Background: an optimization exercise with open tools, aiming at small area, a short achievable clock period and few clock cycles per item. Do not read the settings as production practice.
RTL that was checked went through simulation tests only; none was proved equivalent to the original.
Some runs may be left out. An edit can pass the tests and still lose a function that they never use.
No functional check of the RTL was part of runs 3 to 11.

`flow/run.sh`:
```
#!/bin/bash
# synth_recipe.tcl (not shown) runs the flow's synth.tcl, then flattens the netlist and writes it again
# the make line also repeats each setting of config.mk as NAME=value (left out here)
make -C /OpenROAD-flow-scripts/flow DESIGN_CONFIG=/design/flow/config.mk WORK_HOME=/design/flow/orfs CLKGATE_MAP_FILE= SYNTH_SCRIPT=/design/flow/synth_recipe.tcl finish
```
`flow/config.mk`:
```
export PLATFORM = sky130hd
export DESIGN_NAME = fsm_Hand
export DESIGN_NICKNAME = fsm_Hand
export VERILOG_FILES = /design/flow/design.v
export SDC_FILE = /design/flow/constraint.sdc
export NUM_CORES = 4
export LEC_CHECK = 0
export CAP_MARGIN = 20
export CORE_MARGIN = 2
export CORE_UTILIZATION = 40
export SLEW_MARGIN = 20
```
`flow/constraint.sdc`:
```
create_clock -name core_clock -period 7.0 [get_ports {clk}]
set_input_delay 1.4000 -clock core_clock [delete_from_list [all_inputs] [get_ports {clk}]]
set_output_delay 1.4000 -clock core_clock [all_outputs]
set_load 0.01 [all_outputs]
```
`flow/design.v`:
```
module svmstorage(clk,dataIn,address,read,write,dataOut);
input signed [8:0] dataIn;
output signed[8:0] dataOut;
input clk;
input [7:0]address;
input read;
input write;
reg signed[8:0] memory[0:120];
wire signed[8:0] dataOut;
assign dataOut=read?memory[address]:9'b0;
always@(posedge clk)
	begin
	if(write)
		memory[address]<=dataIn;
	end
endmodule
module testDataModule(clk,dataIn,address,read,write,dataOut);
input signed [1:0]  dataIn;
output signed [1:0] dataOut;
input clk;
input [8:0]address;
input read;
input write;
reg signed [1:0] memory[0:10];
wire signed [1:0] dataOut;
assign dataOut=read?memory[address]:2'b0;
always@(posedge clk)
	begin
	if(write)
		memory[address]<=dataIn;
	end
endmodule
module fsm_Hand(clk,rst,start,ready,result,write1,write2,SVMin,datain);
input clk,rst,start;
input write1;
input write2;
input signed [8:0] SVMin;
input signed [1:0]datain;
output result;
output ready;
reg ready;
reg read1,read2;
reg result;
reg signed[15:0] reg_step1;
reg signed[15:0] step2_last;
reg signed[15:0] last;
reg[6:0]state;
parameter IDLE=7'b0000000,setdata=7'b0000001,setdata2=7'b0000010,step1=7'b0000100,step2=7'b0001000,step3=7'b0010000,finish=7'b0100000;
parameter bias=8'b11111111;
wire signed [8:0] svmOut;
wire signed [1:0] dataOut;
reg[7:0]i;
reg[8:0]j,k,l; 
always@(posedge clk or negedge rst)
	if(!rst)
		begin
			ready<=0;
			result<=0;
			i<=0;
			j<=0;
			k<=0;
			reg_step1<=0;		
			step2_last<=0;
			last<=0;
			state<=IDLE;
			read1<=0;
			read2<=0;
		end
	else
		case(state)
			IDLE:begin
				if(start)
					begin
						state<=setdata;
						ready<=0;
						result<=0;
						i<=0;
						j<=0;
						k<=0;
						reg_step1<=0;		
						step2_last<=0;
						last<=0;
						read1<=0;
						read2<=0;	
					end
				else
					state<=IDLE;
			     end
			setdata:begin
					if(write1)
						begin
							if(i==120)
								begin
									i<=i-120;
									state<=setdata2;
									read1<=1;
								end
							else
							begin
								i<=i+1;
								state<=setdata;
							end
						end 
				end
			setdata2:begin
					if(write2)
						begin
							if(j==10)
								begin
									state<=step1;
									read2<=1;
									j<=j-10;
								end
							else
								begin
									j<=j+1;		
									state<=setdata2;
								end
						end
				 end
			step1:begin
				if(j==11)
					begin
						state<=step2;	
						j<=j+k-11;
					end
				else
				   begin
					i<=i+1; 
					j<=j+1; 
					reg_step1<=reg_step1+svmOut*dataOut;
					state<=step1;
				   end
			      end
			step2:begin
				if(k==11)
				  begin
					state<=step3;
				  end
				else
				   begin
					k<=k+1; 
					step2_last<=step2_last+reg_step1*dataOut;
					reg_step1<=0;
					state<=step1;
					j<=j-k;						
				   end
			      end
			step3:begin
				last<=step2_last+bias;
				state<=finish;
			      end
			finish:begin
				ready<=1;
				if(last>0)
					result<=1;
				else
					result<=0;
				state<=IDLE;
			       end
		endcase
svmstorage  svmdata(.clk(clk),.address(i),.read(read1),.write(write1),.dataIn(SVMin),.dataOut(svmOut));
testDataModule testdata(.clk(clk),.address(j),.read(read2),.write(write2),.dataIn(datain),.dataOut(dataOut));
endmodule
```
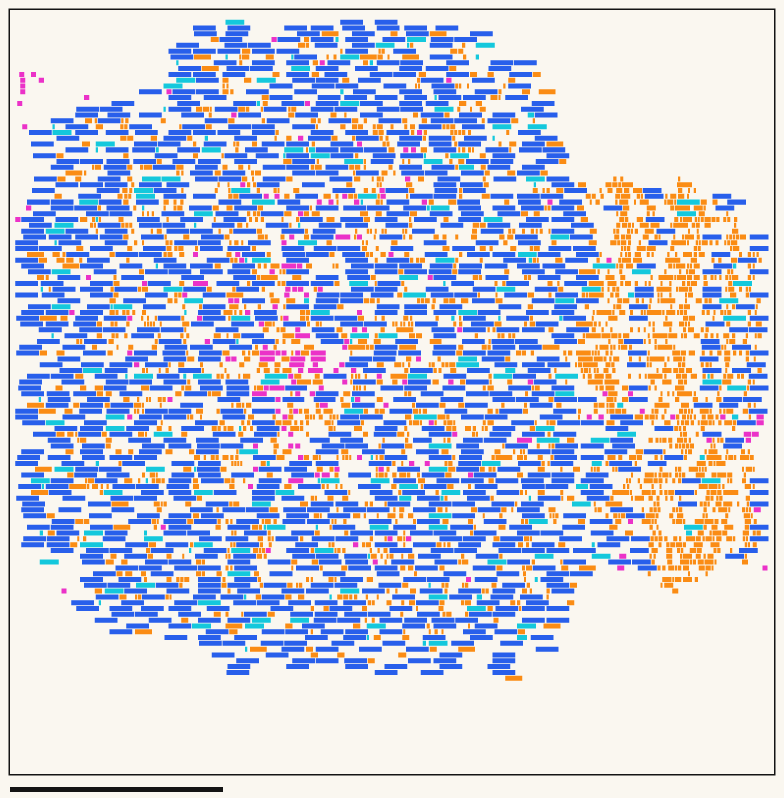
Figure 1: run 1, placed cells, one color a class.
Scale bar: 100 um.
Key: orange = combinational and other logic [cells 2065, share of their area 25%]; cyan = clock drivers and dummy loads [cells 218, share of their area 7.1%]; blue = sequential cells [cells 1195, share of their area 65%]; magenta = remaining buffers and delay cells [cells 165, share of their area 2.7%]

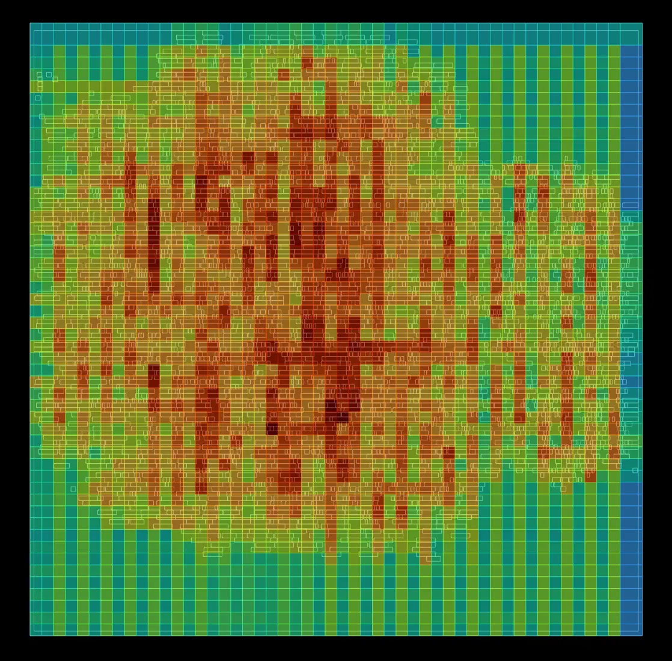
Figure 2: run 1, congestion heat map.
met1 Use GR: 32.3%
GRT Max-Usage Layer: met2

==> impl_results.md, run 1 <==
- Detail Route Antenna Nets: 0
- Post-synthesis simple-gate area fraction: 6.49%
- Die height: 358 um
- Worst Slack Setup Final: 428 ps
- Type of the worst setup path: reg2reg
- Commonest cells in the netlist: 1111 x edfxtp_1, 259 x nor2_1, 240 x a21oi_1
- Cell count along the critical path: 25
- Compound-Gate Fraction of Synth Area: 11.3%
- EDFF count, synth: 1111
- Fin crit share: 93.9%
- Largest registers: svmdata.memory: 1089 flops, testdata.memory: 22 flops
- GP Congestion: 0.889
- CP required: 7580 ps
- Worst Tran Pin Value: 1260 ps
- Hold EP: last[13]
- Largest family of logic cells by synthesized area: compound AO/OA/AOI/OAI gates
- Crit path from: i[1]
- Max reg flops: 1089
- Setup slack, reg-to-reg: 430 ps
- Post-synthesis sequential area ratio: 70.8%
- M2 GR Usage: 35.7%
- First-pass DRT Iterations: 7
- I/O Pins: 18
- Port bufs: 17
- Postcts setup bufs: 0
- Met3 Use GR: 4.20%
- CTS tree: yes
- Initial detailed-routing violation count: 4358
- Final-stage net count: 3658
- Worst-path clk slew: 60 ps
- Highest Signal Layer: met4
- Post-DR vias/cell: 5.98
- NonClk Buf Share: 2.56%
- Setup crit end: reg_step1[14]
- Syn Std Cell Area: 50100 um^2
- Diode count: 0
- Worst path max stage delay: 590 ps
- Synth async-reset ratio: 7.03%
- Min-Delay Startpoint: last[13]
- Outcome: complete, no violations
- Met2 WL: 67.8 mm
- Worst r2r dst: reg_step1[14]
- Setup TNS: 0 ps
- ClkCell Share: 6.81%
- Relative slew slack: 15.6%
- Most common cell after layout, fill and taps aside: edfxtp_1
- Hold crit path type: reg2reg
Testbench counts for the RTL of run 1, summed over its fixed seeds: cycles 55,872, items 192.
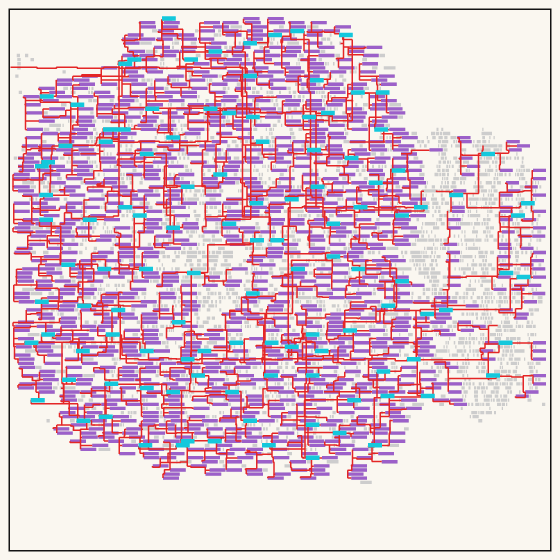
Figure 3: run 1, clock network drawn from the DEF.
Key: purple = flip-flops [count 1195]; red = clock wires [length 13800 um]; cyan = clock drivers [count 116]
Position of the flops: spread over the die.

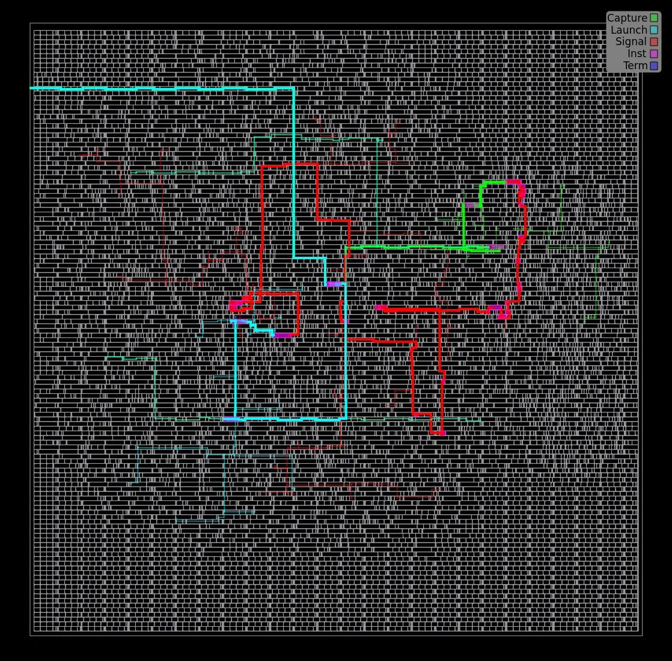
Figure 4: run 1, worst path highlighted.
post-layout minimum cycle time: 6570 ps
Non-Filler Instances: 5280
final core occ: 45.7%

Figure 5. Flops by top-level scope (run 1).
Other sequential cells in the stronger gray, the rest of the logic in the fainter gray.
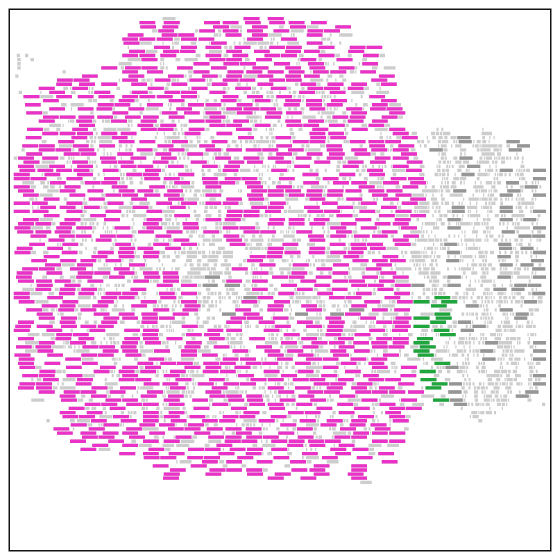

==> run 1 -> run 2 <==
==> flow/design.v (replaced) <==
module svmstorage #(parameter W = 10, parameter DEPTH = 1) (
    input                  clk,
    input                  en,
    input      [W-1:0]     din,
    output     [W-1:0]     tail
);
reg [W-1:0] q [0:DEPTH-1];
integer n;
always @(posedge clk)
    if (en) begin
        q[0] <= din;
        for (n = 1; n < DEPTH; n = n + 1)
            q[n] <= q[n-1];
    end
assign tail = q[DEPTH-1];
endmodule
module testDataModule #(parameter W = 10) (
    input      [1:0]   x,
    input      [W-1:0] v,
    output     [W:0]   opnd,    
    output             neg
);
wire [W:0] vs  = {v[W-1], v};
wire [W:0] mag = x[0] ? vs : (x[1] ? {v, 1'b0} : {(W+1){1'b0}});
assign neg  = x[1];
assign opnd = mag ^ {(W+1){neg}};
endmodule
module fsm_Hand(clk,rst,start,ready,result,write1,write2,SVMin,datain);
input clk,rst,start;
input write1;
input write2;
input signed [8:0] SVMin;
input signed [1:0] datain;
output result;
output ready;
reg ready;
reg result;
localparam IDLE = 2'd0, LW = 2'd1, LX = 2'd2, CP = 2'd3;
reg [1:0] st;
reg [3:0] row, col, k;
reg [8:0]  Wq;
reg [1:0]  xq;
reg [10:1] en;
reg        den;
reg        rot;
reg [10:1] rsel;
reg        fq;
reg [3:0]  kq;
reg        lastq;
wire wbeat = (st == LW) & write1;
wire xbeat = (st == LX) & write2;
always @(posedge clk or negedge rst)
    if (!rst) begin
        st <= IDLE; ready <= 1'b0; result <= 1'b0;
        row <= 4'd0; col <= 4'd0; k <= 4'd0;
        fq <= 1'b0; lastq <= 1'b0; en <= 10'd0; den <= 1'b0;
    end else begin
        lastq <= fq & (kq == 4'd10);
        case (st)
        IDLE: if (start) begin
                st <= LW; ready <= 1'b0; row <= 4'd0; col <= 4'd0; k <= 4'd0;
              end
        LW:   if (write1) begin
                if (col == 4'd10) begin
                    col <= 4'd0; row <= row + 4'd1;
                    if (row == 4'd10) st <= LX;
                end else
                    col <= col + 4'd1;
              end
        LX:   if (write2) begin
                k <= k + 4'd1;
                if (k == 4'd10) st <= CP;
              end
        CP:   if (lastq) begin
                ready  <= 1'b1;
                result <= ~S[15] & (|S);
                st     <= IDLE;
              end
        endcase
        den <= (wbeat & (col == row)) | xbeat;
        begin : enc
            integer c;
            for (c = 1; c <= 10; c = c + 1)
                en[c] <= (wbeat & (((row < c) & (col == c)) | ((row == c) & (col < c)))) | xbeat;
        end
        fq <= xbeat;
    end
always @(posedge clk) begin
    Wq  <= SVMin;
    xq  <= datain;
    kq  <= k;
    rot <= col < row;
    begin : rs
        integer c;
        for (c = 1; c <= 10; c = c + 1)
            rsel[c] <= (row == c);
    end
end
wire [9:0] tail [1:10];
wire [8:0] dtail;
reg [9:0] rtail;
always @* begin : rsel_mux
    integer c;
    rtail = 10'd0;
    for (c = 1; c <= 10; c = c + 1)
        rtail = rtail | ({10{rsel[c]}} & tail[c]);
end
wire [9:0] Wx = {Wq[8], Wq};
wire [9:0] head = rot ? (rtail + Wx) : Wx;
genvar g;
generate
    for (g = 1; g <= 10; g = g + 1) begin : col_q
        svmstorage #(.W(10), .DEPTH(g)) q (.clk(clk), .en(en[g]), .din(head), .tail(tail[g]));
    end
endgenerate
svmstorage #(.W(9), .DEPTH(11)) dq (.clk(clk), .en(den), .din(Wq), .tail(dtail));
wire first = (kq == 4'd0);
wire [14:0] cout [1:10];
reg  [14:0] acc  [2:10];
generate
    for (g = 1; g <= 10; g = g + 1) begin : col_a
        wire [10:0] op;
        wire        ng;
        testDataModule #(.W(10)) m (.x(xq), .v(tail[g]), .opnd(op), .neg(ng));
        if (g == 1) begin : r
            assign cout[g] = {{4{op[10]}}, op} + {14'd0, ng};
        end else begin : r
            wire [14:0] a = first ? 15'd0 : acc[g];
            assign cout[g] = a + {{4{op[10]}}, op} + {14'd0, ng};
            always @(posedge clk)
                if (fq && kq < g - 1) acc[g] <= cout[g];
        end
    end
endgenerate
reg [14:0] fin;
reg [14:0] fsel;
always @* begin : fmux
    integer c;
    fsel = 15'd0;
    for (c = 1; c <= 10; c = c + 1)
        if (kq == c - 1) fsel = cout[c];
end
always @(posedge clk)
    if (fq) fin <= fsel;
reg [15:0] S;
wire [14:0] fop; wire fng; wire fop_hi;
testDataModule #(.W(15)) mf (.x(xq), .v(fin), .opnd({fop_hi, fop}), .neg(fng));
wire [15:0] fterm = first ? 16'd0 : {fop_hi, fop};
wire        fcin  = first ? 1'b0 : fng;
wire [10:0] dterm = xq[0] ? {{2{dtail[8]}}, dtail} : (xq[1] ? {dtail, 2'b00} : 11'd0);
wire [15:0] sbase = first ? 16'd255 : S;
always @(posedge clk)
    if (fq) S <= sbase + fterm + {{5{dterm[10]}}, dterm} + {15'd0, fcin};
endmodule
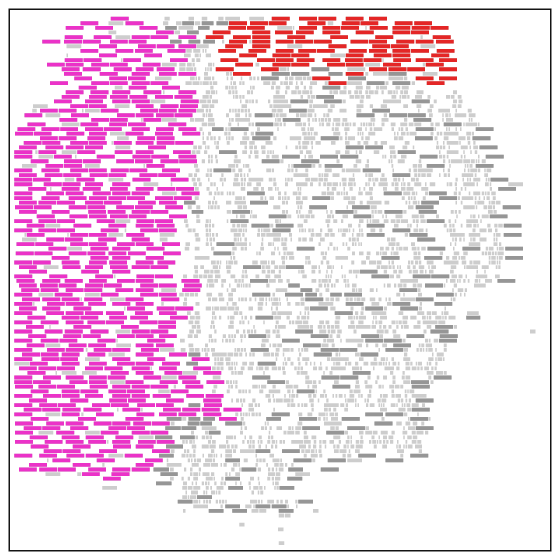
Figure 6: run 2, flops by top-level scope.
Other sequential cells in the stronger gray, the rest of the logic in the fainter gray.
Key: magenta = col_q [placed flops 550, where a vertical strip on the left]; red = dq [placed flops 99]

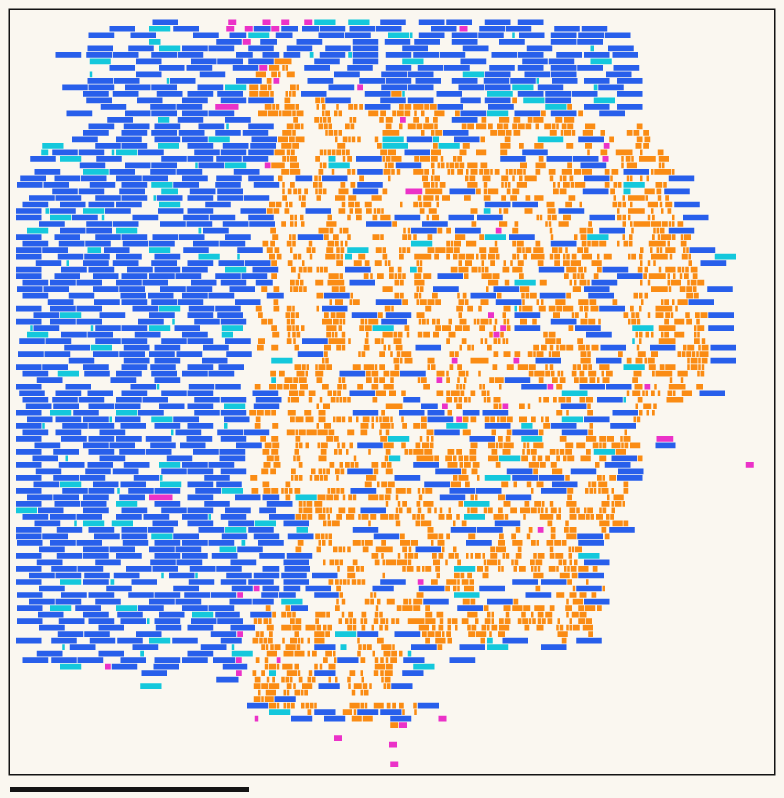
Figure 7: run 2, placed cells, one color a class.
Scale bar: 100 um.
Key: cyan = clock drivers and dummy loads [cells 162, share of their area 6.8%]; magenta = remaining buffers and delay cells [cells 48, share of their area 1.1%]; blue = sequential cells [cells 870, share of their area 60%]; orange = combinational and other logic [cells 2019, share of their area 32%]

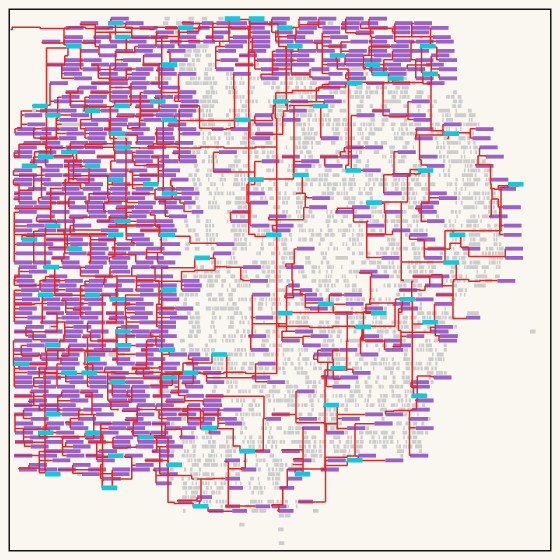
Figure 8: run 2, clock network drawn from the DEF.
Key: cyan = clock drivers [count 90]; purple = flip-flops [count 870]; red = clock wires [length 10400 um]
Position of the flops: spread over the die.

==> impl_results.md, run 2 <==
- Postcts setup bufs: 0 (unchanged)
- Post-synth top area cell: edfxtp_1
- Detail Route Antenna Nets: 0 (unchanged)
- Worst Slack Setup Final: 1850 ps (+1420 ps)
- Compound-Gate Fraction of Synth Area: 10.5% (-0.84 points)
- Hold crit path type: reg2reg
- Commonest cells in the netlist: 815 x edfxtp_1, 235 x nand2_1, 165 x o21ai_0
- CTS tree: yes
- Relative slew slack: 30.9% (+15 points)
- Fraction of area in multi-input gates: 29.9%
- Invs w/o clock: 104
- Buf/Inv on CP: 0
- Final core occ: 45.1% (-0.65 points)
- I/O Pins: 18 (unchanged)
- RSZ-0062 raised after global routing: no
- Top cell type's share of synthesized area: 61.6%
- NonClk Buf Share: 1.04% (-1.5 points)
- Synth Warn #: 25
- Vias in the first global route: 21800
- Worst-path clk slew: 60 ps (about the same)
- Later-pin clock latency in the skew report: 690 ps
- Area after DPL: 41400 um^2
- CTS hold repair buffers: 0
- Met1 wire length: 41.5 mm
- First-pass DRT Iterations: 5 (-2)
- Initial detailed-routing violation count: 2065 (-53%)
- Max-cap violations: 0
- DP Worst Slack: 1880 ps
- Die height: 319 um (-11%)
- Highest Signal Layer: met5
- Post-synthesis simple-gate area fraction: 11.2% (+4.7 points)
- Post-synthesis sequential area ratio: 64.7% (-6.1 points)
- Setup TNS: 0 ps (unchanged)
- Adder-Cell Fraction of Synth Area: 6.44%
- Non-Filler Instances: 4387 (-17%)
- DR vias: 23300
- Met3 Use GR: 2.86% (-1.3 points)
- Yosys reg bits: 870
- Final-stage net count: 3234 (-12%)
- Fin Hold WS: 399 ps
- Syn Std Cell Area: 39800 um^2 (-21%)
- EDFF count, synth: 815 (-27%)
- M2 GR Usage: 28.9% (-6.9 points)
- Sequential share of cell area: 58.0%
- Hold EP: col_q[5].q.q[4][3]
- Outcome: complete, no violations
- Crit path from: kq[2]
- Worst r2r dst: fin[14]
- Final hold vios: 0
- Largest registers: col_q.q.q: 550 flops, acc: 135 flops, dq.q: 99 flops
- Worst Tran Pin Value: 1030 ps (-228 ps)
- ClkCell Share: 6.53% (-0.28 points)
- Worst path max stage delay: 910 ps (+320 ps)
- Met1 Use GR: 25.0% (-7.2 points)
- Min-Delay Startpoint: col_q[5].q.q[3][3]
- Fin crit share: 73.6% (-20 points)
- Hold Crit Depth: 0
- Post-DR vias/cell: 5.32 (-11%)
- Post-layout minimum cycle time: 5150 ps (-1420 ps)
- Die X: 319 um
- CTS root buf: clkbuf_16
- Max reg flops: 550 (-49%)
- Initial core utilization: 40.4%
- Type of the worst setup path: reg2reg
- Largest family of logic cells by synthesized area: simple AND/OR/NAND/NOR gates
- Setup slack, reg-to-reg: 1850 ps (+1420 ps)
- Routed len/inst: 21.5 um
- Share of cells above drive strength 1: 6.78%
- CP required: 7390 ps (-190 ps)
- CP Launch Type: register
- Most common cell after layout, fill and taps aside: edfxtp_1
- CP Cell Sequence: or4_4 -> and2_1 -> ha_1 -> a2111oi_1 -> o211ai_1 -> a2111oi_2 -> o31ai_1 -> xnor2_1 -> a221oi_1 -> o21ai_1 -> a211oi_1 -> o32ai_1
- Cell count along the critical path: 12 (-52%)
- Synth Area in XOR/XNOR: 3.50%
- First-pass GRT wire length: 139 mm
- Top cell category: registers
- Diode count: 1 (+1)
- Port bufs: 17 (unchanged)
- Met2 WL: 43.3 mm (-36%)
- Synth async-reset ratio: 3.33% (-3.7 points)
- Commonest cells after routing, fill and taps aside: 815 x edfxtp_1, 235 x nand2_1, 165 x o21ai_0
- Non-CTS buffers: 48
- GRT Max-Usage Layer: met2
- Synth Instances: 2999
- Inserted Clock Buffers: 90
- Setup crit end: fin[14]
- Sequential cell area: 25700 um^2
- Clock tree buffer depth: 3
- GP Congestion: 0.944 (+6.2%)
Testbench counts for the RTL of run 2, summed over its fixed seeds: cycles 25,920, items 192.
Figure 9. Cells by drive strength (run 2).
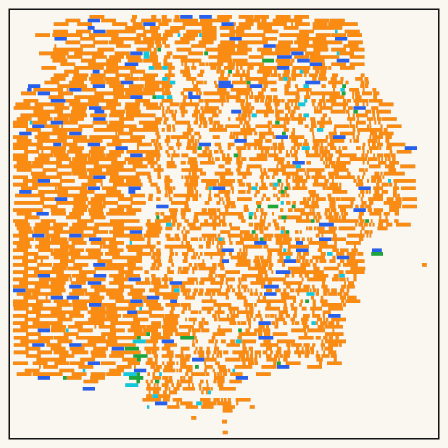

==> run 2 -> run 3 <==
--- a/flow/design.v
+++ b/flow/design.v
@@ -46,5 +46,7 @@
 reg [10:1] rsel;
 reg        fq;
-reg [3:0]  kq;
+reg [10:0] kh;       
+reg        first;    
+reg [10:2] accen;
 reg        lastq;
 wire wbeat = (st == LW) & write1;
@@ -54,7 +56,7 @@
         st <= IDLE; ready <= 1'b0; result <= 1'b0;
         row <= 4'd0; col <= 4'd0; k <= 4'd0;
-        fq <= 1'b0; lastq <= 1'b0; en <= 10'd0; den <= 1'b0;
+        fq <= 1'b0; first <= 1'b0; kh <= 11'd0; accen <= 9'd0; lastq <= 1'b0; en <= 10'd0; den <= 1'b0;
     end else begin
-        lastq <= fq & (kq == 4'd10);
+        lastq <= kh[10];
         case (st)
         IDLE: if (start) begin
@@ -85,9 +87,16 @@
         end
         fq <= xbeat;
+        first <= xbeat & (k == 4'd0);
+        begin : kh_l
+            integer c;
+            for (c = 0; c <= 10; c = c + 1)
+                kh[c] <= xbeat & (k == c);
+            for (c = 2; c <= 10; c = c + 1)
+                accen[c] <= xbeat & (k < c - 1);
+        end
     end
 always @(posedge clk) begin
     Wq  <= SVMin;
     xq  <= datain;
-    kq  <= k;
     rot <= col < row;
     begin : rs
@@ -115,5 +124,4 @@
 endgenerate
 svmstorage #(.W(9), .DEPTH(11)) dq (.clk(clk), .en(den), .din(Wq), .tail(dtail));
-wire first = (kq == 4'd0);
 wire [14:0] cout [1:10];
 reg  [14:0] acc  [2:10];
@@ -129,5 +137,5 @@
             assign cout[g] = a + {{4{op[10]}}, op} + {14'd0, ng};
             always @(posedge clk)
-                if (fq && kq < g - 1) acc[g] <= cout[g];
+                if (accen[g]) acc[g] <= cout[g];
         end
     end
@@ -139,5 +147,5 @@
     fsel = 15'd0;
     for (c = 1; c <= 10; c = c + 1)
-        if (kq == c - 1) fsel = cout[c];
+        fsel = fsel | ({15{kh[c-1]}} & cout[c]);
 end
 always @(posedge clk)
--- a/flow/config.mk
+++ b/flow/config.mk
@@ -6,4 +6,5 @@
 export NUM_CORES = 4
 export LEC_CHECK = 0
+export ABC_CLOCK_PERIOD_IN_PS = 2500
 export CAP_MARGIN = 20
 export CORE_MARGIN = 2
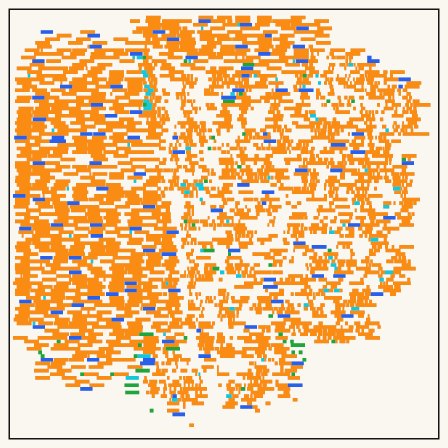
Figure 10: run 3, cells by drive strength.
Key: blue = _6 and larger [cells 112]; green = _3 and _4 cells [cells 47]; orange = _0 and _1 cells [cells 2794]; cyan = _2 cells [cells 70]

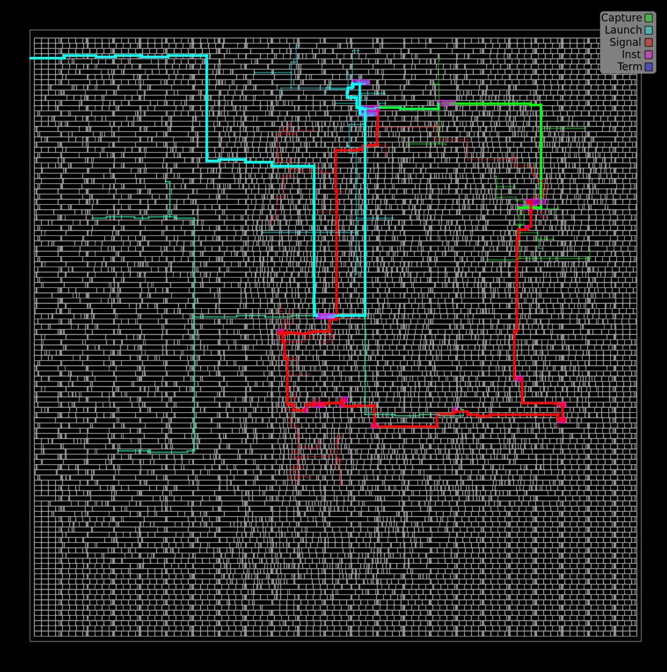
Figure 11: run 3, worst path highlighted.
final core occ: 45.1%
setup TNS: 0 ps

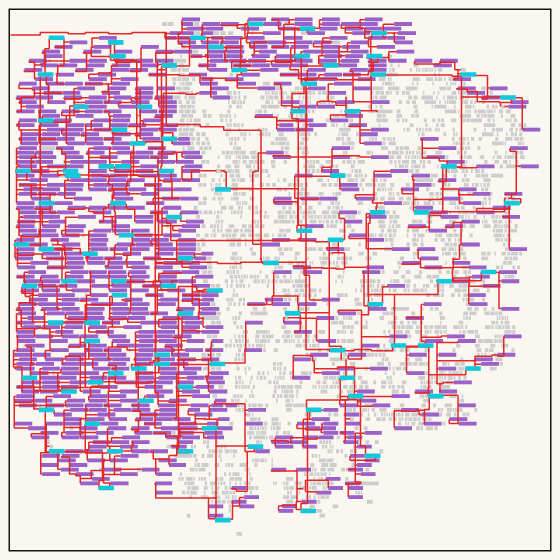
Figure 12: run 3, clock network drawn from the DEF.
Key: purple = flip-flops [count 886]; red = clock wires [length 10800 um]; cyan = clock drivers [count 92]
Position of the flops: spread over the die.

==> impl_results.md, run 3 <==
- Synth Warn #: 25 (unchanged)
- GP Congestion: 0.923 (-2.2%)
- Post-DR vias/cell: 5.37 (+0.86%)
- Share of cells above drive strength 1: 7.58% (+0.80 points)
- ClkCell Share: 6.62% (+0.084 points)
- Cell count along the critical path: 13 (+1)
- Inserted Clock Buffers: 92 (+2.2%)
- Compound-Gate Fraction of Synth Area: 9.57% (-0.89 points)
- Fin Hold WS: 356 ps (-42.1 ps)
- Synth Instances: 2926 (-2.4%)
- Port bufs: 17 (unchanged)
- CTS hold repair buffers: 0 (unchanged)
- Max-cap violations: 0 (unchanged)
- Relative slew slack: 28.4% (-2.4 points)
- Synth async-reset ratio: 5.53% (+2.2 points)
- Initial detailed-routing violation count: 2137 (+3.5%)
- Fraction of area in multi-input gates: 29.0% (-0.88 points)
- Largest registers: col_q.q.q: 550 flops, acc: 135 flops, dq.q: 99 flops
- Buf/Inv on CP: 1 (+1)
- Worst-path clk slew: 60 ps (about the same)
- M2 GR Usage: 29.7% (+0.81 points)
- Commonest cells in the netlist: 815 x edfxtp_1, 179 x nand2_1, 166 x ha_1
- Outcome: complete, no violations
- Detail Route Antenna Nets: 0 (unchanged)
- Post-synthesis simple-gate area fraction: 11.2% (-0.067 points)
- Highest Signal Layer: met4
- Type of the worst setup path: reg2reg
- Invs w/o clock: 110 (+5.8%)
- Post-synth top area cell: edfxtp_1
- Met1 Use GR: 25.9% (+0.85 points)
- Die height: 320 um (+0.14%)
- Clock tree buffer depth: 3 (unchanged)
- Routed len/inst: 22.1 um (+2.8%)
- Commonest cells after routing, fill and taps aside: 815 x edfxtp_1, 179 x nand2_1, 166 x ha_1
- Die X: 320 um (+0.14%)
- DR vias: 23100 (-0.91%)
- Sequential cell area: 26200 um^2 (+1.7%)
- Worst path max stage delay: 940 ps (+30 ps)
- CP required: 7370 ps (-20 ps)
- Fin crit share: 76.0% (+2.4 points)
- Non-Filler Instances: 4310 (-1.8%)
- Crit path from: xq[1]
- Hold crit path type: reg2reg
- RSZ-0062 raised after global routing: no
- Worst Slack Setup Final: 1680 ps (-166 ps)
- Non-CTS buffers: 46 (-4.2%)
- EDFF count, synth: 815 (unchanged)
- Max reg flops: 550 (unchanged)
- Min-Delay Startpoint: kh[10]
Figure 13. Congestion heat map (run 3).
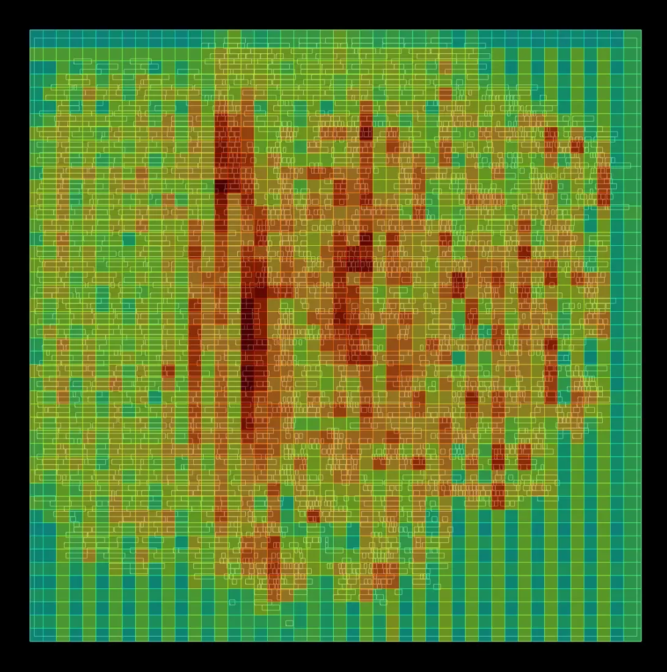

==> run 3 -> run 4 <==
--- a/flow/config.mk
+++ b/flow/config.mk
@@ -10,3 +10,4 @@
 export CORE_MARGIN = 2
 export CORE_UTILIZATION = 40
+export SETUP_SLACK_MARGIN = 4.3
 export SLEW_MARGIN = 20
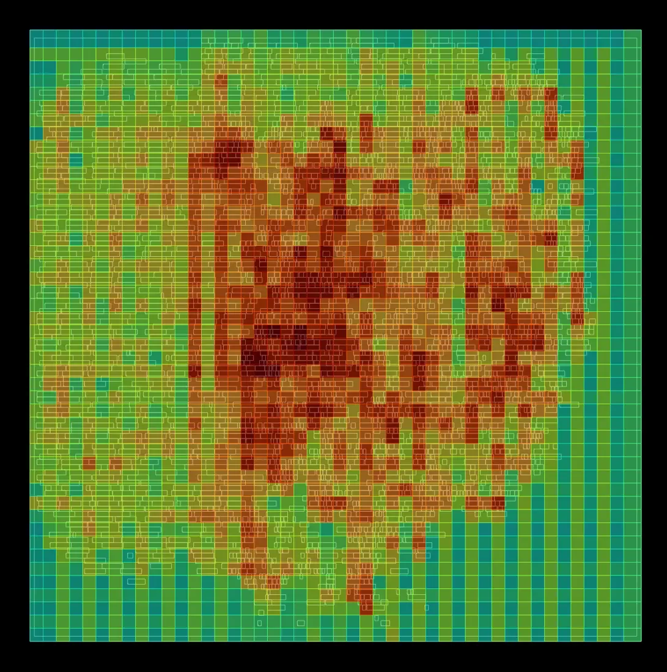
Figure 14: run 4, congestion heat map.
M2 GR Usage: 33.5%
final core occ: 50.8%
routed len/inst: 24.5 um

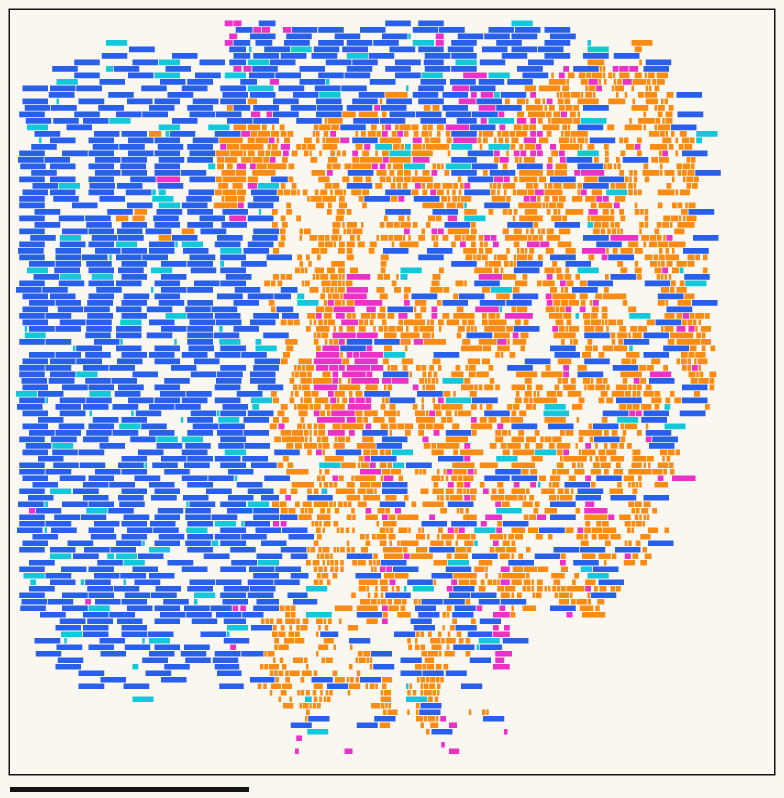
Figure 15: run 4, placed cells, one color a class.
Scale bar: 100 um.
Key: cyan = clock drivers and dummy loads [cells 170, share of their area 6.2%]; magenta = remaining buffers and delay cells [cells 272, share of their area 6.3%]; blue = sequential cells [cells 886, share of their area 54%]; orange = combinational and other logic [cells 1931, share of their area 34%]

==> impl_results.md, run 4 <==
- Outcome: complete, no violations
- Non-CTS buffers: 272 (+490%)
- Final setup viols: 0
- EDFF count, synth: 815 (unchanged)
- Synth Instances: 2926 (unchanged)
- Top cell category: registers
- Synth Area in XOR/XNOR: 3.45%
- Setup slack, reg-to-reg: 3060 ps
- GP Congestion: 1.01 (+9.2%)
- Largest registers: col_q.q.q: 550 flops, acc: 135 flops, dq.q: 99 flops
- Worst Tran Pin Value: 1140 ps
- Fraction of area in multi-input gates: 31.6% (+2.6 points)
- Most common cell after layout, fill and taps aside: edfxtp_1
- Worst path max stage delay: 510 ps (-430 ps)
- Worst-path clk slew: 60 ps (about the same)
- Die height: 320 um (unchanged)
- I/O Pins: 18
- Die X: 320 um (unchanged)
- CTS hold repair buffers: 0 (unchanged)
- Met1 Use GR: 27.8% (+1.9 points)
- Cell count along the critical path: 19 (+6)
- Sequential cell area: 26200 um^2 (about the same)
- DRC: 0
- Diode count: 0
- Later-pin clock latency in the skew report: 690 ps
- Min-Delay Startpoint: kh[10]
- ClkCell Share: 5.95% (-0.66 points)
- Fin Hold WS: 350 ps (-6.15 ps)
- CP required: 7530 ps (+160 ps)
- Fin crit share: 56.3% (-20 points)
- CTS tree: yes
- Inserted Clock Buffers: 93 (+1.1%)
- Invs w/o clock: 110 (unchanged)
- Commonest cells in the netlist: 815 x edfxtp_1, 179 x nand2_1, 166 x ha_1
- Setup TNS: 0 ps (unchanged)
- CTS sink cnt: 886
- RSZ-0062 raised after global routing: yes
- Relative slew slack: 24.0% (-4.5 points)
- Clock tree buffer depth: 3 (unchanged)
- Compound-Gate Fraction of Synth Area: 9.57% (unchanged)
- Post-synth top area cell: edfxtp_1
- Non-Filler Instances: 4546 (+5.5%)
- Initial detailed-routing violation count: 2434 (+14%)
- Type of the worst setup path: reg2reg
- Buf/Inv on CP: 3 (+2)
- Max-cap violations: 0 (unchanged)
- Commonest cells after routing, fill and taps aside: 815 x edfxtp_1, 169 x buf_4, 151 x nand2_1
- Highest Signal Layer: met4
- Post-synthesis simple-gate area fraction: 11.2% (unchanged)
- Predominant post-synthesis flop cell: edfxtp_1
- Hold crit path type: reg2reg
- Initial core utilization: 40.5%
- Synth Warn #: 25 (unchanged)
- Mux share of post-synthesis cell area: 1.60%
- Port bufs: 17 (unchanged)
- Worst Slack Setup Final: 3060 ps (+1380 ps)
- Max reg flops: 550 (unchanged)
- Share of cells above drive strength 1: 26.8% (+19 points)
- Post-DR vias/cell: 5.57 (+3.8%)
- DR vias: 25300 (+9.5%)
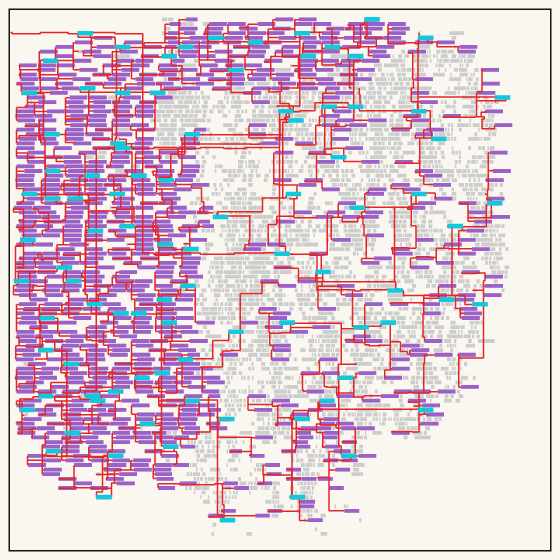
Figure 16: run 4, clock network drawn from the DEF.
Key: purple = flip-flops [count 886]; cyan = clock drivers [count 93]; red = clock wires [length 10600 um]
There are 94 routed clock nets. Position of the flops: spread over the die.

Figure 17. Worst path highlighted (run 4).
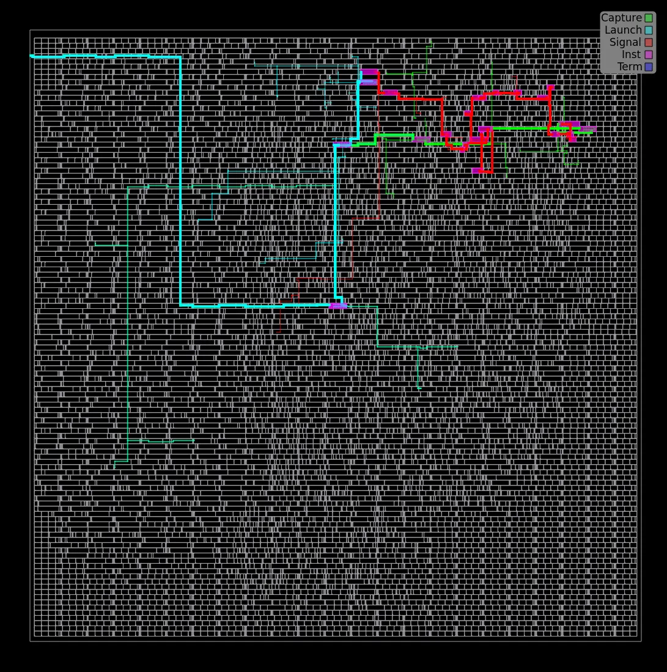

--- run 5 (changed files replaced; the others as in run 4) ---
==> flow/design.v <==
module svmstorage #(parameter W = 10, parameter DEPTH = 1) (
    input                  clk,
    input                  en,
    input      [W-1:0]     din,
    output     [W-1:0]     tail
);
reg [W-1:0] q [0:DEPTH-1];
integer n;
always @(posedge clk)
    if (en) begin
        q[0] <= din;
        for (n = 1; n < DEPTH; n = n + 1)
            q[n] <= q[n-1];
    end
assign tail = q[DEPTH-1];
endmodule
module testDataModule #(parameter W = 15) (
    input              clk,
    input              clr,
    input              pass,
    input              dbl,
    input              neg,
    input      [9:0]   v,
    output reg [W-1:0] acc
);
wire [W-1:0] vs  = {{(W-10){v[9]}}, v};
wire [W-1:0] mag = ({W{pass}} & vs) | ({W{dbl}} & {vs[W-2:0], 1'b0});
wire [W-1:0] op  = mag ^ {W{neg}};
wire [W-1:0] a   = clr ? {W{1'b0}} : acc;
wire [W:0]   sum = {a, 1'b1} + {op, neg};
always @(posedge clk)
    acc <= sum[W:1];
endmodule
module fsm_Hand(clk,rst,start,ready,result,write1,write2,SVMin,datain);
input clk,rst,start;
input write1;
input write2;
input signed [8:0] SVMin;
input signed [1:0] datain;
output result;
output ready;
reg ready;
reg result;
localparam IDLE = 2'd0, LW = 2'd1, LX = 2'd2, CP = 2'd3;
reg [1:0] st;
reg [3:0] row, col, k;
wire wbeat = (st == LW) & write1;
wire xbeat = (st == LX) & write2;
wire x_pass = datain[0];
wire x_dbl  = datain[1] & ~datain[0];
wire x_neg  = datain[1];
reg lastq;
always @(posedge clk or negedge rst)
    if (!rst) begin
        st <= IDLE; ready <= 1'b0; result <= 1'b0;
    end else
        case (st)
        IDLE: if (start) begin
                st <= LW; ready <= 1'b0;
              end
        LW:   if (write1 && row == 4'd10 && col == 4'd10) st <= LX;
        LX:   if (write2 && k == 4'd10) st <= CP;
        CP:   if (lastq) begin
                ready  <= 1'b1;
                result <= ~ssum[15] & (|ssum);
                st     <= IDLE;
              end
        endcase
always @(posedge clk) begin
    if (st == IDLE) begin
        row <= 4'd0; col <= 4'd0; k <= 4'd0;
    end else begin
        if (wbeat) begin
            if (col == 4'd10) begin
                col <= 4'd0; row <= row + 4'd1;
            end else
                col <= col + 4'd1;
        end
        if (xbeat) k <= k + 4'd1;
    end
end
reg [8:0]  Wq;
reg [10:1] en;
reg        den;
reg        rot;
reg [10:1] rsel;
reg [10:0] kh;                  
reg [10:1] cp, cd, cn;          
reg        clr;                 
reg        sp, sd, sn, dq1, dq4;
always @(posedge clk) begin : ctl
    integer c;
    Wq    <= SVMin;
    den   <= (wbeat & (col == row)) | xbeat;
    rot   <= col < row;
    lastq <= kh[10];
    clr   <= xbeat & (k == 4'd0);
    for (c = 1; c <= 10; c = c + 1) begin
        en[c]   <= (wbeat & (((row < c) & (col == c)) | ((row == c) & (col < c)))) | xbeat;
        rsel[c] <= (row == c);
        cp[c]   <= xbeat & (k < c) & x_pass;
        cd[c]   <= xbeat & (k < c) & x_dbl;
        cn[c]   <= xbeat & (k < c) & x_neg;
    end
    for (c = 0; c <= 10; c = c + 1)
        kh[c] <= xbeat & (k == c);
    sp  <= xbeat & (k != 4'd0) & x_pass;
    sd  <= xbeat & (k != 4'd0) & x_dbl;
    sn  <= xbeat & (k != 4'd0) & x_neg;
    dq1 <= xbeat & datain[0];
    dq4 <= xbeat & x_dbl;
end
wire [9:0] tail [1:10];
wire [8:0] dtail;
reg [9:0] rtail;
always @* begin : rsel_mux
    integer c;
    rtail = 10'd0;
    for (c = 1; c <= 10; c = c + 1)
        rtail = rtail | ({10{rsel[c]}} & tail[c]);
end
wire [9:0] Wx = {Wq[8], Wq};
wire [9:0] head = rot ? (rtail + Wx) : Wx;
genvar g;
generate
    for (g = 1; g <= 10; g = g + 1) begin : col_q
        svmstorage #(.W(10), .DEPTH(g)) q (.clk(clk), .en(en[g]), .din(head), .tail(tail[g]));
    end
endgenerate
svmstorage #(.W(9), .DEPTH(11)) dq (.clk(clk), .en(den), .din(Wq), .tail(dtail));
wire [15:0] accx [1:10];        
generate
    for (g = 1; g <= 10; g = g + 1) begin : col_a
        localparam W = (g == 1) ? 12 : (g <= 3) ? 13 : (g <= 7) ? 14 : 15;
        wire [W-1:0] acc;
        testDataModule #(.W(W)) a (.clk(clk), .clr(clr), .pass(cp[g]), .dbl(cd[g]), .neg(cn[g]),
                                   .v(tail[g]), .acc(acc));
        assign accx[g] = {{(16-W){acc[W-1]}}, acc};
    end
endgenerate
reg [15:0] gsel;
always @* begin : gmux
    integer c;
    gsel = 16'd0;
    for (c = 1; c <= 10; c = c + 1)
        gsel = gsel | ({16{kh[c]}} & accx[c]);
end
wire [15:0] gmag  = ({16{sp}} & gsel) | ({16{sd}} & {gsel[14:0], 1'b0});
wire [15:0] gterm = gmag ^ {16{sn}};
wire [15:0] dx    = {{7{dtail[8]}}, dtail};
wire [15:0] dterm = ({16{dq1}} & dx) | ({16{dq4}} & {dx[13:0], 2'b00});
reg  [15:0] Ss, Sc;
wire [15:0] s0 = clr ? 16'd255 : Ss;
wire [15:0] c0 = clr ? 16'd0   : Sc;
wire [15:0] t1s = s0 ^ c0 ^ gterm;
wire [15:0] t1c = {((s0 & c0) | (s0 & gterm) | (c0 & gterm)), sn} ;
wire [15:0] t2s = t1s ^ t1c[15:0] ^ dterm;
wire [15:0] t2c = {((t1s & t1c[15:0]) | (t1s & dterm) | (t1c[15:0] & dterm)), 1'b0};
always @(posedge clk) begin
    Ss <= t2s;
    Sc <= t2c[15:0];
end
wire [15:0] ssum = Ss + Sc;
endmodule
==> flow/config.mk <==
export PLATFORM = sky130hd
export DESIGN_NAME = fsm_Hand
export DESIGN_NICKNAME = fsm_Hand
export VERILOG_FILES = /design/flow/design.v
export SDC_FILE = /design/flow/constraint.sdc
export NUM_CORES = 4
export LEC_CHECK = 0
export CAP_MARGIN = 20
export CORE_MARGIN = 2
export CORE_UTILIZATION = 40
export SETUP_SLACK_MARGIN = 4.5
export SLEW_MARGIN = 20
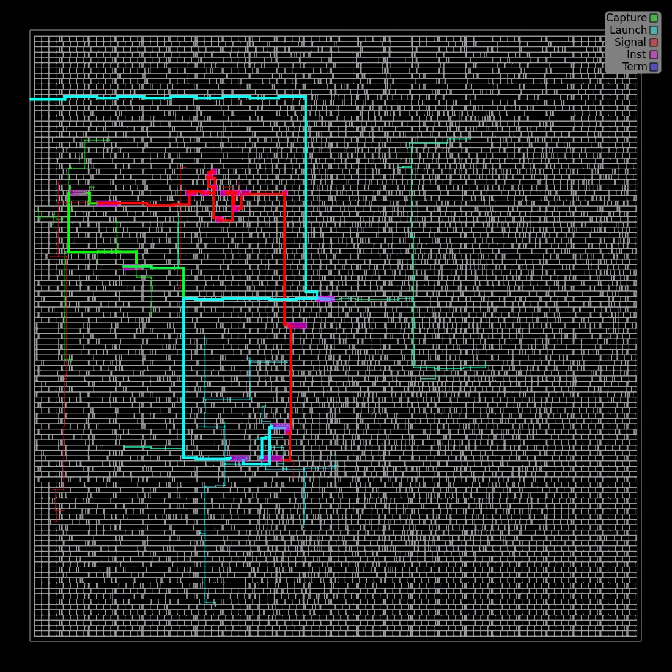
Figure 18: run 5, worst path highlighted.
post-layout minimum cycle time: 3230 ps
Worst Slack Setup Final: 3770 ps
final core occ: 49.4%
Non-Filler Instances: 4335

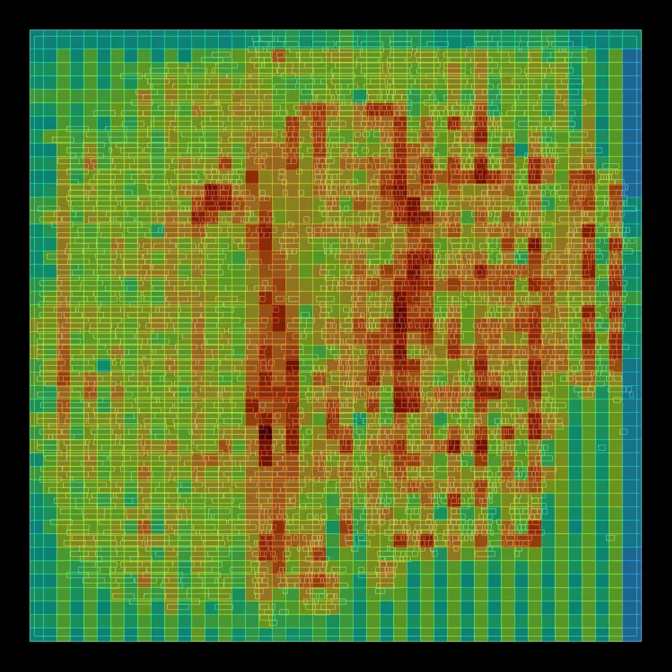
Figure 19: run 5, congestion heat map.
routed len/inst: 22.0 um
GRT Overall Usage: 18.9%
M2 GR Usage: 30.6%

==> impl_results.md, run 5 <==
- Cell count along the critical path: 15 (-4)
- Final setup viols: 0 (unchanged)
- Most common cell after layout, fill and taps aside: edfxtp_1
- Met2 WL: 45.1 mm
- Max-cap violations: 0 (unchanged)
- Commonest cells after routing, fill and taps aside: 649 x edfxtp_1, 206 x xnor2_1, 201 x dfxtp_1
- DR vias: 22900 (-9.5%)
- Initial core utilization: 40.3% (-0.12 points)
- Synth Area in XOR/XNOR: 6.55% (+3.1 points)
- Setup slack, reg-to-reg: 3770 ps (+710 ps)
- CTS hold repair buffers: 0 (unchanged)
- Hold crit path type: reg2reg
- CTS tree: yes
- Compound-Gate Fraction of Synth Area: 11.1% (+1.5 points)
- Diode count: 0 (unchanged)
- Worst Tran Pin Value: 1050 ps (-88.4 ps)
- Outcome: complete, no violations
- Buf/Inv on CP: 3 (unchanged)
- Predominant post-synthesis flop cell: edfxtp_1
- Commonest cells in the netlist: 649 x edfxtp_1, 260 x dfxtp_1, 238 x xnor2_1
- Fraction of area in multi-input gates: 31.7% (+0.086 points)
- Later-pin clock latency in the skew report: 690 ps (about the same)
- CP required: 7380 ps (-150 ps)
- Met1 Use GR: 26.2% (-1.6 points)
- Non-CTS buffers: 211 (-22%)
- ClkCell Share: 6.94% (+0.98 points)
- Largest registers: col_q.q.q: 550 flops, col_a.a.acc: 139 flops, dq.q: 99 flops
- Worst path max stage delay: 410 ps (-100 ps)
- Relative slew slack: 29.9% (+5.9 points)
- Inserted Clock Buffers: 94 (+1.1%)
- EDFF count, synth: 649 (-20%)
- CTS sink cnt: 913 (+3.0%)
- Fin Hold WS: 398 ps (+47.5 ps)
- Mux share of post-synthesis cell area: 0.441% (-1.2 points)
- Synth Instances: 2783 (-4.9%)
- Post-DR vias/cell: 5.29 (-5.1%)
- Post-synthesis simple-gate area fraction: 8.15% (-3.0 points)
- Layout fillers: 8062
- RSZ-0062 raised after global routing: yes
- I/O Pins: 18 (unchanged)
- Fin crit share: 46.2% (-10 points)
- Crit path DAT: 3620 ps
- Vias in the first global route: 22500
- GP Congestion: 0.886 (-12%)
- Invs w/o clock: 63 (-43%)
- Die height: 313 um (-2.0%)
- Clock tree buffer depth: 3 (unchanged)
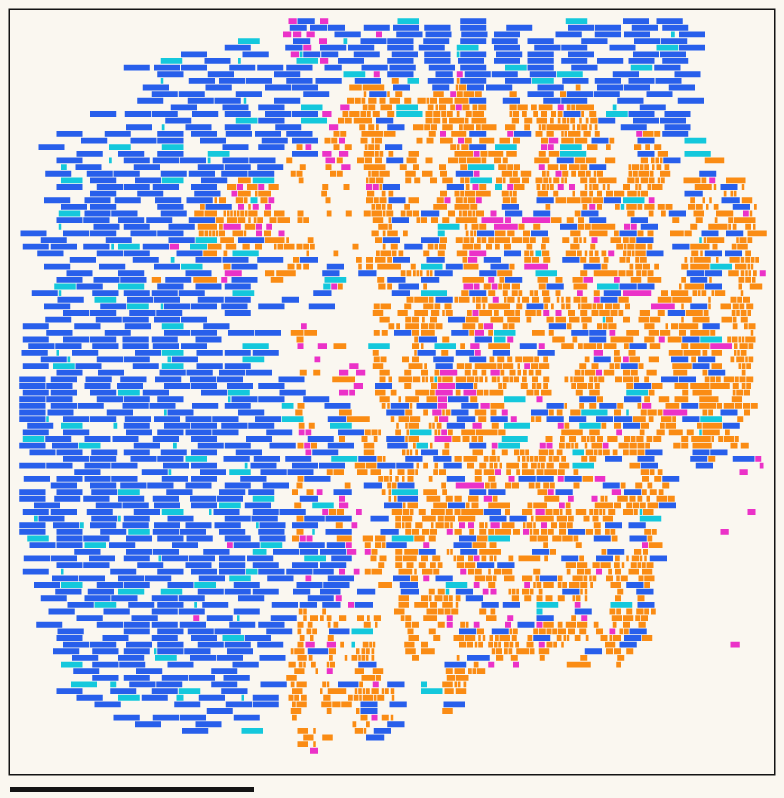
Figure 20: run 5, placed cells, one color a class.
Scale bar: 100 um.
Key: orange = combinational and other logic [cells 1770, share of their area 33%]; cyan = clock drivers and dummy loads [cells 176, share of their area 7.2%]; magenta = remaining buffers and delay cells [cells 211, share of their area 4.5%]; blue = sequential cells [cells 913, share of their area 55%]

Figure 21. Clock network drawn from the DEF (run 5).
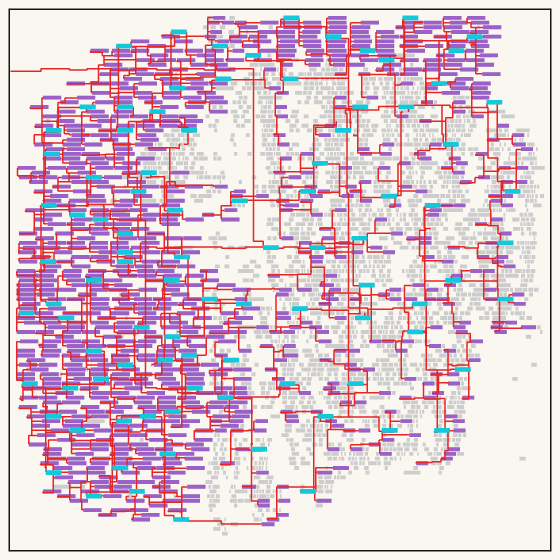

==> run 5 -> run 6 <==
--- a/flow/config.mk
+++ b/flow/config.mk
@@ -9,4 +9,3 @@
 export CORE_MARGIN = 2
 export CORE_UTILIZATION = 40
-export SETUP_SLACK_MARGIN = 4.5
 export SLEW_MARGIN = 20
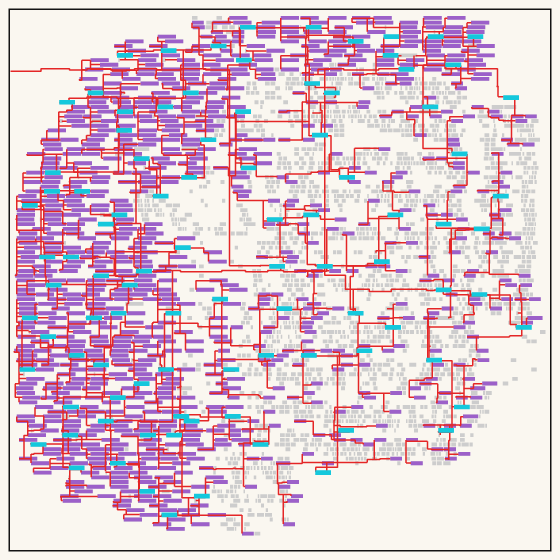
Figure 22: run 6, clock network drawn from the DEF.
Key: red = clock wires [length 10800 um]; cyan = clock drivers [count 96]; purple = flip-flops [count 913]
Position of the flops: spread over the die. There are 97 routed clock nets.

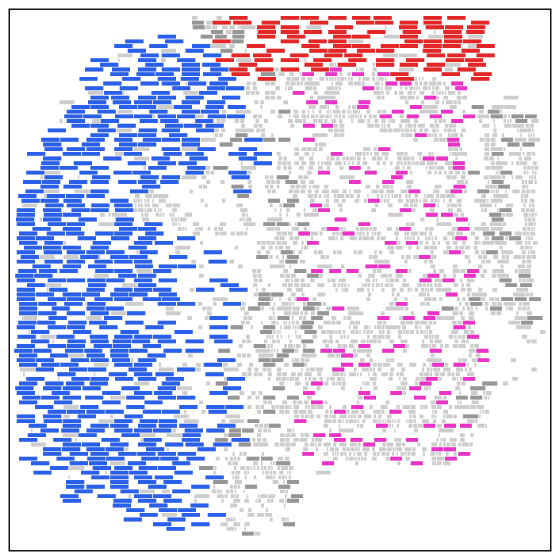
Figure 23: run 6, flops by top-level scope.
Other sequential cells in the stronger gray, the rest of the logic in the fainter gray.
Key: red = dq [placed flops 99]; magenta = col_a [placed flops 139]; blue = col_q [placed flops 550]
Another 125 sequential cells are not colored.

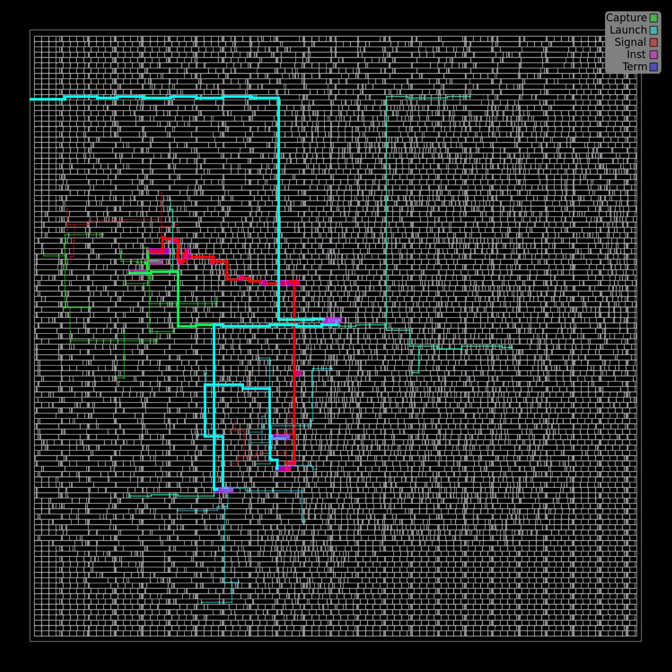
Figure 24: run 6, worst path highlighted.
final core occ: 45.3%
Worst Slack Setup Final: 3050 ps
post-layout minimum cycle time: 3950 ps
Non-Filler Instances: 4162

==> impl_results.md, run 6 <==
- Invs w/o clock: 63 (unchanged)
- CP required: 7340 ps (-40 ps)
- Reg2reg path depth: 12
- Met1 Use GR: 25.6% (-0.61 points)
- EDFF count, synth: 649 (unchanged)
- DR vias: 21900 (-4.4%)
- First-pass DRT Iterations: 6
- M2 GR Usage: 28.7% (-2.0 points)
- Relative slew slack: 27.5% (-2.3 points)
- DP Worst Slack: 3000 ps
- Worst path top cell family by delay: compound AO/OA/AOI/OAI gates
- Commonest cells after routing, fill and taps aside: 649 x edfxtp_1, 250 x dfxtp_1, 238 x xnor2_1
- Outcome: complete, no violations
- Port bufs: 17
- WL final: 89.7 mm
- Adder-Cell Fraction of Synth Area: 7.38%
- Most common cell after layout, fill and taps aside: edfxtp_1
- Crit. End Element: register
- Hold crit path type: reg2reg
- Slew Viols, Final: 0
- Clock tree buffer depth: 3 (unchanged)
- Post-synthesis simple-gate area fraction: 8.15% (unchanged)
- Worst path max stage delay: 690 ps (+280 ps)
- Detail Route Antenna Nets: 0
- CP Cell Sequence: a22o_1 -> a221oi_1 -> nand4_1 -> ha_1 -> a21o_1 -> a21o_1 -> a21oi_1 -> o21ai_0 -> a41o_1 -> nor3_1 -> o21ai_0 -> xnor2_1
- Layout fillers: 8426 (+4.5%)
- RSZ-0062 raised after global routing: no
- Post-DR vias/cell: 5.26 (-0.43%)
- Mux share of post-synthesis cell area: 0.441% (unchanged)
- Synth Area in XOR/XNOR: 6.55% (unchanged)
- Later-pin clock latency in the skew report: 680 ps (about the same)
- I/O Pins: 18 (unchanged)
- Max-cap violations: 0 (unchanged)
- Row cnt: 113
- GRT Overall Usage: 18.2% (-0.72 points)
- Postcts setup bufs: 0
- Post-synth top area cell: edfxtp_1
- Syn Area/Cell: 13.7 um^2
- Worst r2r dst: col_q[3].q.q[0][9]
- Cell count along the critical path: 12 (-3)
- Die height: 313 um (unchanged)
- Syn Std Cell Area: 38300 um^2
- Initial core utilization: 40.3% (unchanged)
- Final hold vios: 0
- Largest family of logic cells by synthesized area: compound AO/OA/AOI/OAI gates
- Setup crit end: col_q[3].q.q[0][9]
- Inserted Clock Buffers: 96 (+2.1%)
- Predominant post-synthesis flop cell: edfxtp_1
- Highest Signal Layer: met4
- Non-CTS buffers: 33 (-84%)
- Synth Instances: 2783 (unchanged)
- Met2 WL: 40.9 mm (-9.2%)
- CTS hold repair buffers: 0 (unchanged)
- Syn Nets: 3006
- Fin Hold WS: 394 ps (-3.99 ps)
- Metal3 WL: 3.93 mm
- Final setup viols: 0 (unchanged)
- Fin crit share: 56.5% (+10 points)
- Detail Placement HPWL: 64.6 mm
- CP Max Fanout: 10
- CTS tree: yes
- Sequential share of cell area: 57.8%
- CTS sink cnt: 913 (unchanged)
- ClkCell Share: 7.42% (+0.48 points)
- Routed len/inst: 21.6 um (-2.0%)
- Sequential cell area: 24800 um^2
- Max reg flops: 550
- Buf/Inv on CP: 0 (-3)
- Vias in the first global route: 21400 (-4.8%)
- Setup Skew: 48.2 ps
- Largest registers: col_q.q.q: 550 flops, col_a.a.acc: 139 flops, dq.q: 99 flops
- Setup TNS: 0 ps
- Setup slack, reg-to-reg: 3050 ps (-720 ps)
- Diode count: 1 (+1)
- Met1 wire length: 41.6 mm
- Hold Crit Depth: 0
- Fraction of area in multi-input gates: 29.9% (-1.8 points)
- CTS HTree Levels: 3
- Crit path DAT: 4290 ps (+670 ps)
- Worst Tran Pin Value: 1090 ps (+33.4 ps)
- Compound-Gate Fraction of Synth Area: 11.1% (unchanged)
- GRT Max-Usage Layer: met2
- Layout clock buffer count: 136
- Commonest cells in the netlist: 649 x edfxtp_1, 260 x dfxtp_1, 238 x xnor2_1
- GP Congestion: 0.898 (+1.3%)
Figure 25. Congestion heat map (run 6).
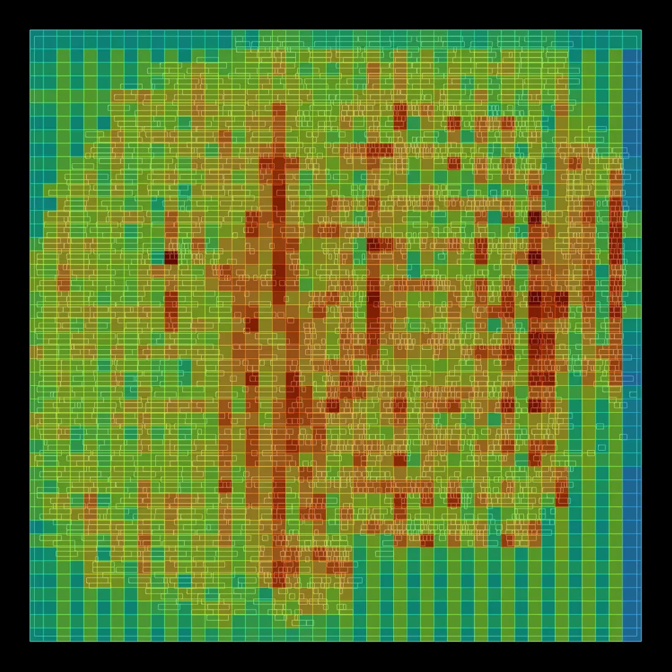

==> run 6 -> run 7 <==
--- a/flow/config.mk
+++ b/flow/config.mk
@@ -8,4 +8,5 @@
 export CAP_MARGIN = 20
 export CORE_MARGIN = 2
-export CORE_UTILIZATION = 40
+export CORE_UTILIZATION = 60
+export SETUP_SLACK_MARGIN = 4.5
 export SLEW_MARGIN = 20
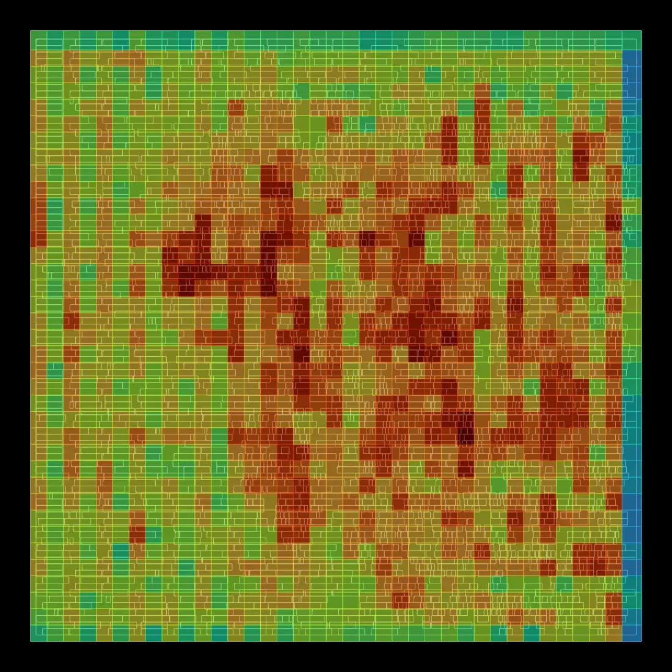
Figure 26: run 7, congestion heat map.
GRT Overall Usage: 27.9%
met3 Use GR: 3.80%
routed len/inst: 24.2 um
final core occ: 72.5%

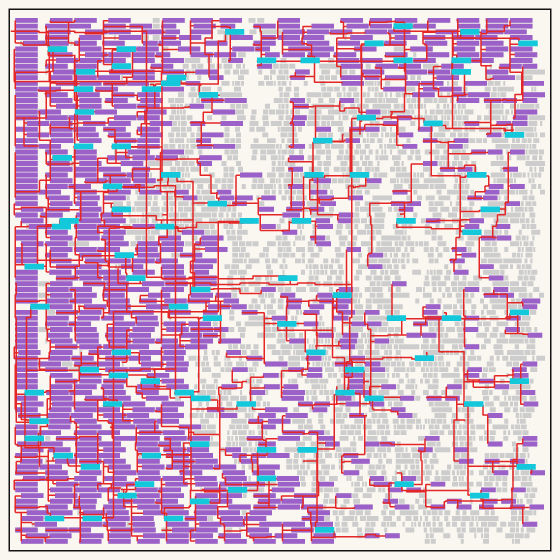
Figure 27: run 7, clock network drawn from the DEF.
Key: red = clock wires [length 10100 um]; cyan = clock drivers [count 91]; purple = flip-flops [count 913]
There are 92 routed clock nets.

==> impl_results.md, run 7 <==
- Outcome: complete, no violations
- Setup slack, reg-to-reg: 3720 ps (+680 ps)
- Crit path DAT: 3610 ps (-680 ps)
- Predominant post-synthesis flop cell: edfxtp_1
- Fin Hold WS: 399 ps (+4.79 ps)
- Final setup viols: 0 (unchanged)
- Slew Viols, Final: 0 (unchanged)
- Clock tree buffer depth: 3 (unchanged)
- CP Cell Sequence: a22oi_1 -> nand4_1 -> ha_1 -> nor2b_2 -> o21ai_2 -> a21boi_2 -> o21ai_2 -> a21boi_2 -> o21ai_2 -> mux2i_4 -> nand2_4
- Buf/Inv on CP: 0 (unchanged)
- Sequential cell area: 24900 um^2 (+0.34%)
- Met1 Use GR: 39.2% (+14 points)
- Mux share of post-synthesis cell area: 0.441% (unchanged)
- Vias in the first global route: 22300 (+4.0%)
- CTS sink cnt: 913 (unchanged)
- Compound-Gate Fraction of Synth Area: 11.1% (unchanged)
- Diode count: 0 (-1)
- Post-layout minimum cycle time: 3280 ps (-676 ps)
- Postcts setup bufs: 75 (+75)
- Detail Route Antenna Nets: 0 (unchanged)
- Max reg flops: 550 (unchanged)
- Hold Crit Depth: 0 (unchanged)
- Row cnt: 92 (-19%)
- Syn Nets: 3006 (unchanged)
- Post-DR vias/cell: 5.91 (+12%)
- Detail Placement HPWL: 60.8 mm (-5.9%)
- Fraction of area in multi-input gates: 32.1% (+2.2 points)
- Inserted Clock Buffers: 91 (-5.2%)
- Non-CTS buffers: 184 (+460%)
- Setup TNS: 0 ps (unchanged)
- Max-cap violations: 0 (unchanged)
- Die height: 257 um (-18%)
- Met2 WL: 44.2 mm (+8.1%)
- Commonest cells in the netlist: 649 x edfxtp_1, 260 x dfxtp_1, 238 x xnor2_1
- EDFF count, synth: 649 (unchanged)
- GP Congestion: 0.991 (+10%)
- Cell count along the critical path: 11 (-1)
- Worst Slack Setup Final: 3720 ps (+676 ps)
- Metal3 WL: 5.21 mm (+33%)
- Final hold vios: 0 (unchanged)
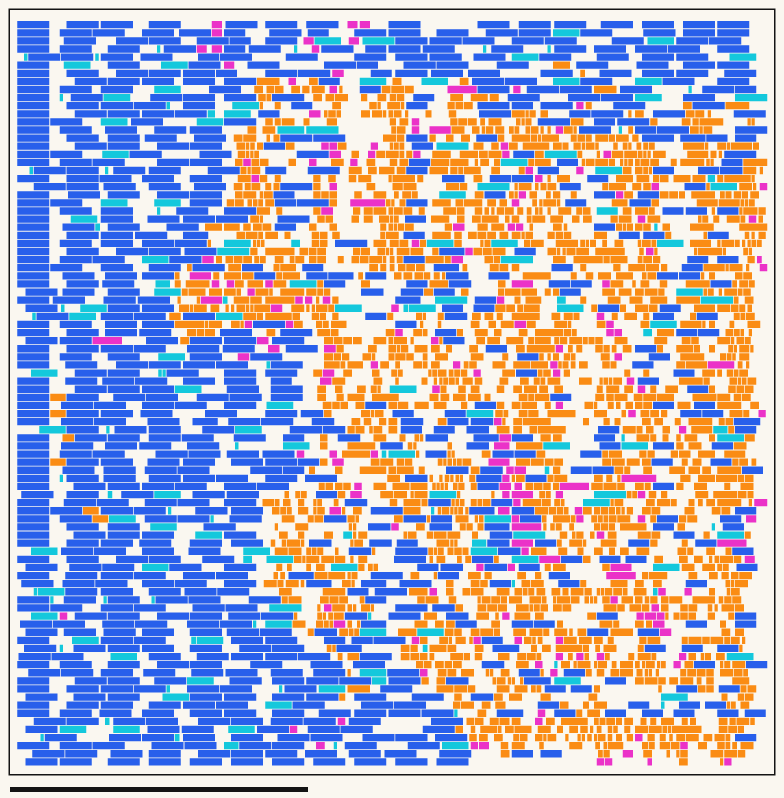
Figure 28: run 7, placed cells, one color a class.
Scale bar: 100 um.
Key: orange = combinational and other logic [cells 1775, share of their area 33%]; cyan = clock drivers and dummy loads [cells 170, share of their area 6.8%]; magenta = remaining buffers and delay cells [cells 184, share of their area 4.1%]; blue = sequential cells [cells 913, share of their area 56%]

Figure 29. Worst path highlighted (run 7).
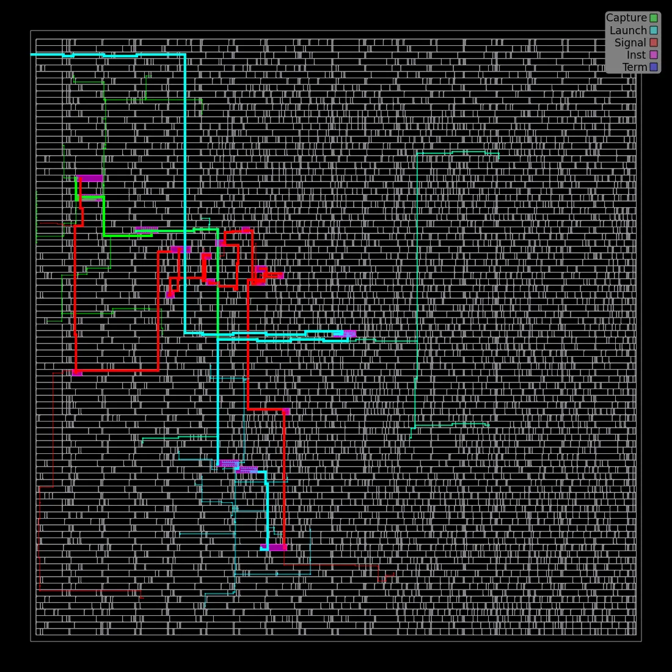

==> run 8: a larger rewrite; changed files in full <==
==> flow/design.v <==
module svmstorage #(parameter W = 10, parameter DEPTH = 1) (
    input                  clk,
    input                  en,
    input      [W-1:0]     din,
    output     [W-1:0]     tail,
    output     [W-1:0]     pre
);
reg [W-1:0] q [0:DEPTH-1];
integer n;
always @(posedge clk)
    if (en) begin
        q[0] <= din;
        for (n = 1; n < DEPTH; n = n + 1)
            q[n] <= q[n-1];
    end
assign tail = q[DEPTH-1];
assign pre  = q[(DEPTH > 1) ? DEPTH-2 : 0];
endmodule
module testDataModule #(parameter W = 15) (
    input              clk,
    input              clr,
    input              pass,
    input              dbl,
    input              neg,
    input      [9:0]   v,
    output     [W-1:0] acc
);
reg [7:0]   lo;
reg [W-9:0] hi;
reg         pc;
wire [W-1:0] vs  = {{(W-10){v[9]}}, v};
wire [W-1:0] mag = ({W{pass}} & vs) | ({W{dbl}} & {vs[W-2:0], 1'b0});
wire [W-1:0] op  = mag ^ {W{neg}};
wire [7:0]   al  = clr ? 8'd0 : lo;
wire [W-9:0] ah  = clr ? {(W-8){1'b0}} : hi;
wire         ac  = clr ? 1'b0 : pc;
wire [9:0]   sl  = {1'b0, al, 1'b1} + {1'b0, op[7:0], neg};
wire [W-8:0] sh  = {ah, 1'b1} + {op[W-1:8], ac};
always @(posedge clk) begin
    lo <= sl[8:1];
    pc <= sl[9];
    hi <= sh[W-8:1];
end
assign acc = {hi, lo};
endmodule
module fsm_Hand(clk,rst,start,ready,result,write1,write2,SVMin,datain);
input clk,rst,start;
input write1;
input write2;
input signed [8:0] SVMin;
input signed [1:0] datain;
output result;
output ready;
reg ready;
reg result;
localparam IDLE = 2'd0, LW = 2'd1, LX = 2'd2, CP = 2'd3;
reg [1:0] st;
reg [3:0] row, col, k;
wire wbeat = (st == LW) & write1;
wire xbeat = (st == LX) & write2;
wire x_pass = datain[0];
wire x_dbl  = datain[1] & ~datain[0];
wire x_neg  = datain[1];
reg fin;
always @(posedge clk or negedge rst)
    if (!rst) begin
        st <= IDLE; ready <= 1'b0;
    end else
        case (st)
        IDLE: if (start) begin
                st <= LW; ready <= 1'b0;
              end
        LW:   if (write1 && row == 4'd10 && col == 4'd10) st <= LX;
        LX:   if (write2 && k == 4'd10) st <= CP;
        CP:   if (fin) begin
                ready <= 1'b1;
                st    <= IDLE;
              end
        endcase
always @(posedge clk) begin
    if (st == IDLE) begin
        row <= 4'd0; col <= 4'd0; k <= 4'd0;
    end else begin
        if (wbeat) begin
            if (col == 4'd10) begin
                col <= 4'd0; row <= row + 4'd1;
            end else
                col <= col + 4'd1;
        end
        if (xbeat) k <= k + 4'd1;
    end
end
reg [8:0]  Wq;
reg [10:1] en;
reg        den;
reg        rot;
reg [9:0]  rtail;
reg [10:1] cp, cd, cn;          
reg        clr;                 
reg        dq1, dq4;            
reg [10:1] kh;                  
reg        sp, sd, sn, last;
reg [10:1] kh2;
reg        sp2, sd2, sn2, last2;
always @(posedge clk) begin : ctl
    integer c;
    Wq    <= SVMin;
    den   <= (wbeat & (col == row)) | xbeat;
    rot   <= col < row;
    clr   <= xbeat & (k == 4'd0);
    for (c = 1; c <= 10; c = c + 1) begin
        en[c] <= (wbeat & (((row < c) & (col == c)) | ((row == c) & (col < c)))) | xbeat;
        cp[c] <= xbeat & (k < c) & x_pass;
        cd[c] <= xbeat & (k < c) & x_dbl;
        cn[c] <= xbeat & (k < c) & x_neg;
        kh[c] <= xbeat & (k == c);
    end
    dq1  <= xbeat & datain[0];
    dq4  <= xbeat & x_dbl;
    sp   <= xbeat & (k != 4'd0) & x_pass;
    sd   <= xbeat & (k != 4'd0) & x_dbl;
    sn   <= xbeat & (k != 4'd0) & x_neg;
    last <= xbeat & (k == 4'd10);
    kh2  <= kh;
    sp2  <= sp; sd2 <= sd; sn2 <= sn;
    last2 <= last;
    fin  <= last2;
end
wire [9:0] tail [1:10];
wire [9:0] pre  [1:10];
wire [8:0] dtail;
reg [9:0] rnext;
always @* begin : rsel_mux
    integer c;
    rnext = 10'd0;
    for (c = 1; c <= 10; c = c + 1)
        rnext = rnext | ({10{row == c}} & (en[c] ? pre[c] : tail[c]));
end
always @(posedge clk)
    rtail <= rnext;
wire [9:0] Wx = {Wq[8], Wq};
wire [9:0] head = rot ? (rtail + Wx) : Wx;
genvar g;
generate
    for (g = 1; g <= 10; g = g + 1) begin : col_q
        svmstorage #(.W(10), .DEPTH(g)) q (.clk(clk), .en(en[g]), .din(head), .tail(tail[g]), .pre(pre[g]));
    end
endgenerate
svmstorage #(.W(9), .DEPTH(11)) dq (.clk(clk), .en(den), .din(Wq), .tail(dtail), .pre());
wire [15:0] accx [1:10];        
generate
    for (g = 1; g <= 10; g = g + 1) begin : col_a
        localparam W = (g == 1) ? 12 : (g <= 3) ? 13 : (g <= 7) ? 14 : 15;
        wire [W-1:0] acc;
        testDataModule #(.W(W)) a (.clk(clk), .clr(clr), .pass(cp[g]), .dbl(cd[g]), .neg(cn[g]),
                                   .v(tail[g]), .acc(acc));
        assign accx[g] = {{(16-W){acc[W-1]}}, acc};
    end
endgenerate
reg [15:0] gsel;
always @* begin : gmux
    integer c;
    gsel = 16'd0;
    for (c = 1; c <= 10; c = c + 1)
        gsel = gsel | ({16{kh2[c]}} & accx[c]);
end
wire [15:0] gmag  = ({16{sp2}} & gsel) | ({16{sd2}} & {gsel[14:0], 1'b0});
wire [15:0] gterm = gmag ^ {16{sn2}};
wire [15:0] dx    = {{7{dtail[8]}}, dtail};
wire [15:0] dterm = ({16{dq1}} & dx) | ({16{dq4}} & {dx[13:0], 2'b00});
reg  [15:0] Ss, Sc;
wire [15:0] s0 = clr ? 16'd255 : Ss;
wire [15:0] c0 = clr ? 16'd0   : Sc;
wire [15:0] t1s = s0 ^ c0 ^ gterm;
wire [15:0] t1c = {((s0 & c0) | (s0 & gterm) | (c0 & gterm)), sn2};
wire [15:0] t2s = t1s ^ t1c ^ dterm;
wire [15:0] t2c = {((t1s & t1c) | (t1s & dterm) | (t1c & dterm)), 1'b0};
always @(posedge clk) begin
    Ss <= t2s;
    Sc <= t2c;
end
wire [8:0] rlo  = Ss[7:0] + Sc[7:0];
wire [7:0] rhi0 = Ss[15:8] + Sc[15:8];
wire [7:0] rhi1 = Ss[15:8] + Sc[15:8] + 8'd1;
wire       pos0 = ~rhi0[7] & ((|rhi0) | (|rlo[7:0]));
wire       pos1 = ~rhi1[7] & ((|rhi1) | (|rlo[7:0]));
always @(posedge clk)
    if (fin) result <= rlo[8] ? pos1 : pos0;
endmodule
==> flow/config.mk <==
export PLATFORM = sky130hd
export DESIGN_NAME = fsm_Hand
export DESIGN_NICKNAME = fsm_Hand
export VERILOG_FILES = /design/flow/design.v
export SDC_FILE = /design/flow/constraint.sdc
export NUM_CORES = 4
export LEC_CHECK = 0
export CAP_MARGIN = 20
export CORE_MARGIN = 2
export CORE_UTILIZATION = 55
export CTS_CLUSTER_SIZE = 25
export SETUP_SLACK_MARGIN = 4.5
export SLEW_MARGIN = 20
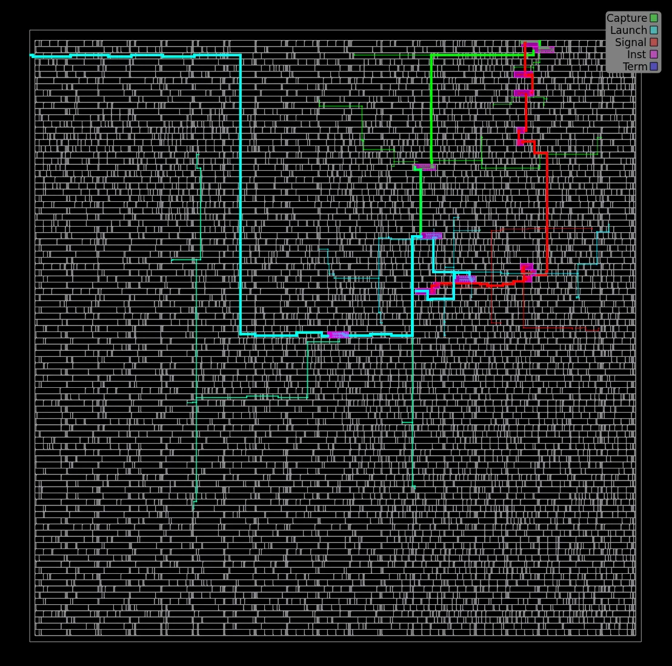
Figure 30: run 8, worst path highlighted.
final core occ: 63.9%
Non-Filler Instances: 3878
Worst Slack Setup Final: 4320 ps

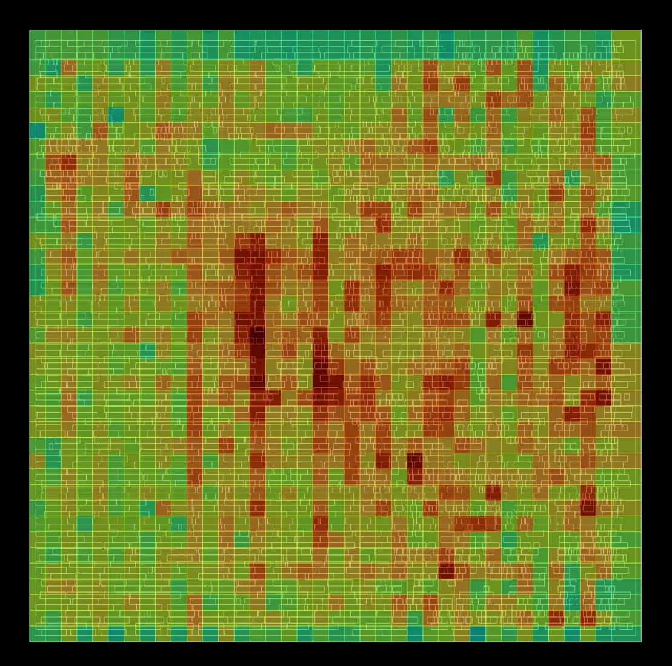
Figure 31: run 8, congestion heat map.
M2 GR Usage: 40.3%
routed len/inst: 23.1 um
met3 Use GR: 2.93%

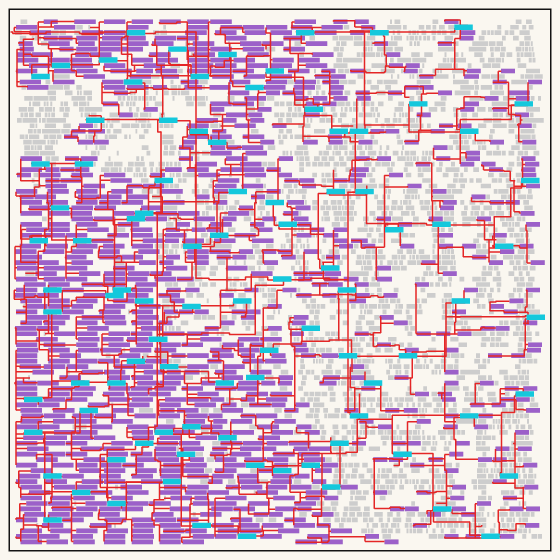
Figure 32: run 8, clock network drawn from the DEF.
Key: purple = flip-flops [count 936]; red = clock wires [length 10400 um]; cyan = clock drivers [count 94]
Position of the flops: spread over the die. There are 95 routed clock nets.

==> impl_results.md, run 8 <==
- CTS sink cnt: 936 (+2.5%)
- Outcome: complete, no violations
- DP Worst Slack: 3610 ps
- Sequential share of cell area: 55.7%
- Post-layout minimum cycle time: 2680 ps (-594 ps)
- Top-count cell post-synth: edfxtp_1
- Setup slack, reg-to-reg: 4320 ps (+590 ps)
- GP Congestion: 0.909 (-8.4%)
- CTS HTree Levels: 3
- Area delta synth->final: 14.4%
- Adder-Cell Fraction of Synth Area: 7.89%
- Max reg flops: 550 (unchanged)
- Cell count along the critical path: 9 (-2)
- Inserted Clock Buffers: 94 (+3.3%)
- Die X: 268 um
- Final hold vios: 0 (unchanged)
- Post-DR vias/cell: 5.64 (-4.7%)
- Final setup viols: 0 (unchanged)
- I/O Pins: 18
- Met2 WL: 41.8 mm (-5.5%)
- Detail Route Antenna Nets: 0 (unchanged)
- Slew Viols, Final: 0 (unchanged)
- GRT Max-Usage Layer: met2
- Setup TNS: 0 ps (unchanged)
- Postcts setup bufs: 28 (-63%)
- Multi-input gates: 1691
- Row cnt: 96 (+4.3%)
- Final-stage net count: 3101
- Mux share of post-synthesis cell area: 2.89% (+2.4 points)
- Vias in the first global route: 21200 (-5.0%)
- First-pass GRT wire length: 132 mm
- CP required: 7590 ps
- Ranking of synthesized cells by area: edfxtp_1 44%, dfxtp_1 19%, ha_1 5.7%
- Core area: 68800 um^2
- CTS tree: yes
- Post-CTS Resized: 134
- Min-Delay Startpoint: kh[3]
- Clock tree buffer depth: 3 (unchanged)
- Crit path DAT: 3280 ps (-330 ps)
- Crit. End Element: register
- Compound-Gate Fraction of Synth Area: 10.2% (-0.92 points)
- Layout fillers: 5121
- Fraction of area in multi-input gates: 32.0% (-0.15 points)
- Syn Nets: 3035 (+0.96%)
- Fin Hold WS: 322 ps (-76.6 ps)
- Sequential cell area: 24500 um^2 (-1.7%)
- Detail Placement HPWL: 62.1 mm (+2.2%)
- First-pass DRT Iterations: 7
- EDFF count, synth: 560 (-14%)
- Die height: 268 um (+4.6%)
- Buf/Inv on CP: 3 (+3)
- Max-cap violations: 0 (unchanged)
- Later-pin clock latency in the skew report: 660 ps
- Metal3 WL: 3.19 mm (-39%)
- Hold Crit Depth: 0 (unchanged)
- Layout clock buffer count: 127
- Hold crit path type: reg2reg
- WL final: 89.5 mm
- Met1 Use GR: 35.0% (-4.2 points)
- Diode count: 0 (unchanged)
- Post-synthesis sequential area ratio: 63.4%
- Non-CTS buffers: 79 (-57%)
- Commonest cells in the netlist: 560 x edfxtp_1, 373 x dfxtp_1, 215 x xnor2_1
- RSZ-0062 raised after global routing: yes
- CP Cell Sequence: buf_4 -> buf_4 -> a221oi_2 -> nand4_1 -> a22oi_1 -> xor2_1 -> fa_1 -> inv_2 -> fa_2
- GRT Overall Usage: 25.1% (-2.8 points)
- Largest registers: col_q.q.q: 550 flops, dq.q: 99 flops, col_a.a.lo: 80 flops
- Most common cell after layout, fill and taps aside: edfxtp_1
- Critical path's most frequent cell: buf_4
- Predominant post-synthesis flop cell: edfxtp_1
Figure 33. Placed cells, one color a class (run 8).
Scale bar: 100 um.
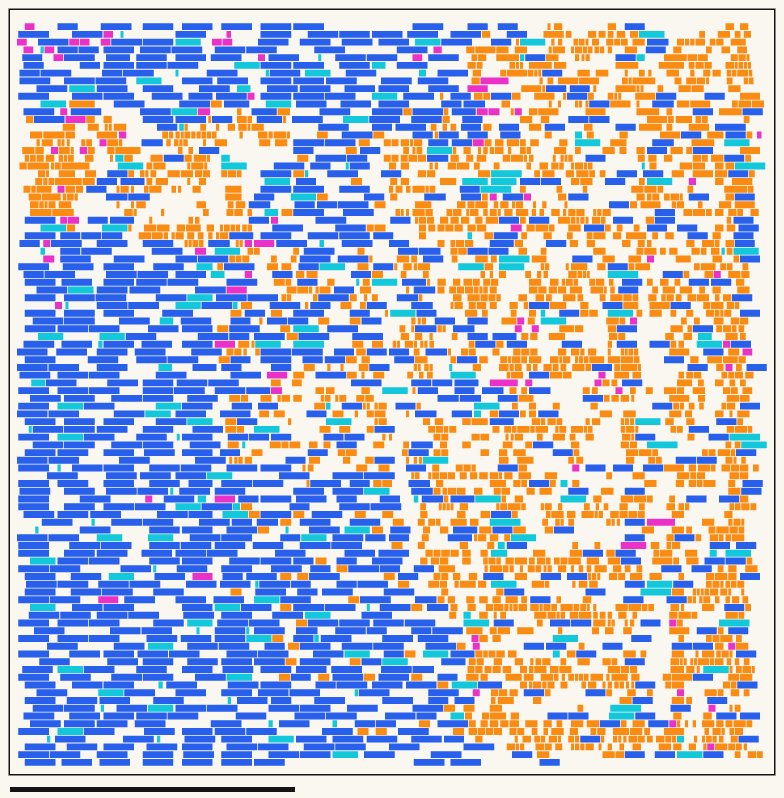

==> run 8 -> run 9 <==
--- a/flow/config.mk
+++ b/flow/config.mk
@@ -8,6 +8,5 @@
 export CAP_MARGIN = 20
 export CORE_MARGIN = 2
-export CORE_UTILIZATION = 55
-export CTS_CLUSTER_SIZE = 25
+export CORE_UTILIZATION = 40
 export SETUP_SLACK_MARGIN = 4.5
 export SLEW_MARGIN = 20
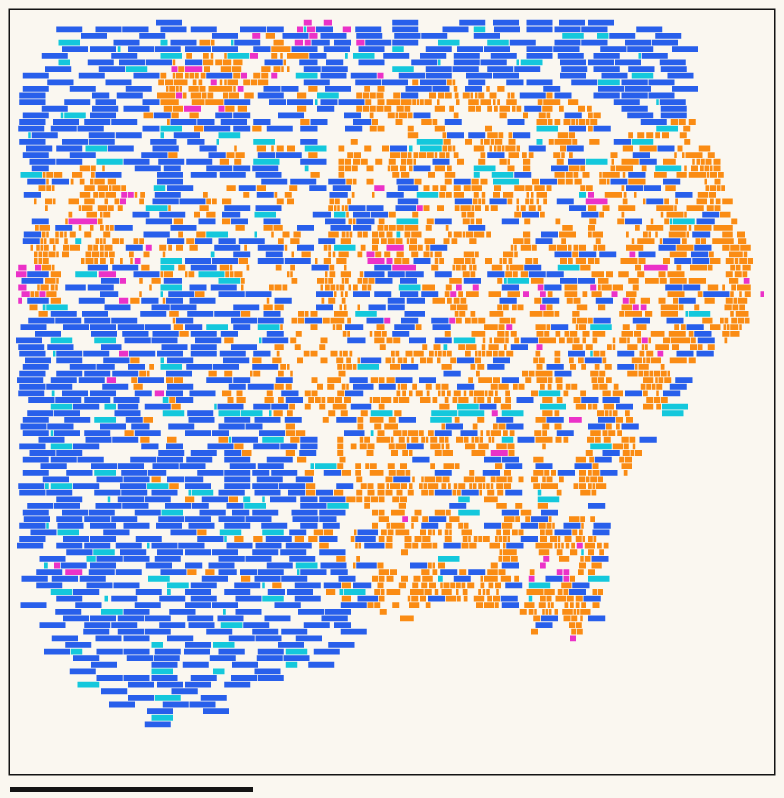
Figure 34: run 9, placed cells, one color a class.
Scale bar: 100 um.
Key: magenta = remaining buffers and delay cells [cells 85, share of their area 2.0%]; cyan = clock drivers and dummy loads [cells 183, share of their area 7.6%]; orange = combinational and other logic [cells 1757, share of their area 33%]; blue = sequential cells [cells 936, share of their area 57%]

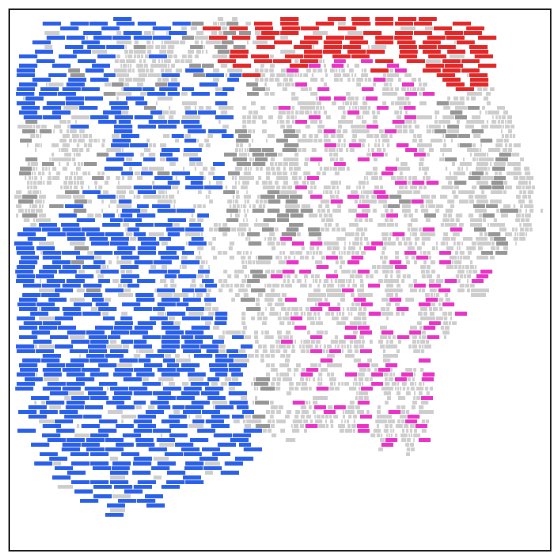
Figure 35: run 9, flops by top-level scope.
Other sequential cells in the stronger gray, the rest of the logic in the fainter gray.
Key: blue = col_q [placed flops 550]; magenta = col_a [placed flops 149]; red = dq [placed flops 99]

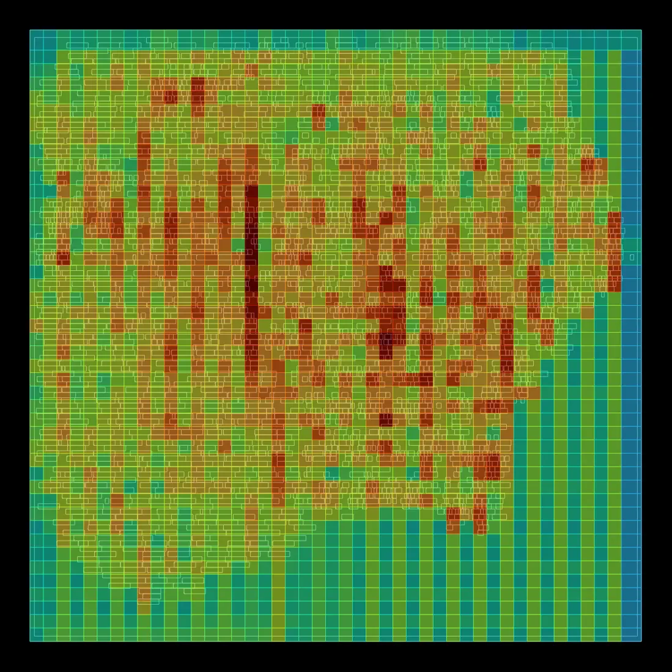
Figure 36: run 9, congestion heat map.
GRT Overall Usage: 18.1%
M2 GR Usage: 29.3%
routed len/inst: 21.4 um

==> impl_results.md, run 9 <==
- Inserted Clock Buffers: 97 (+3.2%)
- CTS tree: yes
- Detail Route Antenna Nets: 0 (unchanged)
- Largest registers: col_q.q.q: 550 flops, dq.q: 99 flops, col_a.a.lo: 80 flops
- Worst Slack Setup Final: 4270 ps (-48.4 ps)
- Row cnt: 113 (+18%)
- Final hold vios: 0 (unchanged)
- Layout clock buffer count: 137 (+7.9%)
- Post-CTS Resized: 104 (-22%)
- CP Cell Sequence: a22o_1 -> a221oi_2 -> nand4_1 -> a22oi_2 -> xor2_1 -> fa_1 -> inv_1 -> fa_1
- Met2 WL: 42.7 mm (+2.1%)
- Port bufs: 17
- ClkCell Share: 7.29%
- GP Congestion: 0.892 (-1.8%)
- Core area: 95200 um^2 (+38%)
- Met1 Use GR: 25.1% (-9.9 points)
- Area delta synth->final: 15.7%
- Postcts setup bufs: 24 (-14%)
- First-pass DRT Iterations: 6 (-1)
- Critical path's most frequent cell: fa_1
- Hold crit path type: reg2reg
- Max-cap violations: 0 (unchanged)
- First-pass GRT wire length: 135 mm (+2.2%)
- Top cell type's share of synthesized area: 43.8%
- CTS HTree Levels: 3 (unchanged)
- Non-CTS buffers: 85 (+7.6%)
- I/O Pins: 18 (unchanged)
- Commonest cells in the netlist: 560 x edfxtp_1, 373 x dfxtp_1, 215 x xnor2_1
- Die height: 314 um (+17%)
- Crit path DAT: 3270 ps (about the same)
- Setup TNS: 0 ps (unchanged)
- Fraction of area in multi-input gates: 31.5% (-0.42 points)
- Vias in the first global route: 22000 (+4.2%)
- Detail Placement HPWL: 64.2 mm (+3.3%)
- Final core occ: 46.7% (-17 points)
- Met3 Use GR: 2.12% (-0.81 points)
- Diode count: 0 (unchanged)
- EDFF count, synth: 560 (unchanged)
- Later-pin clock latency in the skew report: 670 ps (about the same)
- Tap cells: 1265
- Die X: 314 um (+17%)
- Final setup viols: 0 (unchanged)
- Largest net degree at the start of global routing: 84
- Post-DR vias/cell: 5.23 (-7.1%)
- CP required: 7540 ps (-50 ps)
- Layout fillers: 8225 (+61%)
- Cell count along the critical path: 8 (-1)
- DP Worst Slack: 3620 ps (+12.8 ps)
- Buf/Inv on CP: 1 (-2)
- Max reg flops: 550 (unchanged)
- CTS sink cnt: 936 (unchanged)
- WL final: 90.4 mm (+0.96%)
- Compound-Gate Fraction of Synth Area: 10.2% (unchanged)
- Sequential share of cell area: 55.1% (-0.61 points)
- Clock tree buffer depth: 3 (unchanged)
- Mux share of post-synthesis cell area: 2.89% (unchanged)
- Adder-Cell Fraction of Synth Area: 7.89% (unchanged)
- Final-stage net count: 3110 (+0.29%)
- Predominant post-synthesis flop cell: edfxtp_1
- Fin Hold WS: 311 ps (-10.8 ps)
- Syn Nets: 3035 (unchanged)
- Post-layout minimum cycle time: 2730 ps (+48.4 ps)
- Sequential cell area: 24500 um^2 (about the same)
- Outcome: complete, no violations
- Min-Delay Startpoint: kh[7]
- Largest family of logic cells by synthesized area: compound AO/OA/AOI/OAI gates
- Worst Tran Pin Value: 1150 ps
- Metal3 WL: 3.26 mm (+2.1%)
- Setup slack, reg-to-reg: 4270 ps (-50 ps)
- Slew Viols, Final: 0 (unchanged)
- Ranking of synthesized cells by area: edfxtp_1 44%, dfxtp_1 19%, ha_1 5.7%
- RSZ-0062 raised after global routing: yes
- Crit. End Element: register
- Non-Filler Instances: 4226 (+9.0%)
- Multi-input gates: 1691 (unchanged)
- GRT Max-Usage Layer: met2
- Hold Crit Depth: 0 (unchanged)
- Remaining Overflow, GRT: 0
- Syn Std Cell Area: 38400 um^2
- CP Launch Type: register
- Most common cell after layout, fill and taps aside: edfxtp_1
- Post-synthesis sequential area ratio: 63.4% (unchanged)
- Top-count cell post-synth: edfxtp_1
Figure 37. Worst path highlighted (run 9).
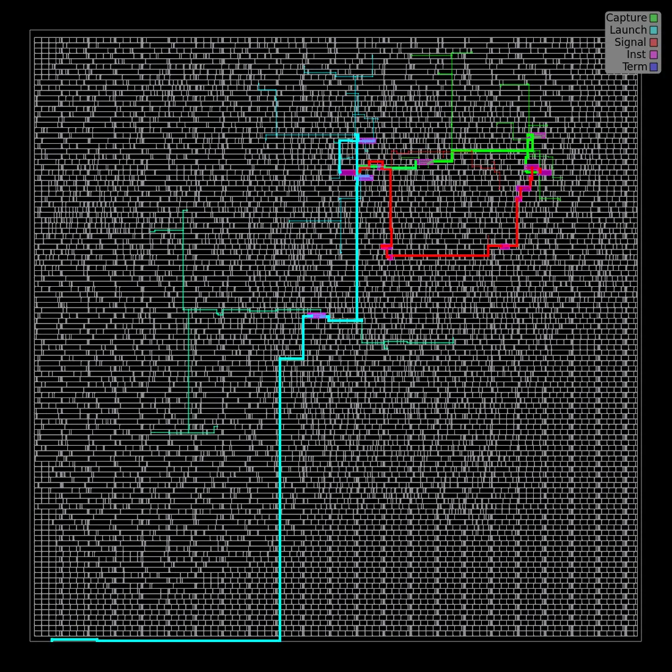

==> run 10: a larger rewrite; changed files in full <==
==> flow/design.v <==
module svmstorage #(parameter W = 10, parameter DEPTH = 1) (
    input                  clk,
    input                  en,
    input      [W-1:0]     din,
    output     [W-1:0]     tail,
    output     [W-1:0]     pre
);
reg [W-1:0] q [0:DEPTH-1];
integer n;
always @(posedge clk)
    if (en) begin
        q[0] <= din;
        for (n = 1; n < DEPTH; n = n + 1)
            q[n] <= q[n-1];
    end
assign tail = q[DEPTH-1];
assign pre  = q[(DEPTH > 1) ? DEPTH-2 : 0];
endmodule
module testDataModule (
    input              a1,
    input              a2,
    input              a4,
    input              ng,
    input      [9:0]   v,
    output     [11:0]  u
);
wire [11:0] vs  = {{2{v[9]}}, v};
wire [11:0] mag = ({12{a1}} & vs) | ({12{a2}} & {vs[10:0], 1'b0}) | ({12{a4}} & {vs[9:0], 2'b00});
wire [11:0] t   = mag ^ {12{ng}};
assign u = {~t[11], t[10:0]};
endmodule
module fsm_Hand(clk,rst,start,ready,result,write1,write2,SVMin,datain);
input clk,rst,start;
input write1;
input write2;
input signed [8:0] SVMin;
input signed [1:0] datain;
output result;
output ready;
reg ready;
reg result;
localparam IDLE = 2'd0, LW = 2'd1, LX = 2'd2, CP = 2'd3;
reg [1:0] st;
reg [3:0] row, col, k;
wire wbeat = (st == LW) & write1;
wire xbeat = (st == LX) & write2;
reg fin;
always @(posedge clk or negedge rst)
    if (!rst) begin
        st <= IDLE; ready <= 1'b0;
    end else
        case (st)
        IDLE: if (start) begin
                st <= LW; ready <= 1'b0;
              end
        LW:   if (write1 && row == 4'd10 && col == 4'd10) st <= LX;
        LX:   if (write2 && k == 4'd10) st <= CP;
        CP:   if (fin) begin
                ready <= 1'b1;
                st    <= IDLE;
              end
        endcase
always @(posedge clk) begin
    if (st == IDLE) begin
        row <= 4'd0; col <= 4'd0; k <= 4'd0;
    end else begin
        if (wbeat) begin
            if (col == 4'd10) begin
                col <= 4'd0; row <= row + 4'd1;
            end else
                col <= col + 4'd1;
        end
        if (xbeat) k <= k + 4'd1;
    end
end
reg [9:0] xm1, xm2, xs;
wire dm1 = datain[0];
wire dm2 = datain[1] & ~datain[0];
wire ds  = datain[1];
always @(posedge clk) begin : xh
    integer i;
    for (i = 0; i <= 9; i = i + 1)
        if (xbeat && k == i) begin
            xm1[i] <= dm1; xm2[i] <= dm2; xs[i] <= ds;
        end
end
reg [8:0]  Wq;
reg [9:0]  en;
reg        den;
reg        rot;
reg [9:0]  rtail;
reg [9:0]  a1, a2, a4, ng;      
reg        d1, d4;              
reg        vA, vB, first, last, last2;
always @(posedge clk) begin : ctl
    integer i;
    Wq  <= SVMin;
    den <= (wbeat & (col == row)) | xbeat;
    rot <= col < row;
    for (i = 0; i <= 9; i = i + 1) begin
        en[i] <= (wbeat & (((row == i) & (col > i)) | ((row > i) & (col == i)))) | (xbeat & (k > i));
        a1[i] <= xbeat & (k > i) & dm1 & xm1[i];
        a2[i] <= xbeat & (k > i) & ((dm1 & xm2[i]) | (dm2 & xm1[i]));
        a4[i] <= xbeat & (k > i) & dm2 & xm2[i];
        ng[i] <= xbeat & (k > i) & (ds ^ xs[i]) & (dm1 | dm2) & (xm1[i] | xm2[i]);
    end
    d1    <= xbeat & dm1;
    d4    <= xbeat & dm2;
    vA    <= xbeat;
    vB    <= vA;
    first <= xbeat & (k == 4'd0);
    last  <= xbeat & (k == 4'd10);
    last2 <= last;
    fin   <= last2;
end
wire [9:0] tail [0:9];
wire [9:0] pre  [0:9];
wire [8:0] dtail;
reg [9:0] rnext;
always @* begin : rsel_mux
    integer i;
    rnext = 10'd0;
    for (i = 0; i <= 9; i = i + 1)
        rnext = rnext | ({10{col == i}} & (en[i] ? pre[i] : tail[i]));
end
always @(posedge clk)
    rtail <= rnext;
wire [9:0] Wx = {Wq[8], Wq};
wire [9:0] head = rot ? (rtail + Wx) : Wx;
genvar g;
generate
    for (g = 0; g <= 9; g = g + 1) begin : row_q
        svmstorage #(.W(10), .DEPTH(10 - g)) q (.clk(clk), .en(en[g]), .din(head), .tail(tail[g]), .pre(pre[g]));
    end
endgenerate
svmstorage #(.W(9), .DEPTH(11)) dq (.clk(clk), .en(den), .din(Wq), .tail(dtail), .pre());
wire [11:0] u [0:10];
generate
    for (g = 0; g <= 9; g = g + 1) begin : term
        testDataModule t (.a1(a1[g]), .a2(a2[g]), .a4(a4[g]), .ng(ng[g]), .v(tail[g]), .u(u[g]));
    end
endgenerate
testDataModule td (.a1(d1), .a2(1'b0), .a4(d4), .ng(1'b0), .v({dtail[8], dtail}), .u(u[10]));
function [31:0] csa;            
    input [15:0] a, b, c;
    input        ci;
    begin
        csa[15:0]  = a ^ b ^ c;
        csa[31:16] = {((a & b) | (a & c) | (b & c)), ci};
    end
endfunction
wire [15:0] z [0:10];
generate
    for (g = 0; g <= 10; g = g + 1) begin : zx
        assign z[g] = {4'd0, u[g]};
    end
endgenerate
wire [31:0] l1a = csa(z[0], z[1], z[2], ng[0]);
wire [31:0] l1b = csa(z[3], z[4], z[5], ng[1]);
wire [31:0] l1c = csa(z[6], z[7], z[8], ng[2]);
wire [31:0] l2a = csa(l1a[15:0], l1a[31:16], l1b[15:0], ng[3]);
wire [31:0] l2b = csa(l1b[31:16], l1c[15:0], l1c[31:16], ng[4]);
wire [31:0] l3a = csa(l2a[15:0], l2a[31:16], l2b[15:0], ng[5]);
wire [31:0] l3b = csa(l2b[31:16], z[9], z[10], ng[6]);
reg [15:0] P0, P1, P2, P3;
reg [2:0]  ngB;
always @(posedge clk) begin
    P0 <= l3a[15:0]; P1 <= l3a[31:16]; P2 <= l3b[15:0]; P3 <= l3b[31:16];
    ngB <= ng[9:7];
end
reg firstB;
always @(posedge clk) firstB <= first;
reg  [15:0] Ss, Sc;
wire [15:0] s0 = firstB ? 16'h38FF : Ss;
wire [15:0] c0 = firstB ? 16'h0000 : Sc;
wire [31:0] m1a = csa(P0, P1, P2, ngB[0]);
wire [31:0] m1b = csa(P3, s0, c0, ngB[1]);
wire [31:0] m2  = csa(m1a[15:0], m1a[31:16], m1b[15:0], ngB[2]);
wire [31:0] m3  = csa(m2[15:0], m2[31:16], m1b[31:16], 1'b0);
always @(posedge clk)
    if (vB) begin
        Ss <= m3[15:0];
        Sc <= m3[31:16];
    end
wire [8:0] rlo  = Ss[7:0] + Sc[7:0];
wire [7:0] rhi0 = Ss[15:8] + Sc[15:8];
wire [7:0] rhi1 = Ss[15:8] + Sc[15:8] + 8'd1;
wire       pos0 = ~rhi0[7] & ((|rhi0) | (|rlo[7:0]));
wire       pos1 = ~rhi1[7] & ((|rhi1) | (|rlo[7:0]));
always @(posedge clk)
    if (fin) result <= rlo[8] ? pos1 : pos0;
endmodule
==> flow/config.mk <==
export PLATFORM = sky130hd
export DESIGN_NAME = fsm_Hand
export DESIGN_NICKNAME = fsm_Hand
export VERILOG_FILES = /design/flow/design.v
export SDC_FILE = /design/flow/constraint.sdc
export NUM_CORES = 4
export LEC_CHECK = 0
export CAP_MARGIN = 20
export CORE_MARGIN = 2
export CORE_UTILIZATION = 55
export CTS_CLUSTER_SIZE = 25
export SETUP_SLACK_MARGIN = 4.5
export SLEW_MARGIN = 20
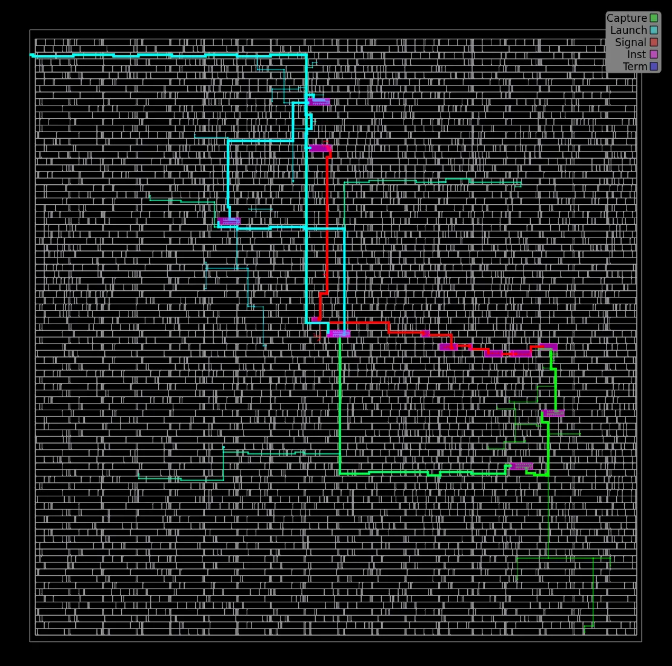
Figure 38: run 10, worst path highlighted.
post-layout minimum cycle time: 2890 ps
final core occ: 63.7%

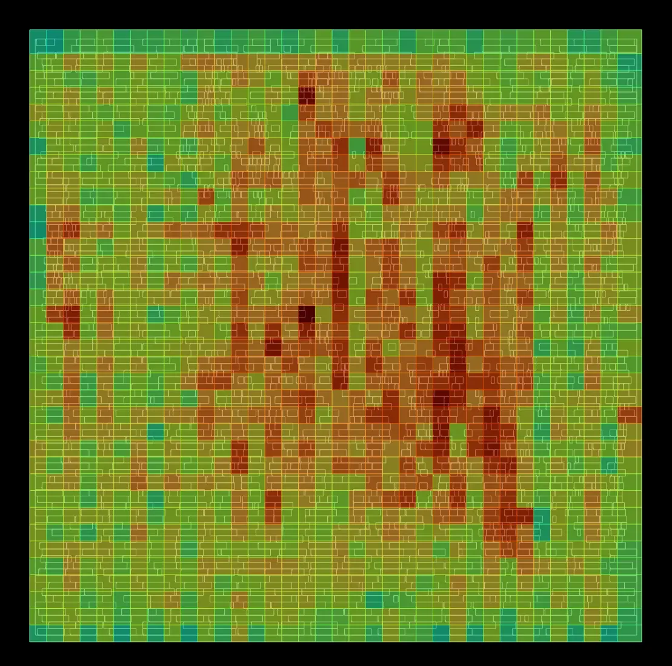
Figure 39: run 10, congestion heat map.
M2 GR Usage: 39.1%
GRT Overall Usage: 24.2%
routed len/inst: 25.3 um
met3 Use GR: 3.55%
met1 Use GR: 34.8%

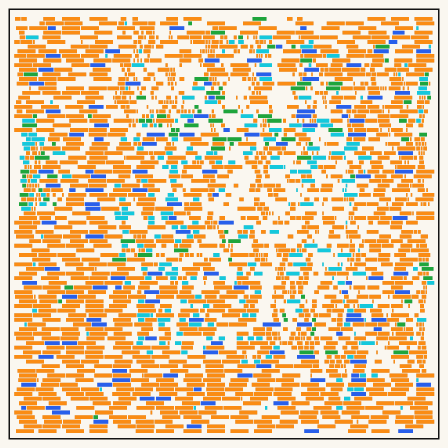
Figure 40: run 10, cells by drive strength.
Key: cyan = _2 cells [cells 241]; blue = _6 and larger [cells 126]; orange = _0 and _1 cells [cells 1744]; green = _3 and _4 cells [cells 91]

==> impl_results.md, run 10 <==
- Top cell type's share of synthesized area: 55.4% (+12 points)
- Syn Nets: 2262 (-25%)
- CP required: 7500 ps (-40 ps)
- Predominant post-synthesis flop cell: edfxtp_1
- Commonest cells in the netlist: 621 x edfxtp_1, 239 x dfxtp_1, 142 x fa_1
- First-pass GRT wire length: 111 mm (-18%)
- Syn Std Cell Area: 33600 um^2 (-12%)
- Core area: 60500 um^2 (-36%)
- Die height: 251 um (-20%)
- Final-stage net count: 2333 (-25%)
- Met2 WL: 36.0 mm (-16%)
- Cell count along the critical path: 7 (-1)
- Layout fillers: 4330 (-47%)
- Metal3 WL: 4.11 mm (+26%)
- GRT Max-Usage Layer: met2
- Largest registers: row_q.q.q: 550 flops, dq.q: 99 flops, Ss: 16 flops
- EDFF count, synth: 621 (+11%)
- Inserted Clock Buffers: 86 (-11%)
- CTS HTree Levels: 3 (unchanged)
- Compound-Gate Fraction of Synth Area: 6.82% (-3.3 points)
- Min-Delay Startpoint: first
- Top-count cell post-synth: edfxtp_1
- Detail Placement HPWL: 52.3 mm (-18%)
- Later-pin clock latency in the skew report: 660 ps (about the same)
- Slew Viols, Final: 0 (unchanged)
- Buf/Inv on CP: 2 (+1)
- Area delta synth->final: 14.5%
- Multi-input gates: 980 (-42%)
- First-pass DRT Iterations: 10 (+4)
- Die X: 251 um (-20%)
- Layout clock buffer count: 113 (-18%)
- Critical path's most frequent cell: fa_1
- Remaining Overflow, GRT: 0 (unchanged)
- Detail Route Antenna Nets: 0 (unchanged)
- Crit. End Element: register
- Max reg flops: 550 (unchanged)
- CTS sink cnt: 863 (-7.8%)
- Clock tree buffer depth: 3 (unchanged)
- DP Worst Slack: 3260 ps (-362 ps)
- Outcome: complete, no violations
Figure 41. Placed cells, one color a class (run 10).
Scale bar: 100 um.
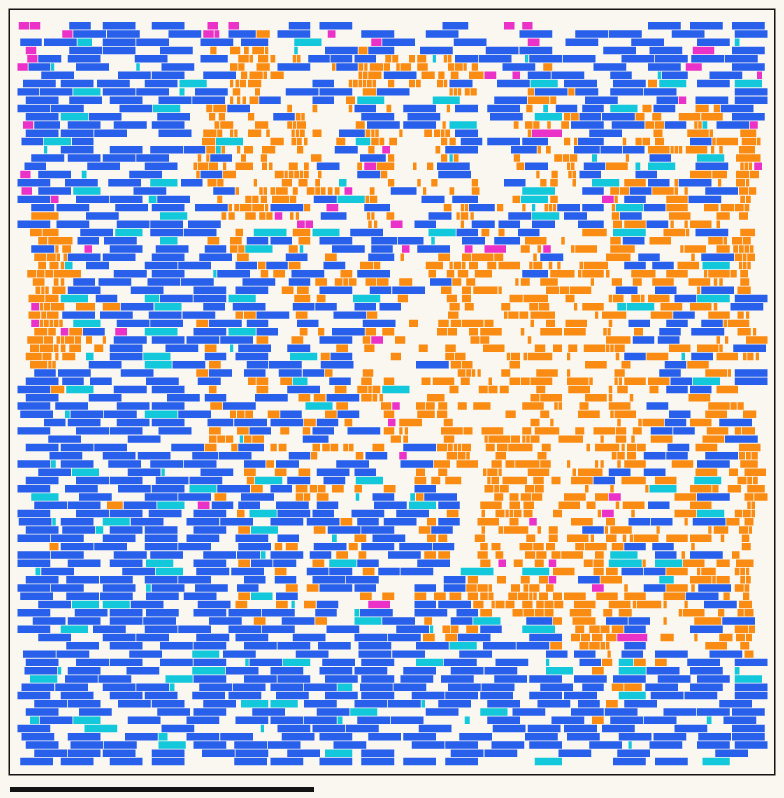

==> run 10 -> run 11 <==
--- a/flow/config.mk
+++ b/flow/config.mk
@@ -8,6 +8,5 @@
 export CAP_MARGIN = 20
 export CORE_MARGIN = 2
-export CORE_UTILIZATION = 55
-export CTS_CLUSTER_SIZE = 25
-export SETUP_SLACK_MARGIN = 4.5
+export CORE_UTILIZATION = 60
+export SETUP_SLACK_MARGIN = 4.7
 export SLEW_MARGIN = 20
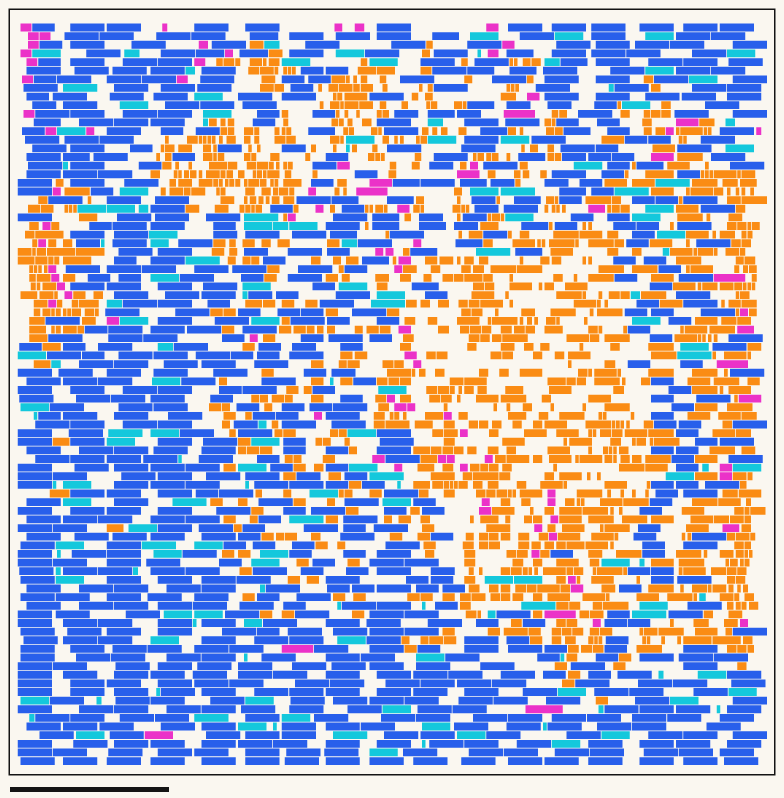
Figure 42: run 11, placed cells, one color a class.
Scale bar: 50 um.
Key: orange = combinational and other logic [cells 1118, share of their area 28%]; magenta = remaining buffers and delay cells [cells 90, share of their area 2.6%]; blue = sequential cells [cells 863, share of their area 62%]; cyan = clock drivers and dummy loads [cells 156, share of their area 7.9%]

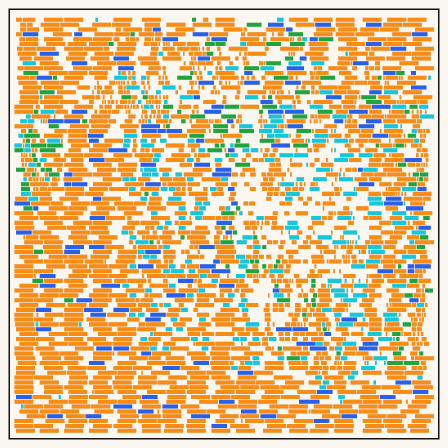
Figure 43: run 11, cells by drive strength.
Key: green = _3 and _4 cells [cells 133]; cyan = _2 cells [cells 280]; orange = _0 and _1 cells [cells 1666]; blue = _6 and larger [cells 148]

==> impl_results.md, run 11 <==
- Top-count cell post-synth: edfxtp_1
- Post-layout minimum cycle time: 2950 ps (+69.2 ps)
- Met3 Use GR: 4.03% (+0.47 points)
- Ranking of synthesized cells by area: edfxtp_1 55%, dfxtp_1 14%, fa_1 8.4%
- Setup TNS: 0 ps
- Min-Delay Startpoint: last
- Hold Crit Depth: 0
- Die height: 241 um (-4.2%)
- Routed len/inst: 25.6 um (+0.93%)
- Met1 Use GR: 37.5% (+2.7 points)
- Detail Placement HPWL: 51.0 mm (-2.5%)
- Critical path's most frequent cell: fa_1
- Crit. End Element: register
- DP Worst Slack: 3300 ps (+37.3 ps)
- Share of cells above drive strength 1: 25.2%
- Buf/Inv on CP: 2 (unchanged)
- CP required: 7550 ps (+50 ps)
- GRT Overall Usage: 26.6% (+2.4 points)
- First-pass GRT wire length: 110 mm (-0.51%)
- Final-stage net count: 2361 (+1.2%)
- Layout clock buffer count: 101 (-11%)
- Later-pin clock latency in the skew report: 650 ps (about the same)
- Detail Route Antenna Nets: 0 (unchanged)
- Area delta synth->final: 17.0%
- Commonest cells in the netlist: 621 x edfxtp_1, 239 x dfxtp_1, 142 x fa_1
- Setup slack, reg-to-reg: 4050 ps
- Compound-Gate Fraction of Synth Area: 6.82% (unchanged)
- Remaining Overflow, GRT: 0 (unchanged)
- Inserted Clock Buffers: 83 (-3.5%)
- Core area: 55300 um^2 (-8.5%)
- First-pass DRT Iterations: 10 (unchanged)
- Slew Viols, Final: 0 (unchanged)
- Outcome: complete, no violations
- Met2 WL: 36.5 mm (+1.3%)
- Multi-input gates: 981 (+0.10%)
- Metal3 WL: 4.93 mm (+20%)
- CTS sink cnt: 863 (unchanged)
- GRT Max-Usage Layer: met2
- Predominant post-synthesis flop cell: edfxtp_1
- Syn Std Cell Area: 33600 um^2 (unchanged)
- Max reg flops: 550 (unchanged)
- EDFF count, synth: 621 (unchanged)
- Cell count along the critical path: 7 (unchanged)
- Die X: 241 um (-4.2%)
- Clock tree buffer depth: 3 (unchanged)
- Final setup viols: 0
- Layout fillers: 3617 (-16%)
- Top cell type's share of synthesized area: 55.4% (unchanged)
- Most common cell after layout, fill and taps aside: edfxtp_1
- CP Max Fanout: 10
- CTS hold repair buffers: 0
- Syn Nets: 2262 (unchanged)
- Largest registers: row_q.q.q: 550 flops, dq.q: 99 flops, Ss: 16 flops
- CTS HTree Levels: 3 (unchanged)
- M2 GR Usage: 43.3% (+4.2 points)
- Final core occ: 71.2% (+7.5 points)
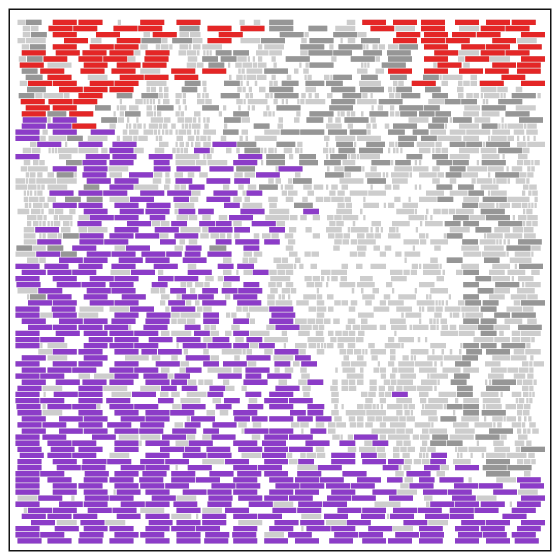
Figure 44: run 11, flops by top-level scope.
Other sequential cells in the stronger gray, the rest of the logic in the fainter gray.
Key: purple = row_q [placed flops 550]; red = dq [placed flops 99, where a band across the top]
Another 214 sequential cells are not colored.

Figure 45. Worst path highlighted (run 11).
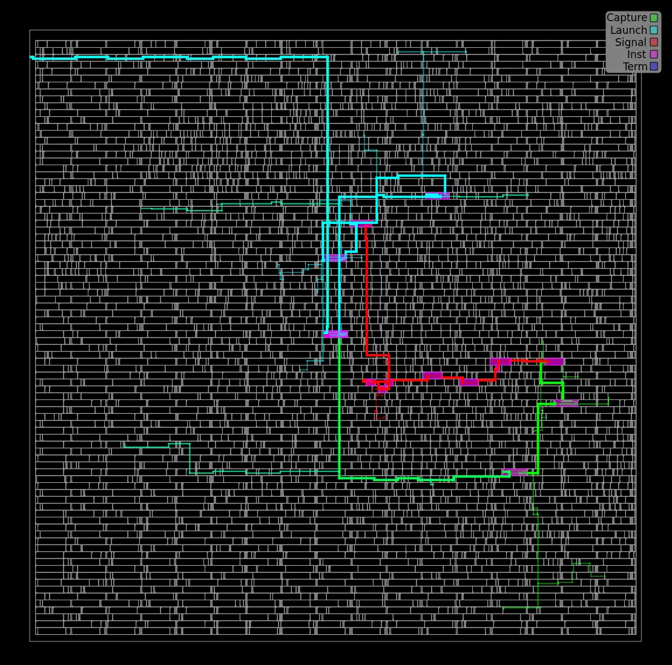

--- run 12: outline of the changes from run 11 ---
flow/design.v: 192 -> 216 lines; modules unchanged: 2
  fsm_Hand: edited, 161 -> 185 lines
--- a/flow/config.mk
+++ b/flow/config.mk
@@ -8,5 +8,6 @@
 export CAP_MARGIN = 20
 export CORE_MARGIN = 2
-export CORE_UTILIZATION = 60
-export SETUP_SLACK_MARGIN = 4.7
+export CORE_UTILIZATION = 55
+export CTS_CLUSTER_SIZE = 25
+export SETUP_SLACK_MARGIN = 4.5
 export SLEW_MARGIN = 20
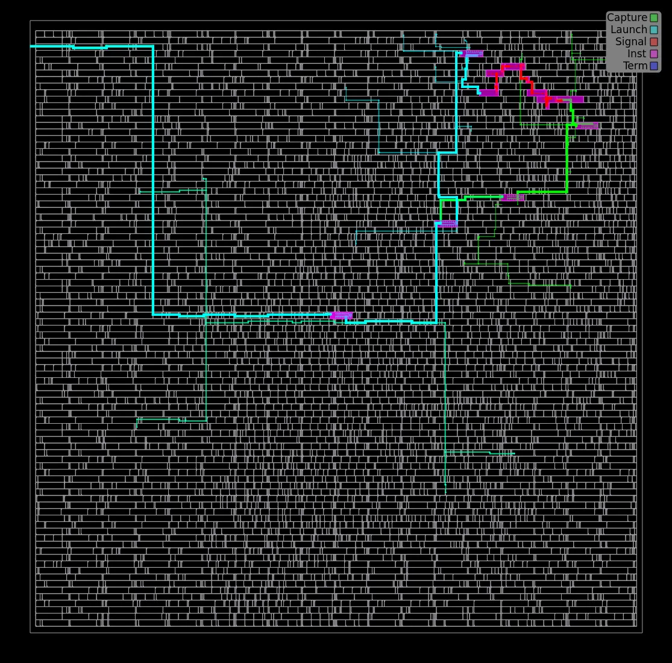
Figure 46: run 12, worst path highlighted.
Non-Filler Instances: 3095
Worst Slack Setup Final: 4260 ps
post-layout minimum cycle time: 2740 ps

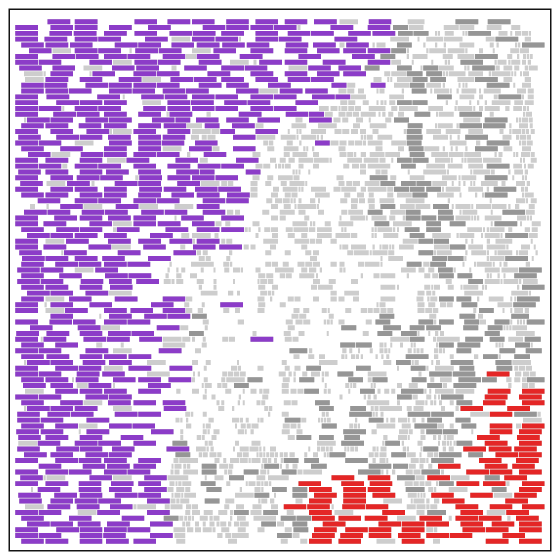
Figure 47: run 12, flops by top-level scope.
Other sequential cells in the stronger gray, the rest of the logic in the fainter gray.
Key: red = dq [placed flops 99, where bottom right]; purple = row_q [placed flops 550]

==> impl_results.md, run 12 <==
- Outcome: complete, no violations
- Met1 Use GR: 34.5% (-3.0 points)
- Later-pin clock latency in the skew report: 650 ps (about the same)
- Layout fillers: 4551 (+26%)
- Min-Delay Startpoint: first
- Remaining Overflow, GRT: 0 (unchanged)
- Top-count cell post-synth: edfxtp_1
- Final setup viols: 0 (unchanged)
- CTS hold repair buffers: 0 (unchanged)
- Critical path's most frequent cell: inv_2
- CTS sink cnt: 878 (+1.7%)
- Metal3 WL: 4.33 mm (-12%)
- Cell count along the critical path: 8 (+1)
- Final core occ: 62.7% (-8.5 points)
- DP Worst Slack: 3070 ps (-228 ps)
- Syn Std Cell Area: 34500 um^2 (+2.5%)
- EDFF count, synth: 691 (+11%)
- Predominant post-synthesis flop cell: edfxtp_1
- Slew Viols, Final: 0 (unchanged)
- Port bufs: 17
- GRT Max-Usage Layer: met2
- Layout clock buffer count: 110 (+8.9%)
- Setup TNS: 0 ps (unchanged)
- Die X: 254 um (+5.7%)
- Area delta synth->final: 12.3%
- Commonest cells in the netlist: 691 x edfxtp_1, 221 x inv_1, 184 x dfxtp_1
- GRT Overall Usage: 24.8% (-1.9 points)
- CP Max Fanout: 1 (-9)
- Hold Crit Depth: 0 (unchanged)
- Met3 Use GR: 3.26% (-0.77 points)
- Largest registers: row_q.q.q: 550 flops, dq.q: 99 flops, P: 77 flops
- M2 GR Usage: 39.9% (-3.4 points)
- First-pass GRT wire length: 114 mm (+3.0%)
- Ranking of synthesized cells by area: edfxtp_1 60%, dfxtp_1 11%, fa_1 8.1%
- Inserted Clock Buffers: 85 (+2.4%)
- Multi-input gates: 950 (-3.2%)
- Compound-Gate Fraction of Synth Area: 6.55% (-0.27 points)
- Core area: 61800 um^2 (+12%)
- Top cell type's share of synthesized area: 60.1% (+4.7 points)
- Met2 WL: 37.3 mm (+2.2%)
- Detail Route Antenna Nets: 0 (unchanged)
- Largest net degree at the start of global routing: 100
- Crit. End Element: register
- Syn Nets: 2347 (+3.8%)
- Die height: 254 um (+5.7%)
- First-pass DRT Iterations: 11 (+1)
- Non-CTS buffers: 48
- Routed len/inst: 25.2 um (-1.5%)
- Share of cells above drive strength 1: 13.8% (-11 points)
- Max reg flops: 550 (unchanged)
Testbench counts for the RTL of run 12, summed over its fixed seeds: cycles 26,112, items 192.
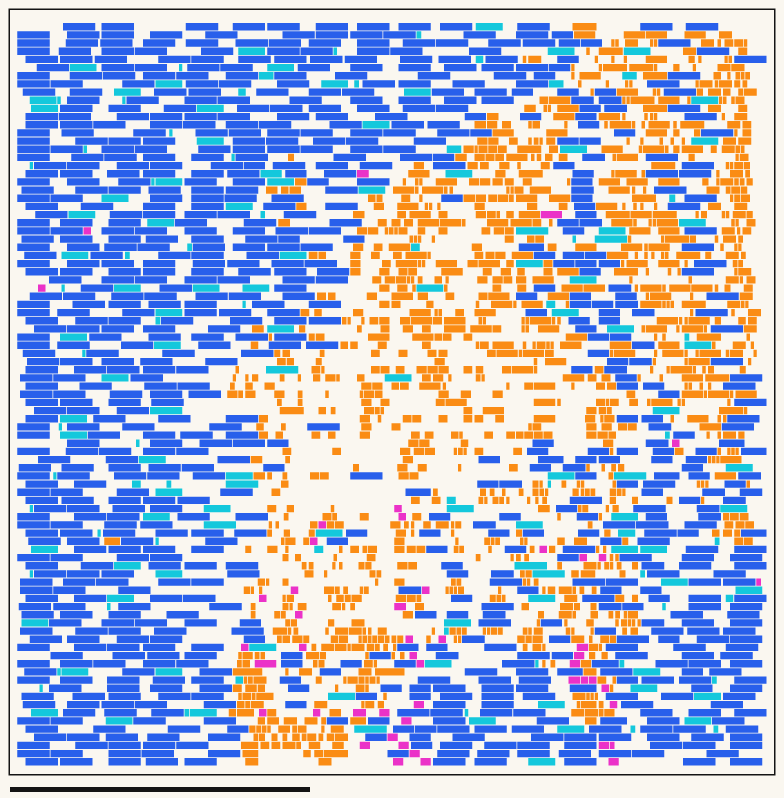
Figure 48: run 12, placed cells, one color a class.
Scale bar: 100 um.
Key: blue = sequential cells [cells 878, share of their area 65%]; magenta = remaining buffers and delay cells [cells 48, share of their area 1.1%]; cyan = clock drivers and dummy loads [cells 157, share of their area 7.5%]; orange = combinational and other logic [cells 1174, share of their area 26%]

## port drivers added, routing unchanged
The flow's constraints put no driver on any port. The routed layouts listed below were extracted and timed again, unchanged, in two steps.
Step 1 (the two cells are an assumption about what drives the block):
set clk [get_ports {clk}]
set_driving_cell -lib_cell sky130_fd_sc_hd__clkbuf_16 $clk
set_driving_cell -lib_cell sky130_fd_sc_hd__buf_2 [delete_from_list [all_inputs] $clk]
Step 2 times the ports against the registers' clock, not the clock port: input delays grow and output delays shrink by t, the midpoint of the rising clock arrivals with the driver on.
Three values: no drivers, after step 1, after step 2; two values: the first two.
run	shift t [ns]	setup slack, ns	slew at the worst register clock pin (ns)	worst slew at a driven data input, ns
run 1	0.788	0.428 / 0.428 / 0.428	0.07 / 0.07	0.07
run 2	0.733	1.848 / 1.848 / 1.848	0.06 / 0.06	0.04
run 3	0.728	1.682 / 1.682 / 1.682	0.07 / 0.07	0.05
run 4	0.734	3.058 / 3.058 / 3.058	0.07 / 0.07	0.06
run 5	0.722	3.766 / 3.766 / 3.766	0.06 / 0.06	0.11
run 6	0.723	3.047 / 3.047 / 3.047	0.07 / 0.07	0.05
run 7	0.716	3.723 / 3.723 / 3.723	0.08 / 0.08	0.06
run 8	0.710	4.317 / 4.317 / 3.953	0.06 / 0.06	0.04
run 9	0.708	4.269 / 4.269 / 3.864	0.07 / 0.07	0.10
run 10	0.702	4.115 / 4.115 / 3.825	0.07 / 0.07	0.04
run 11	0.697	4.046 / 4.046 / 4.046	0.08 / 0.08	0.05
run 12	0.693	4.258 / 4.258 / 3.820	0.07 / 0.07	0.05
After both steps every run listed still meets setup and hold. The setup slack of run 12, which loses most, moves by 0.000 ns with the drivers and by -0.438 ns with both steps.
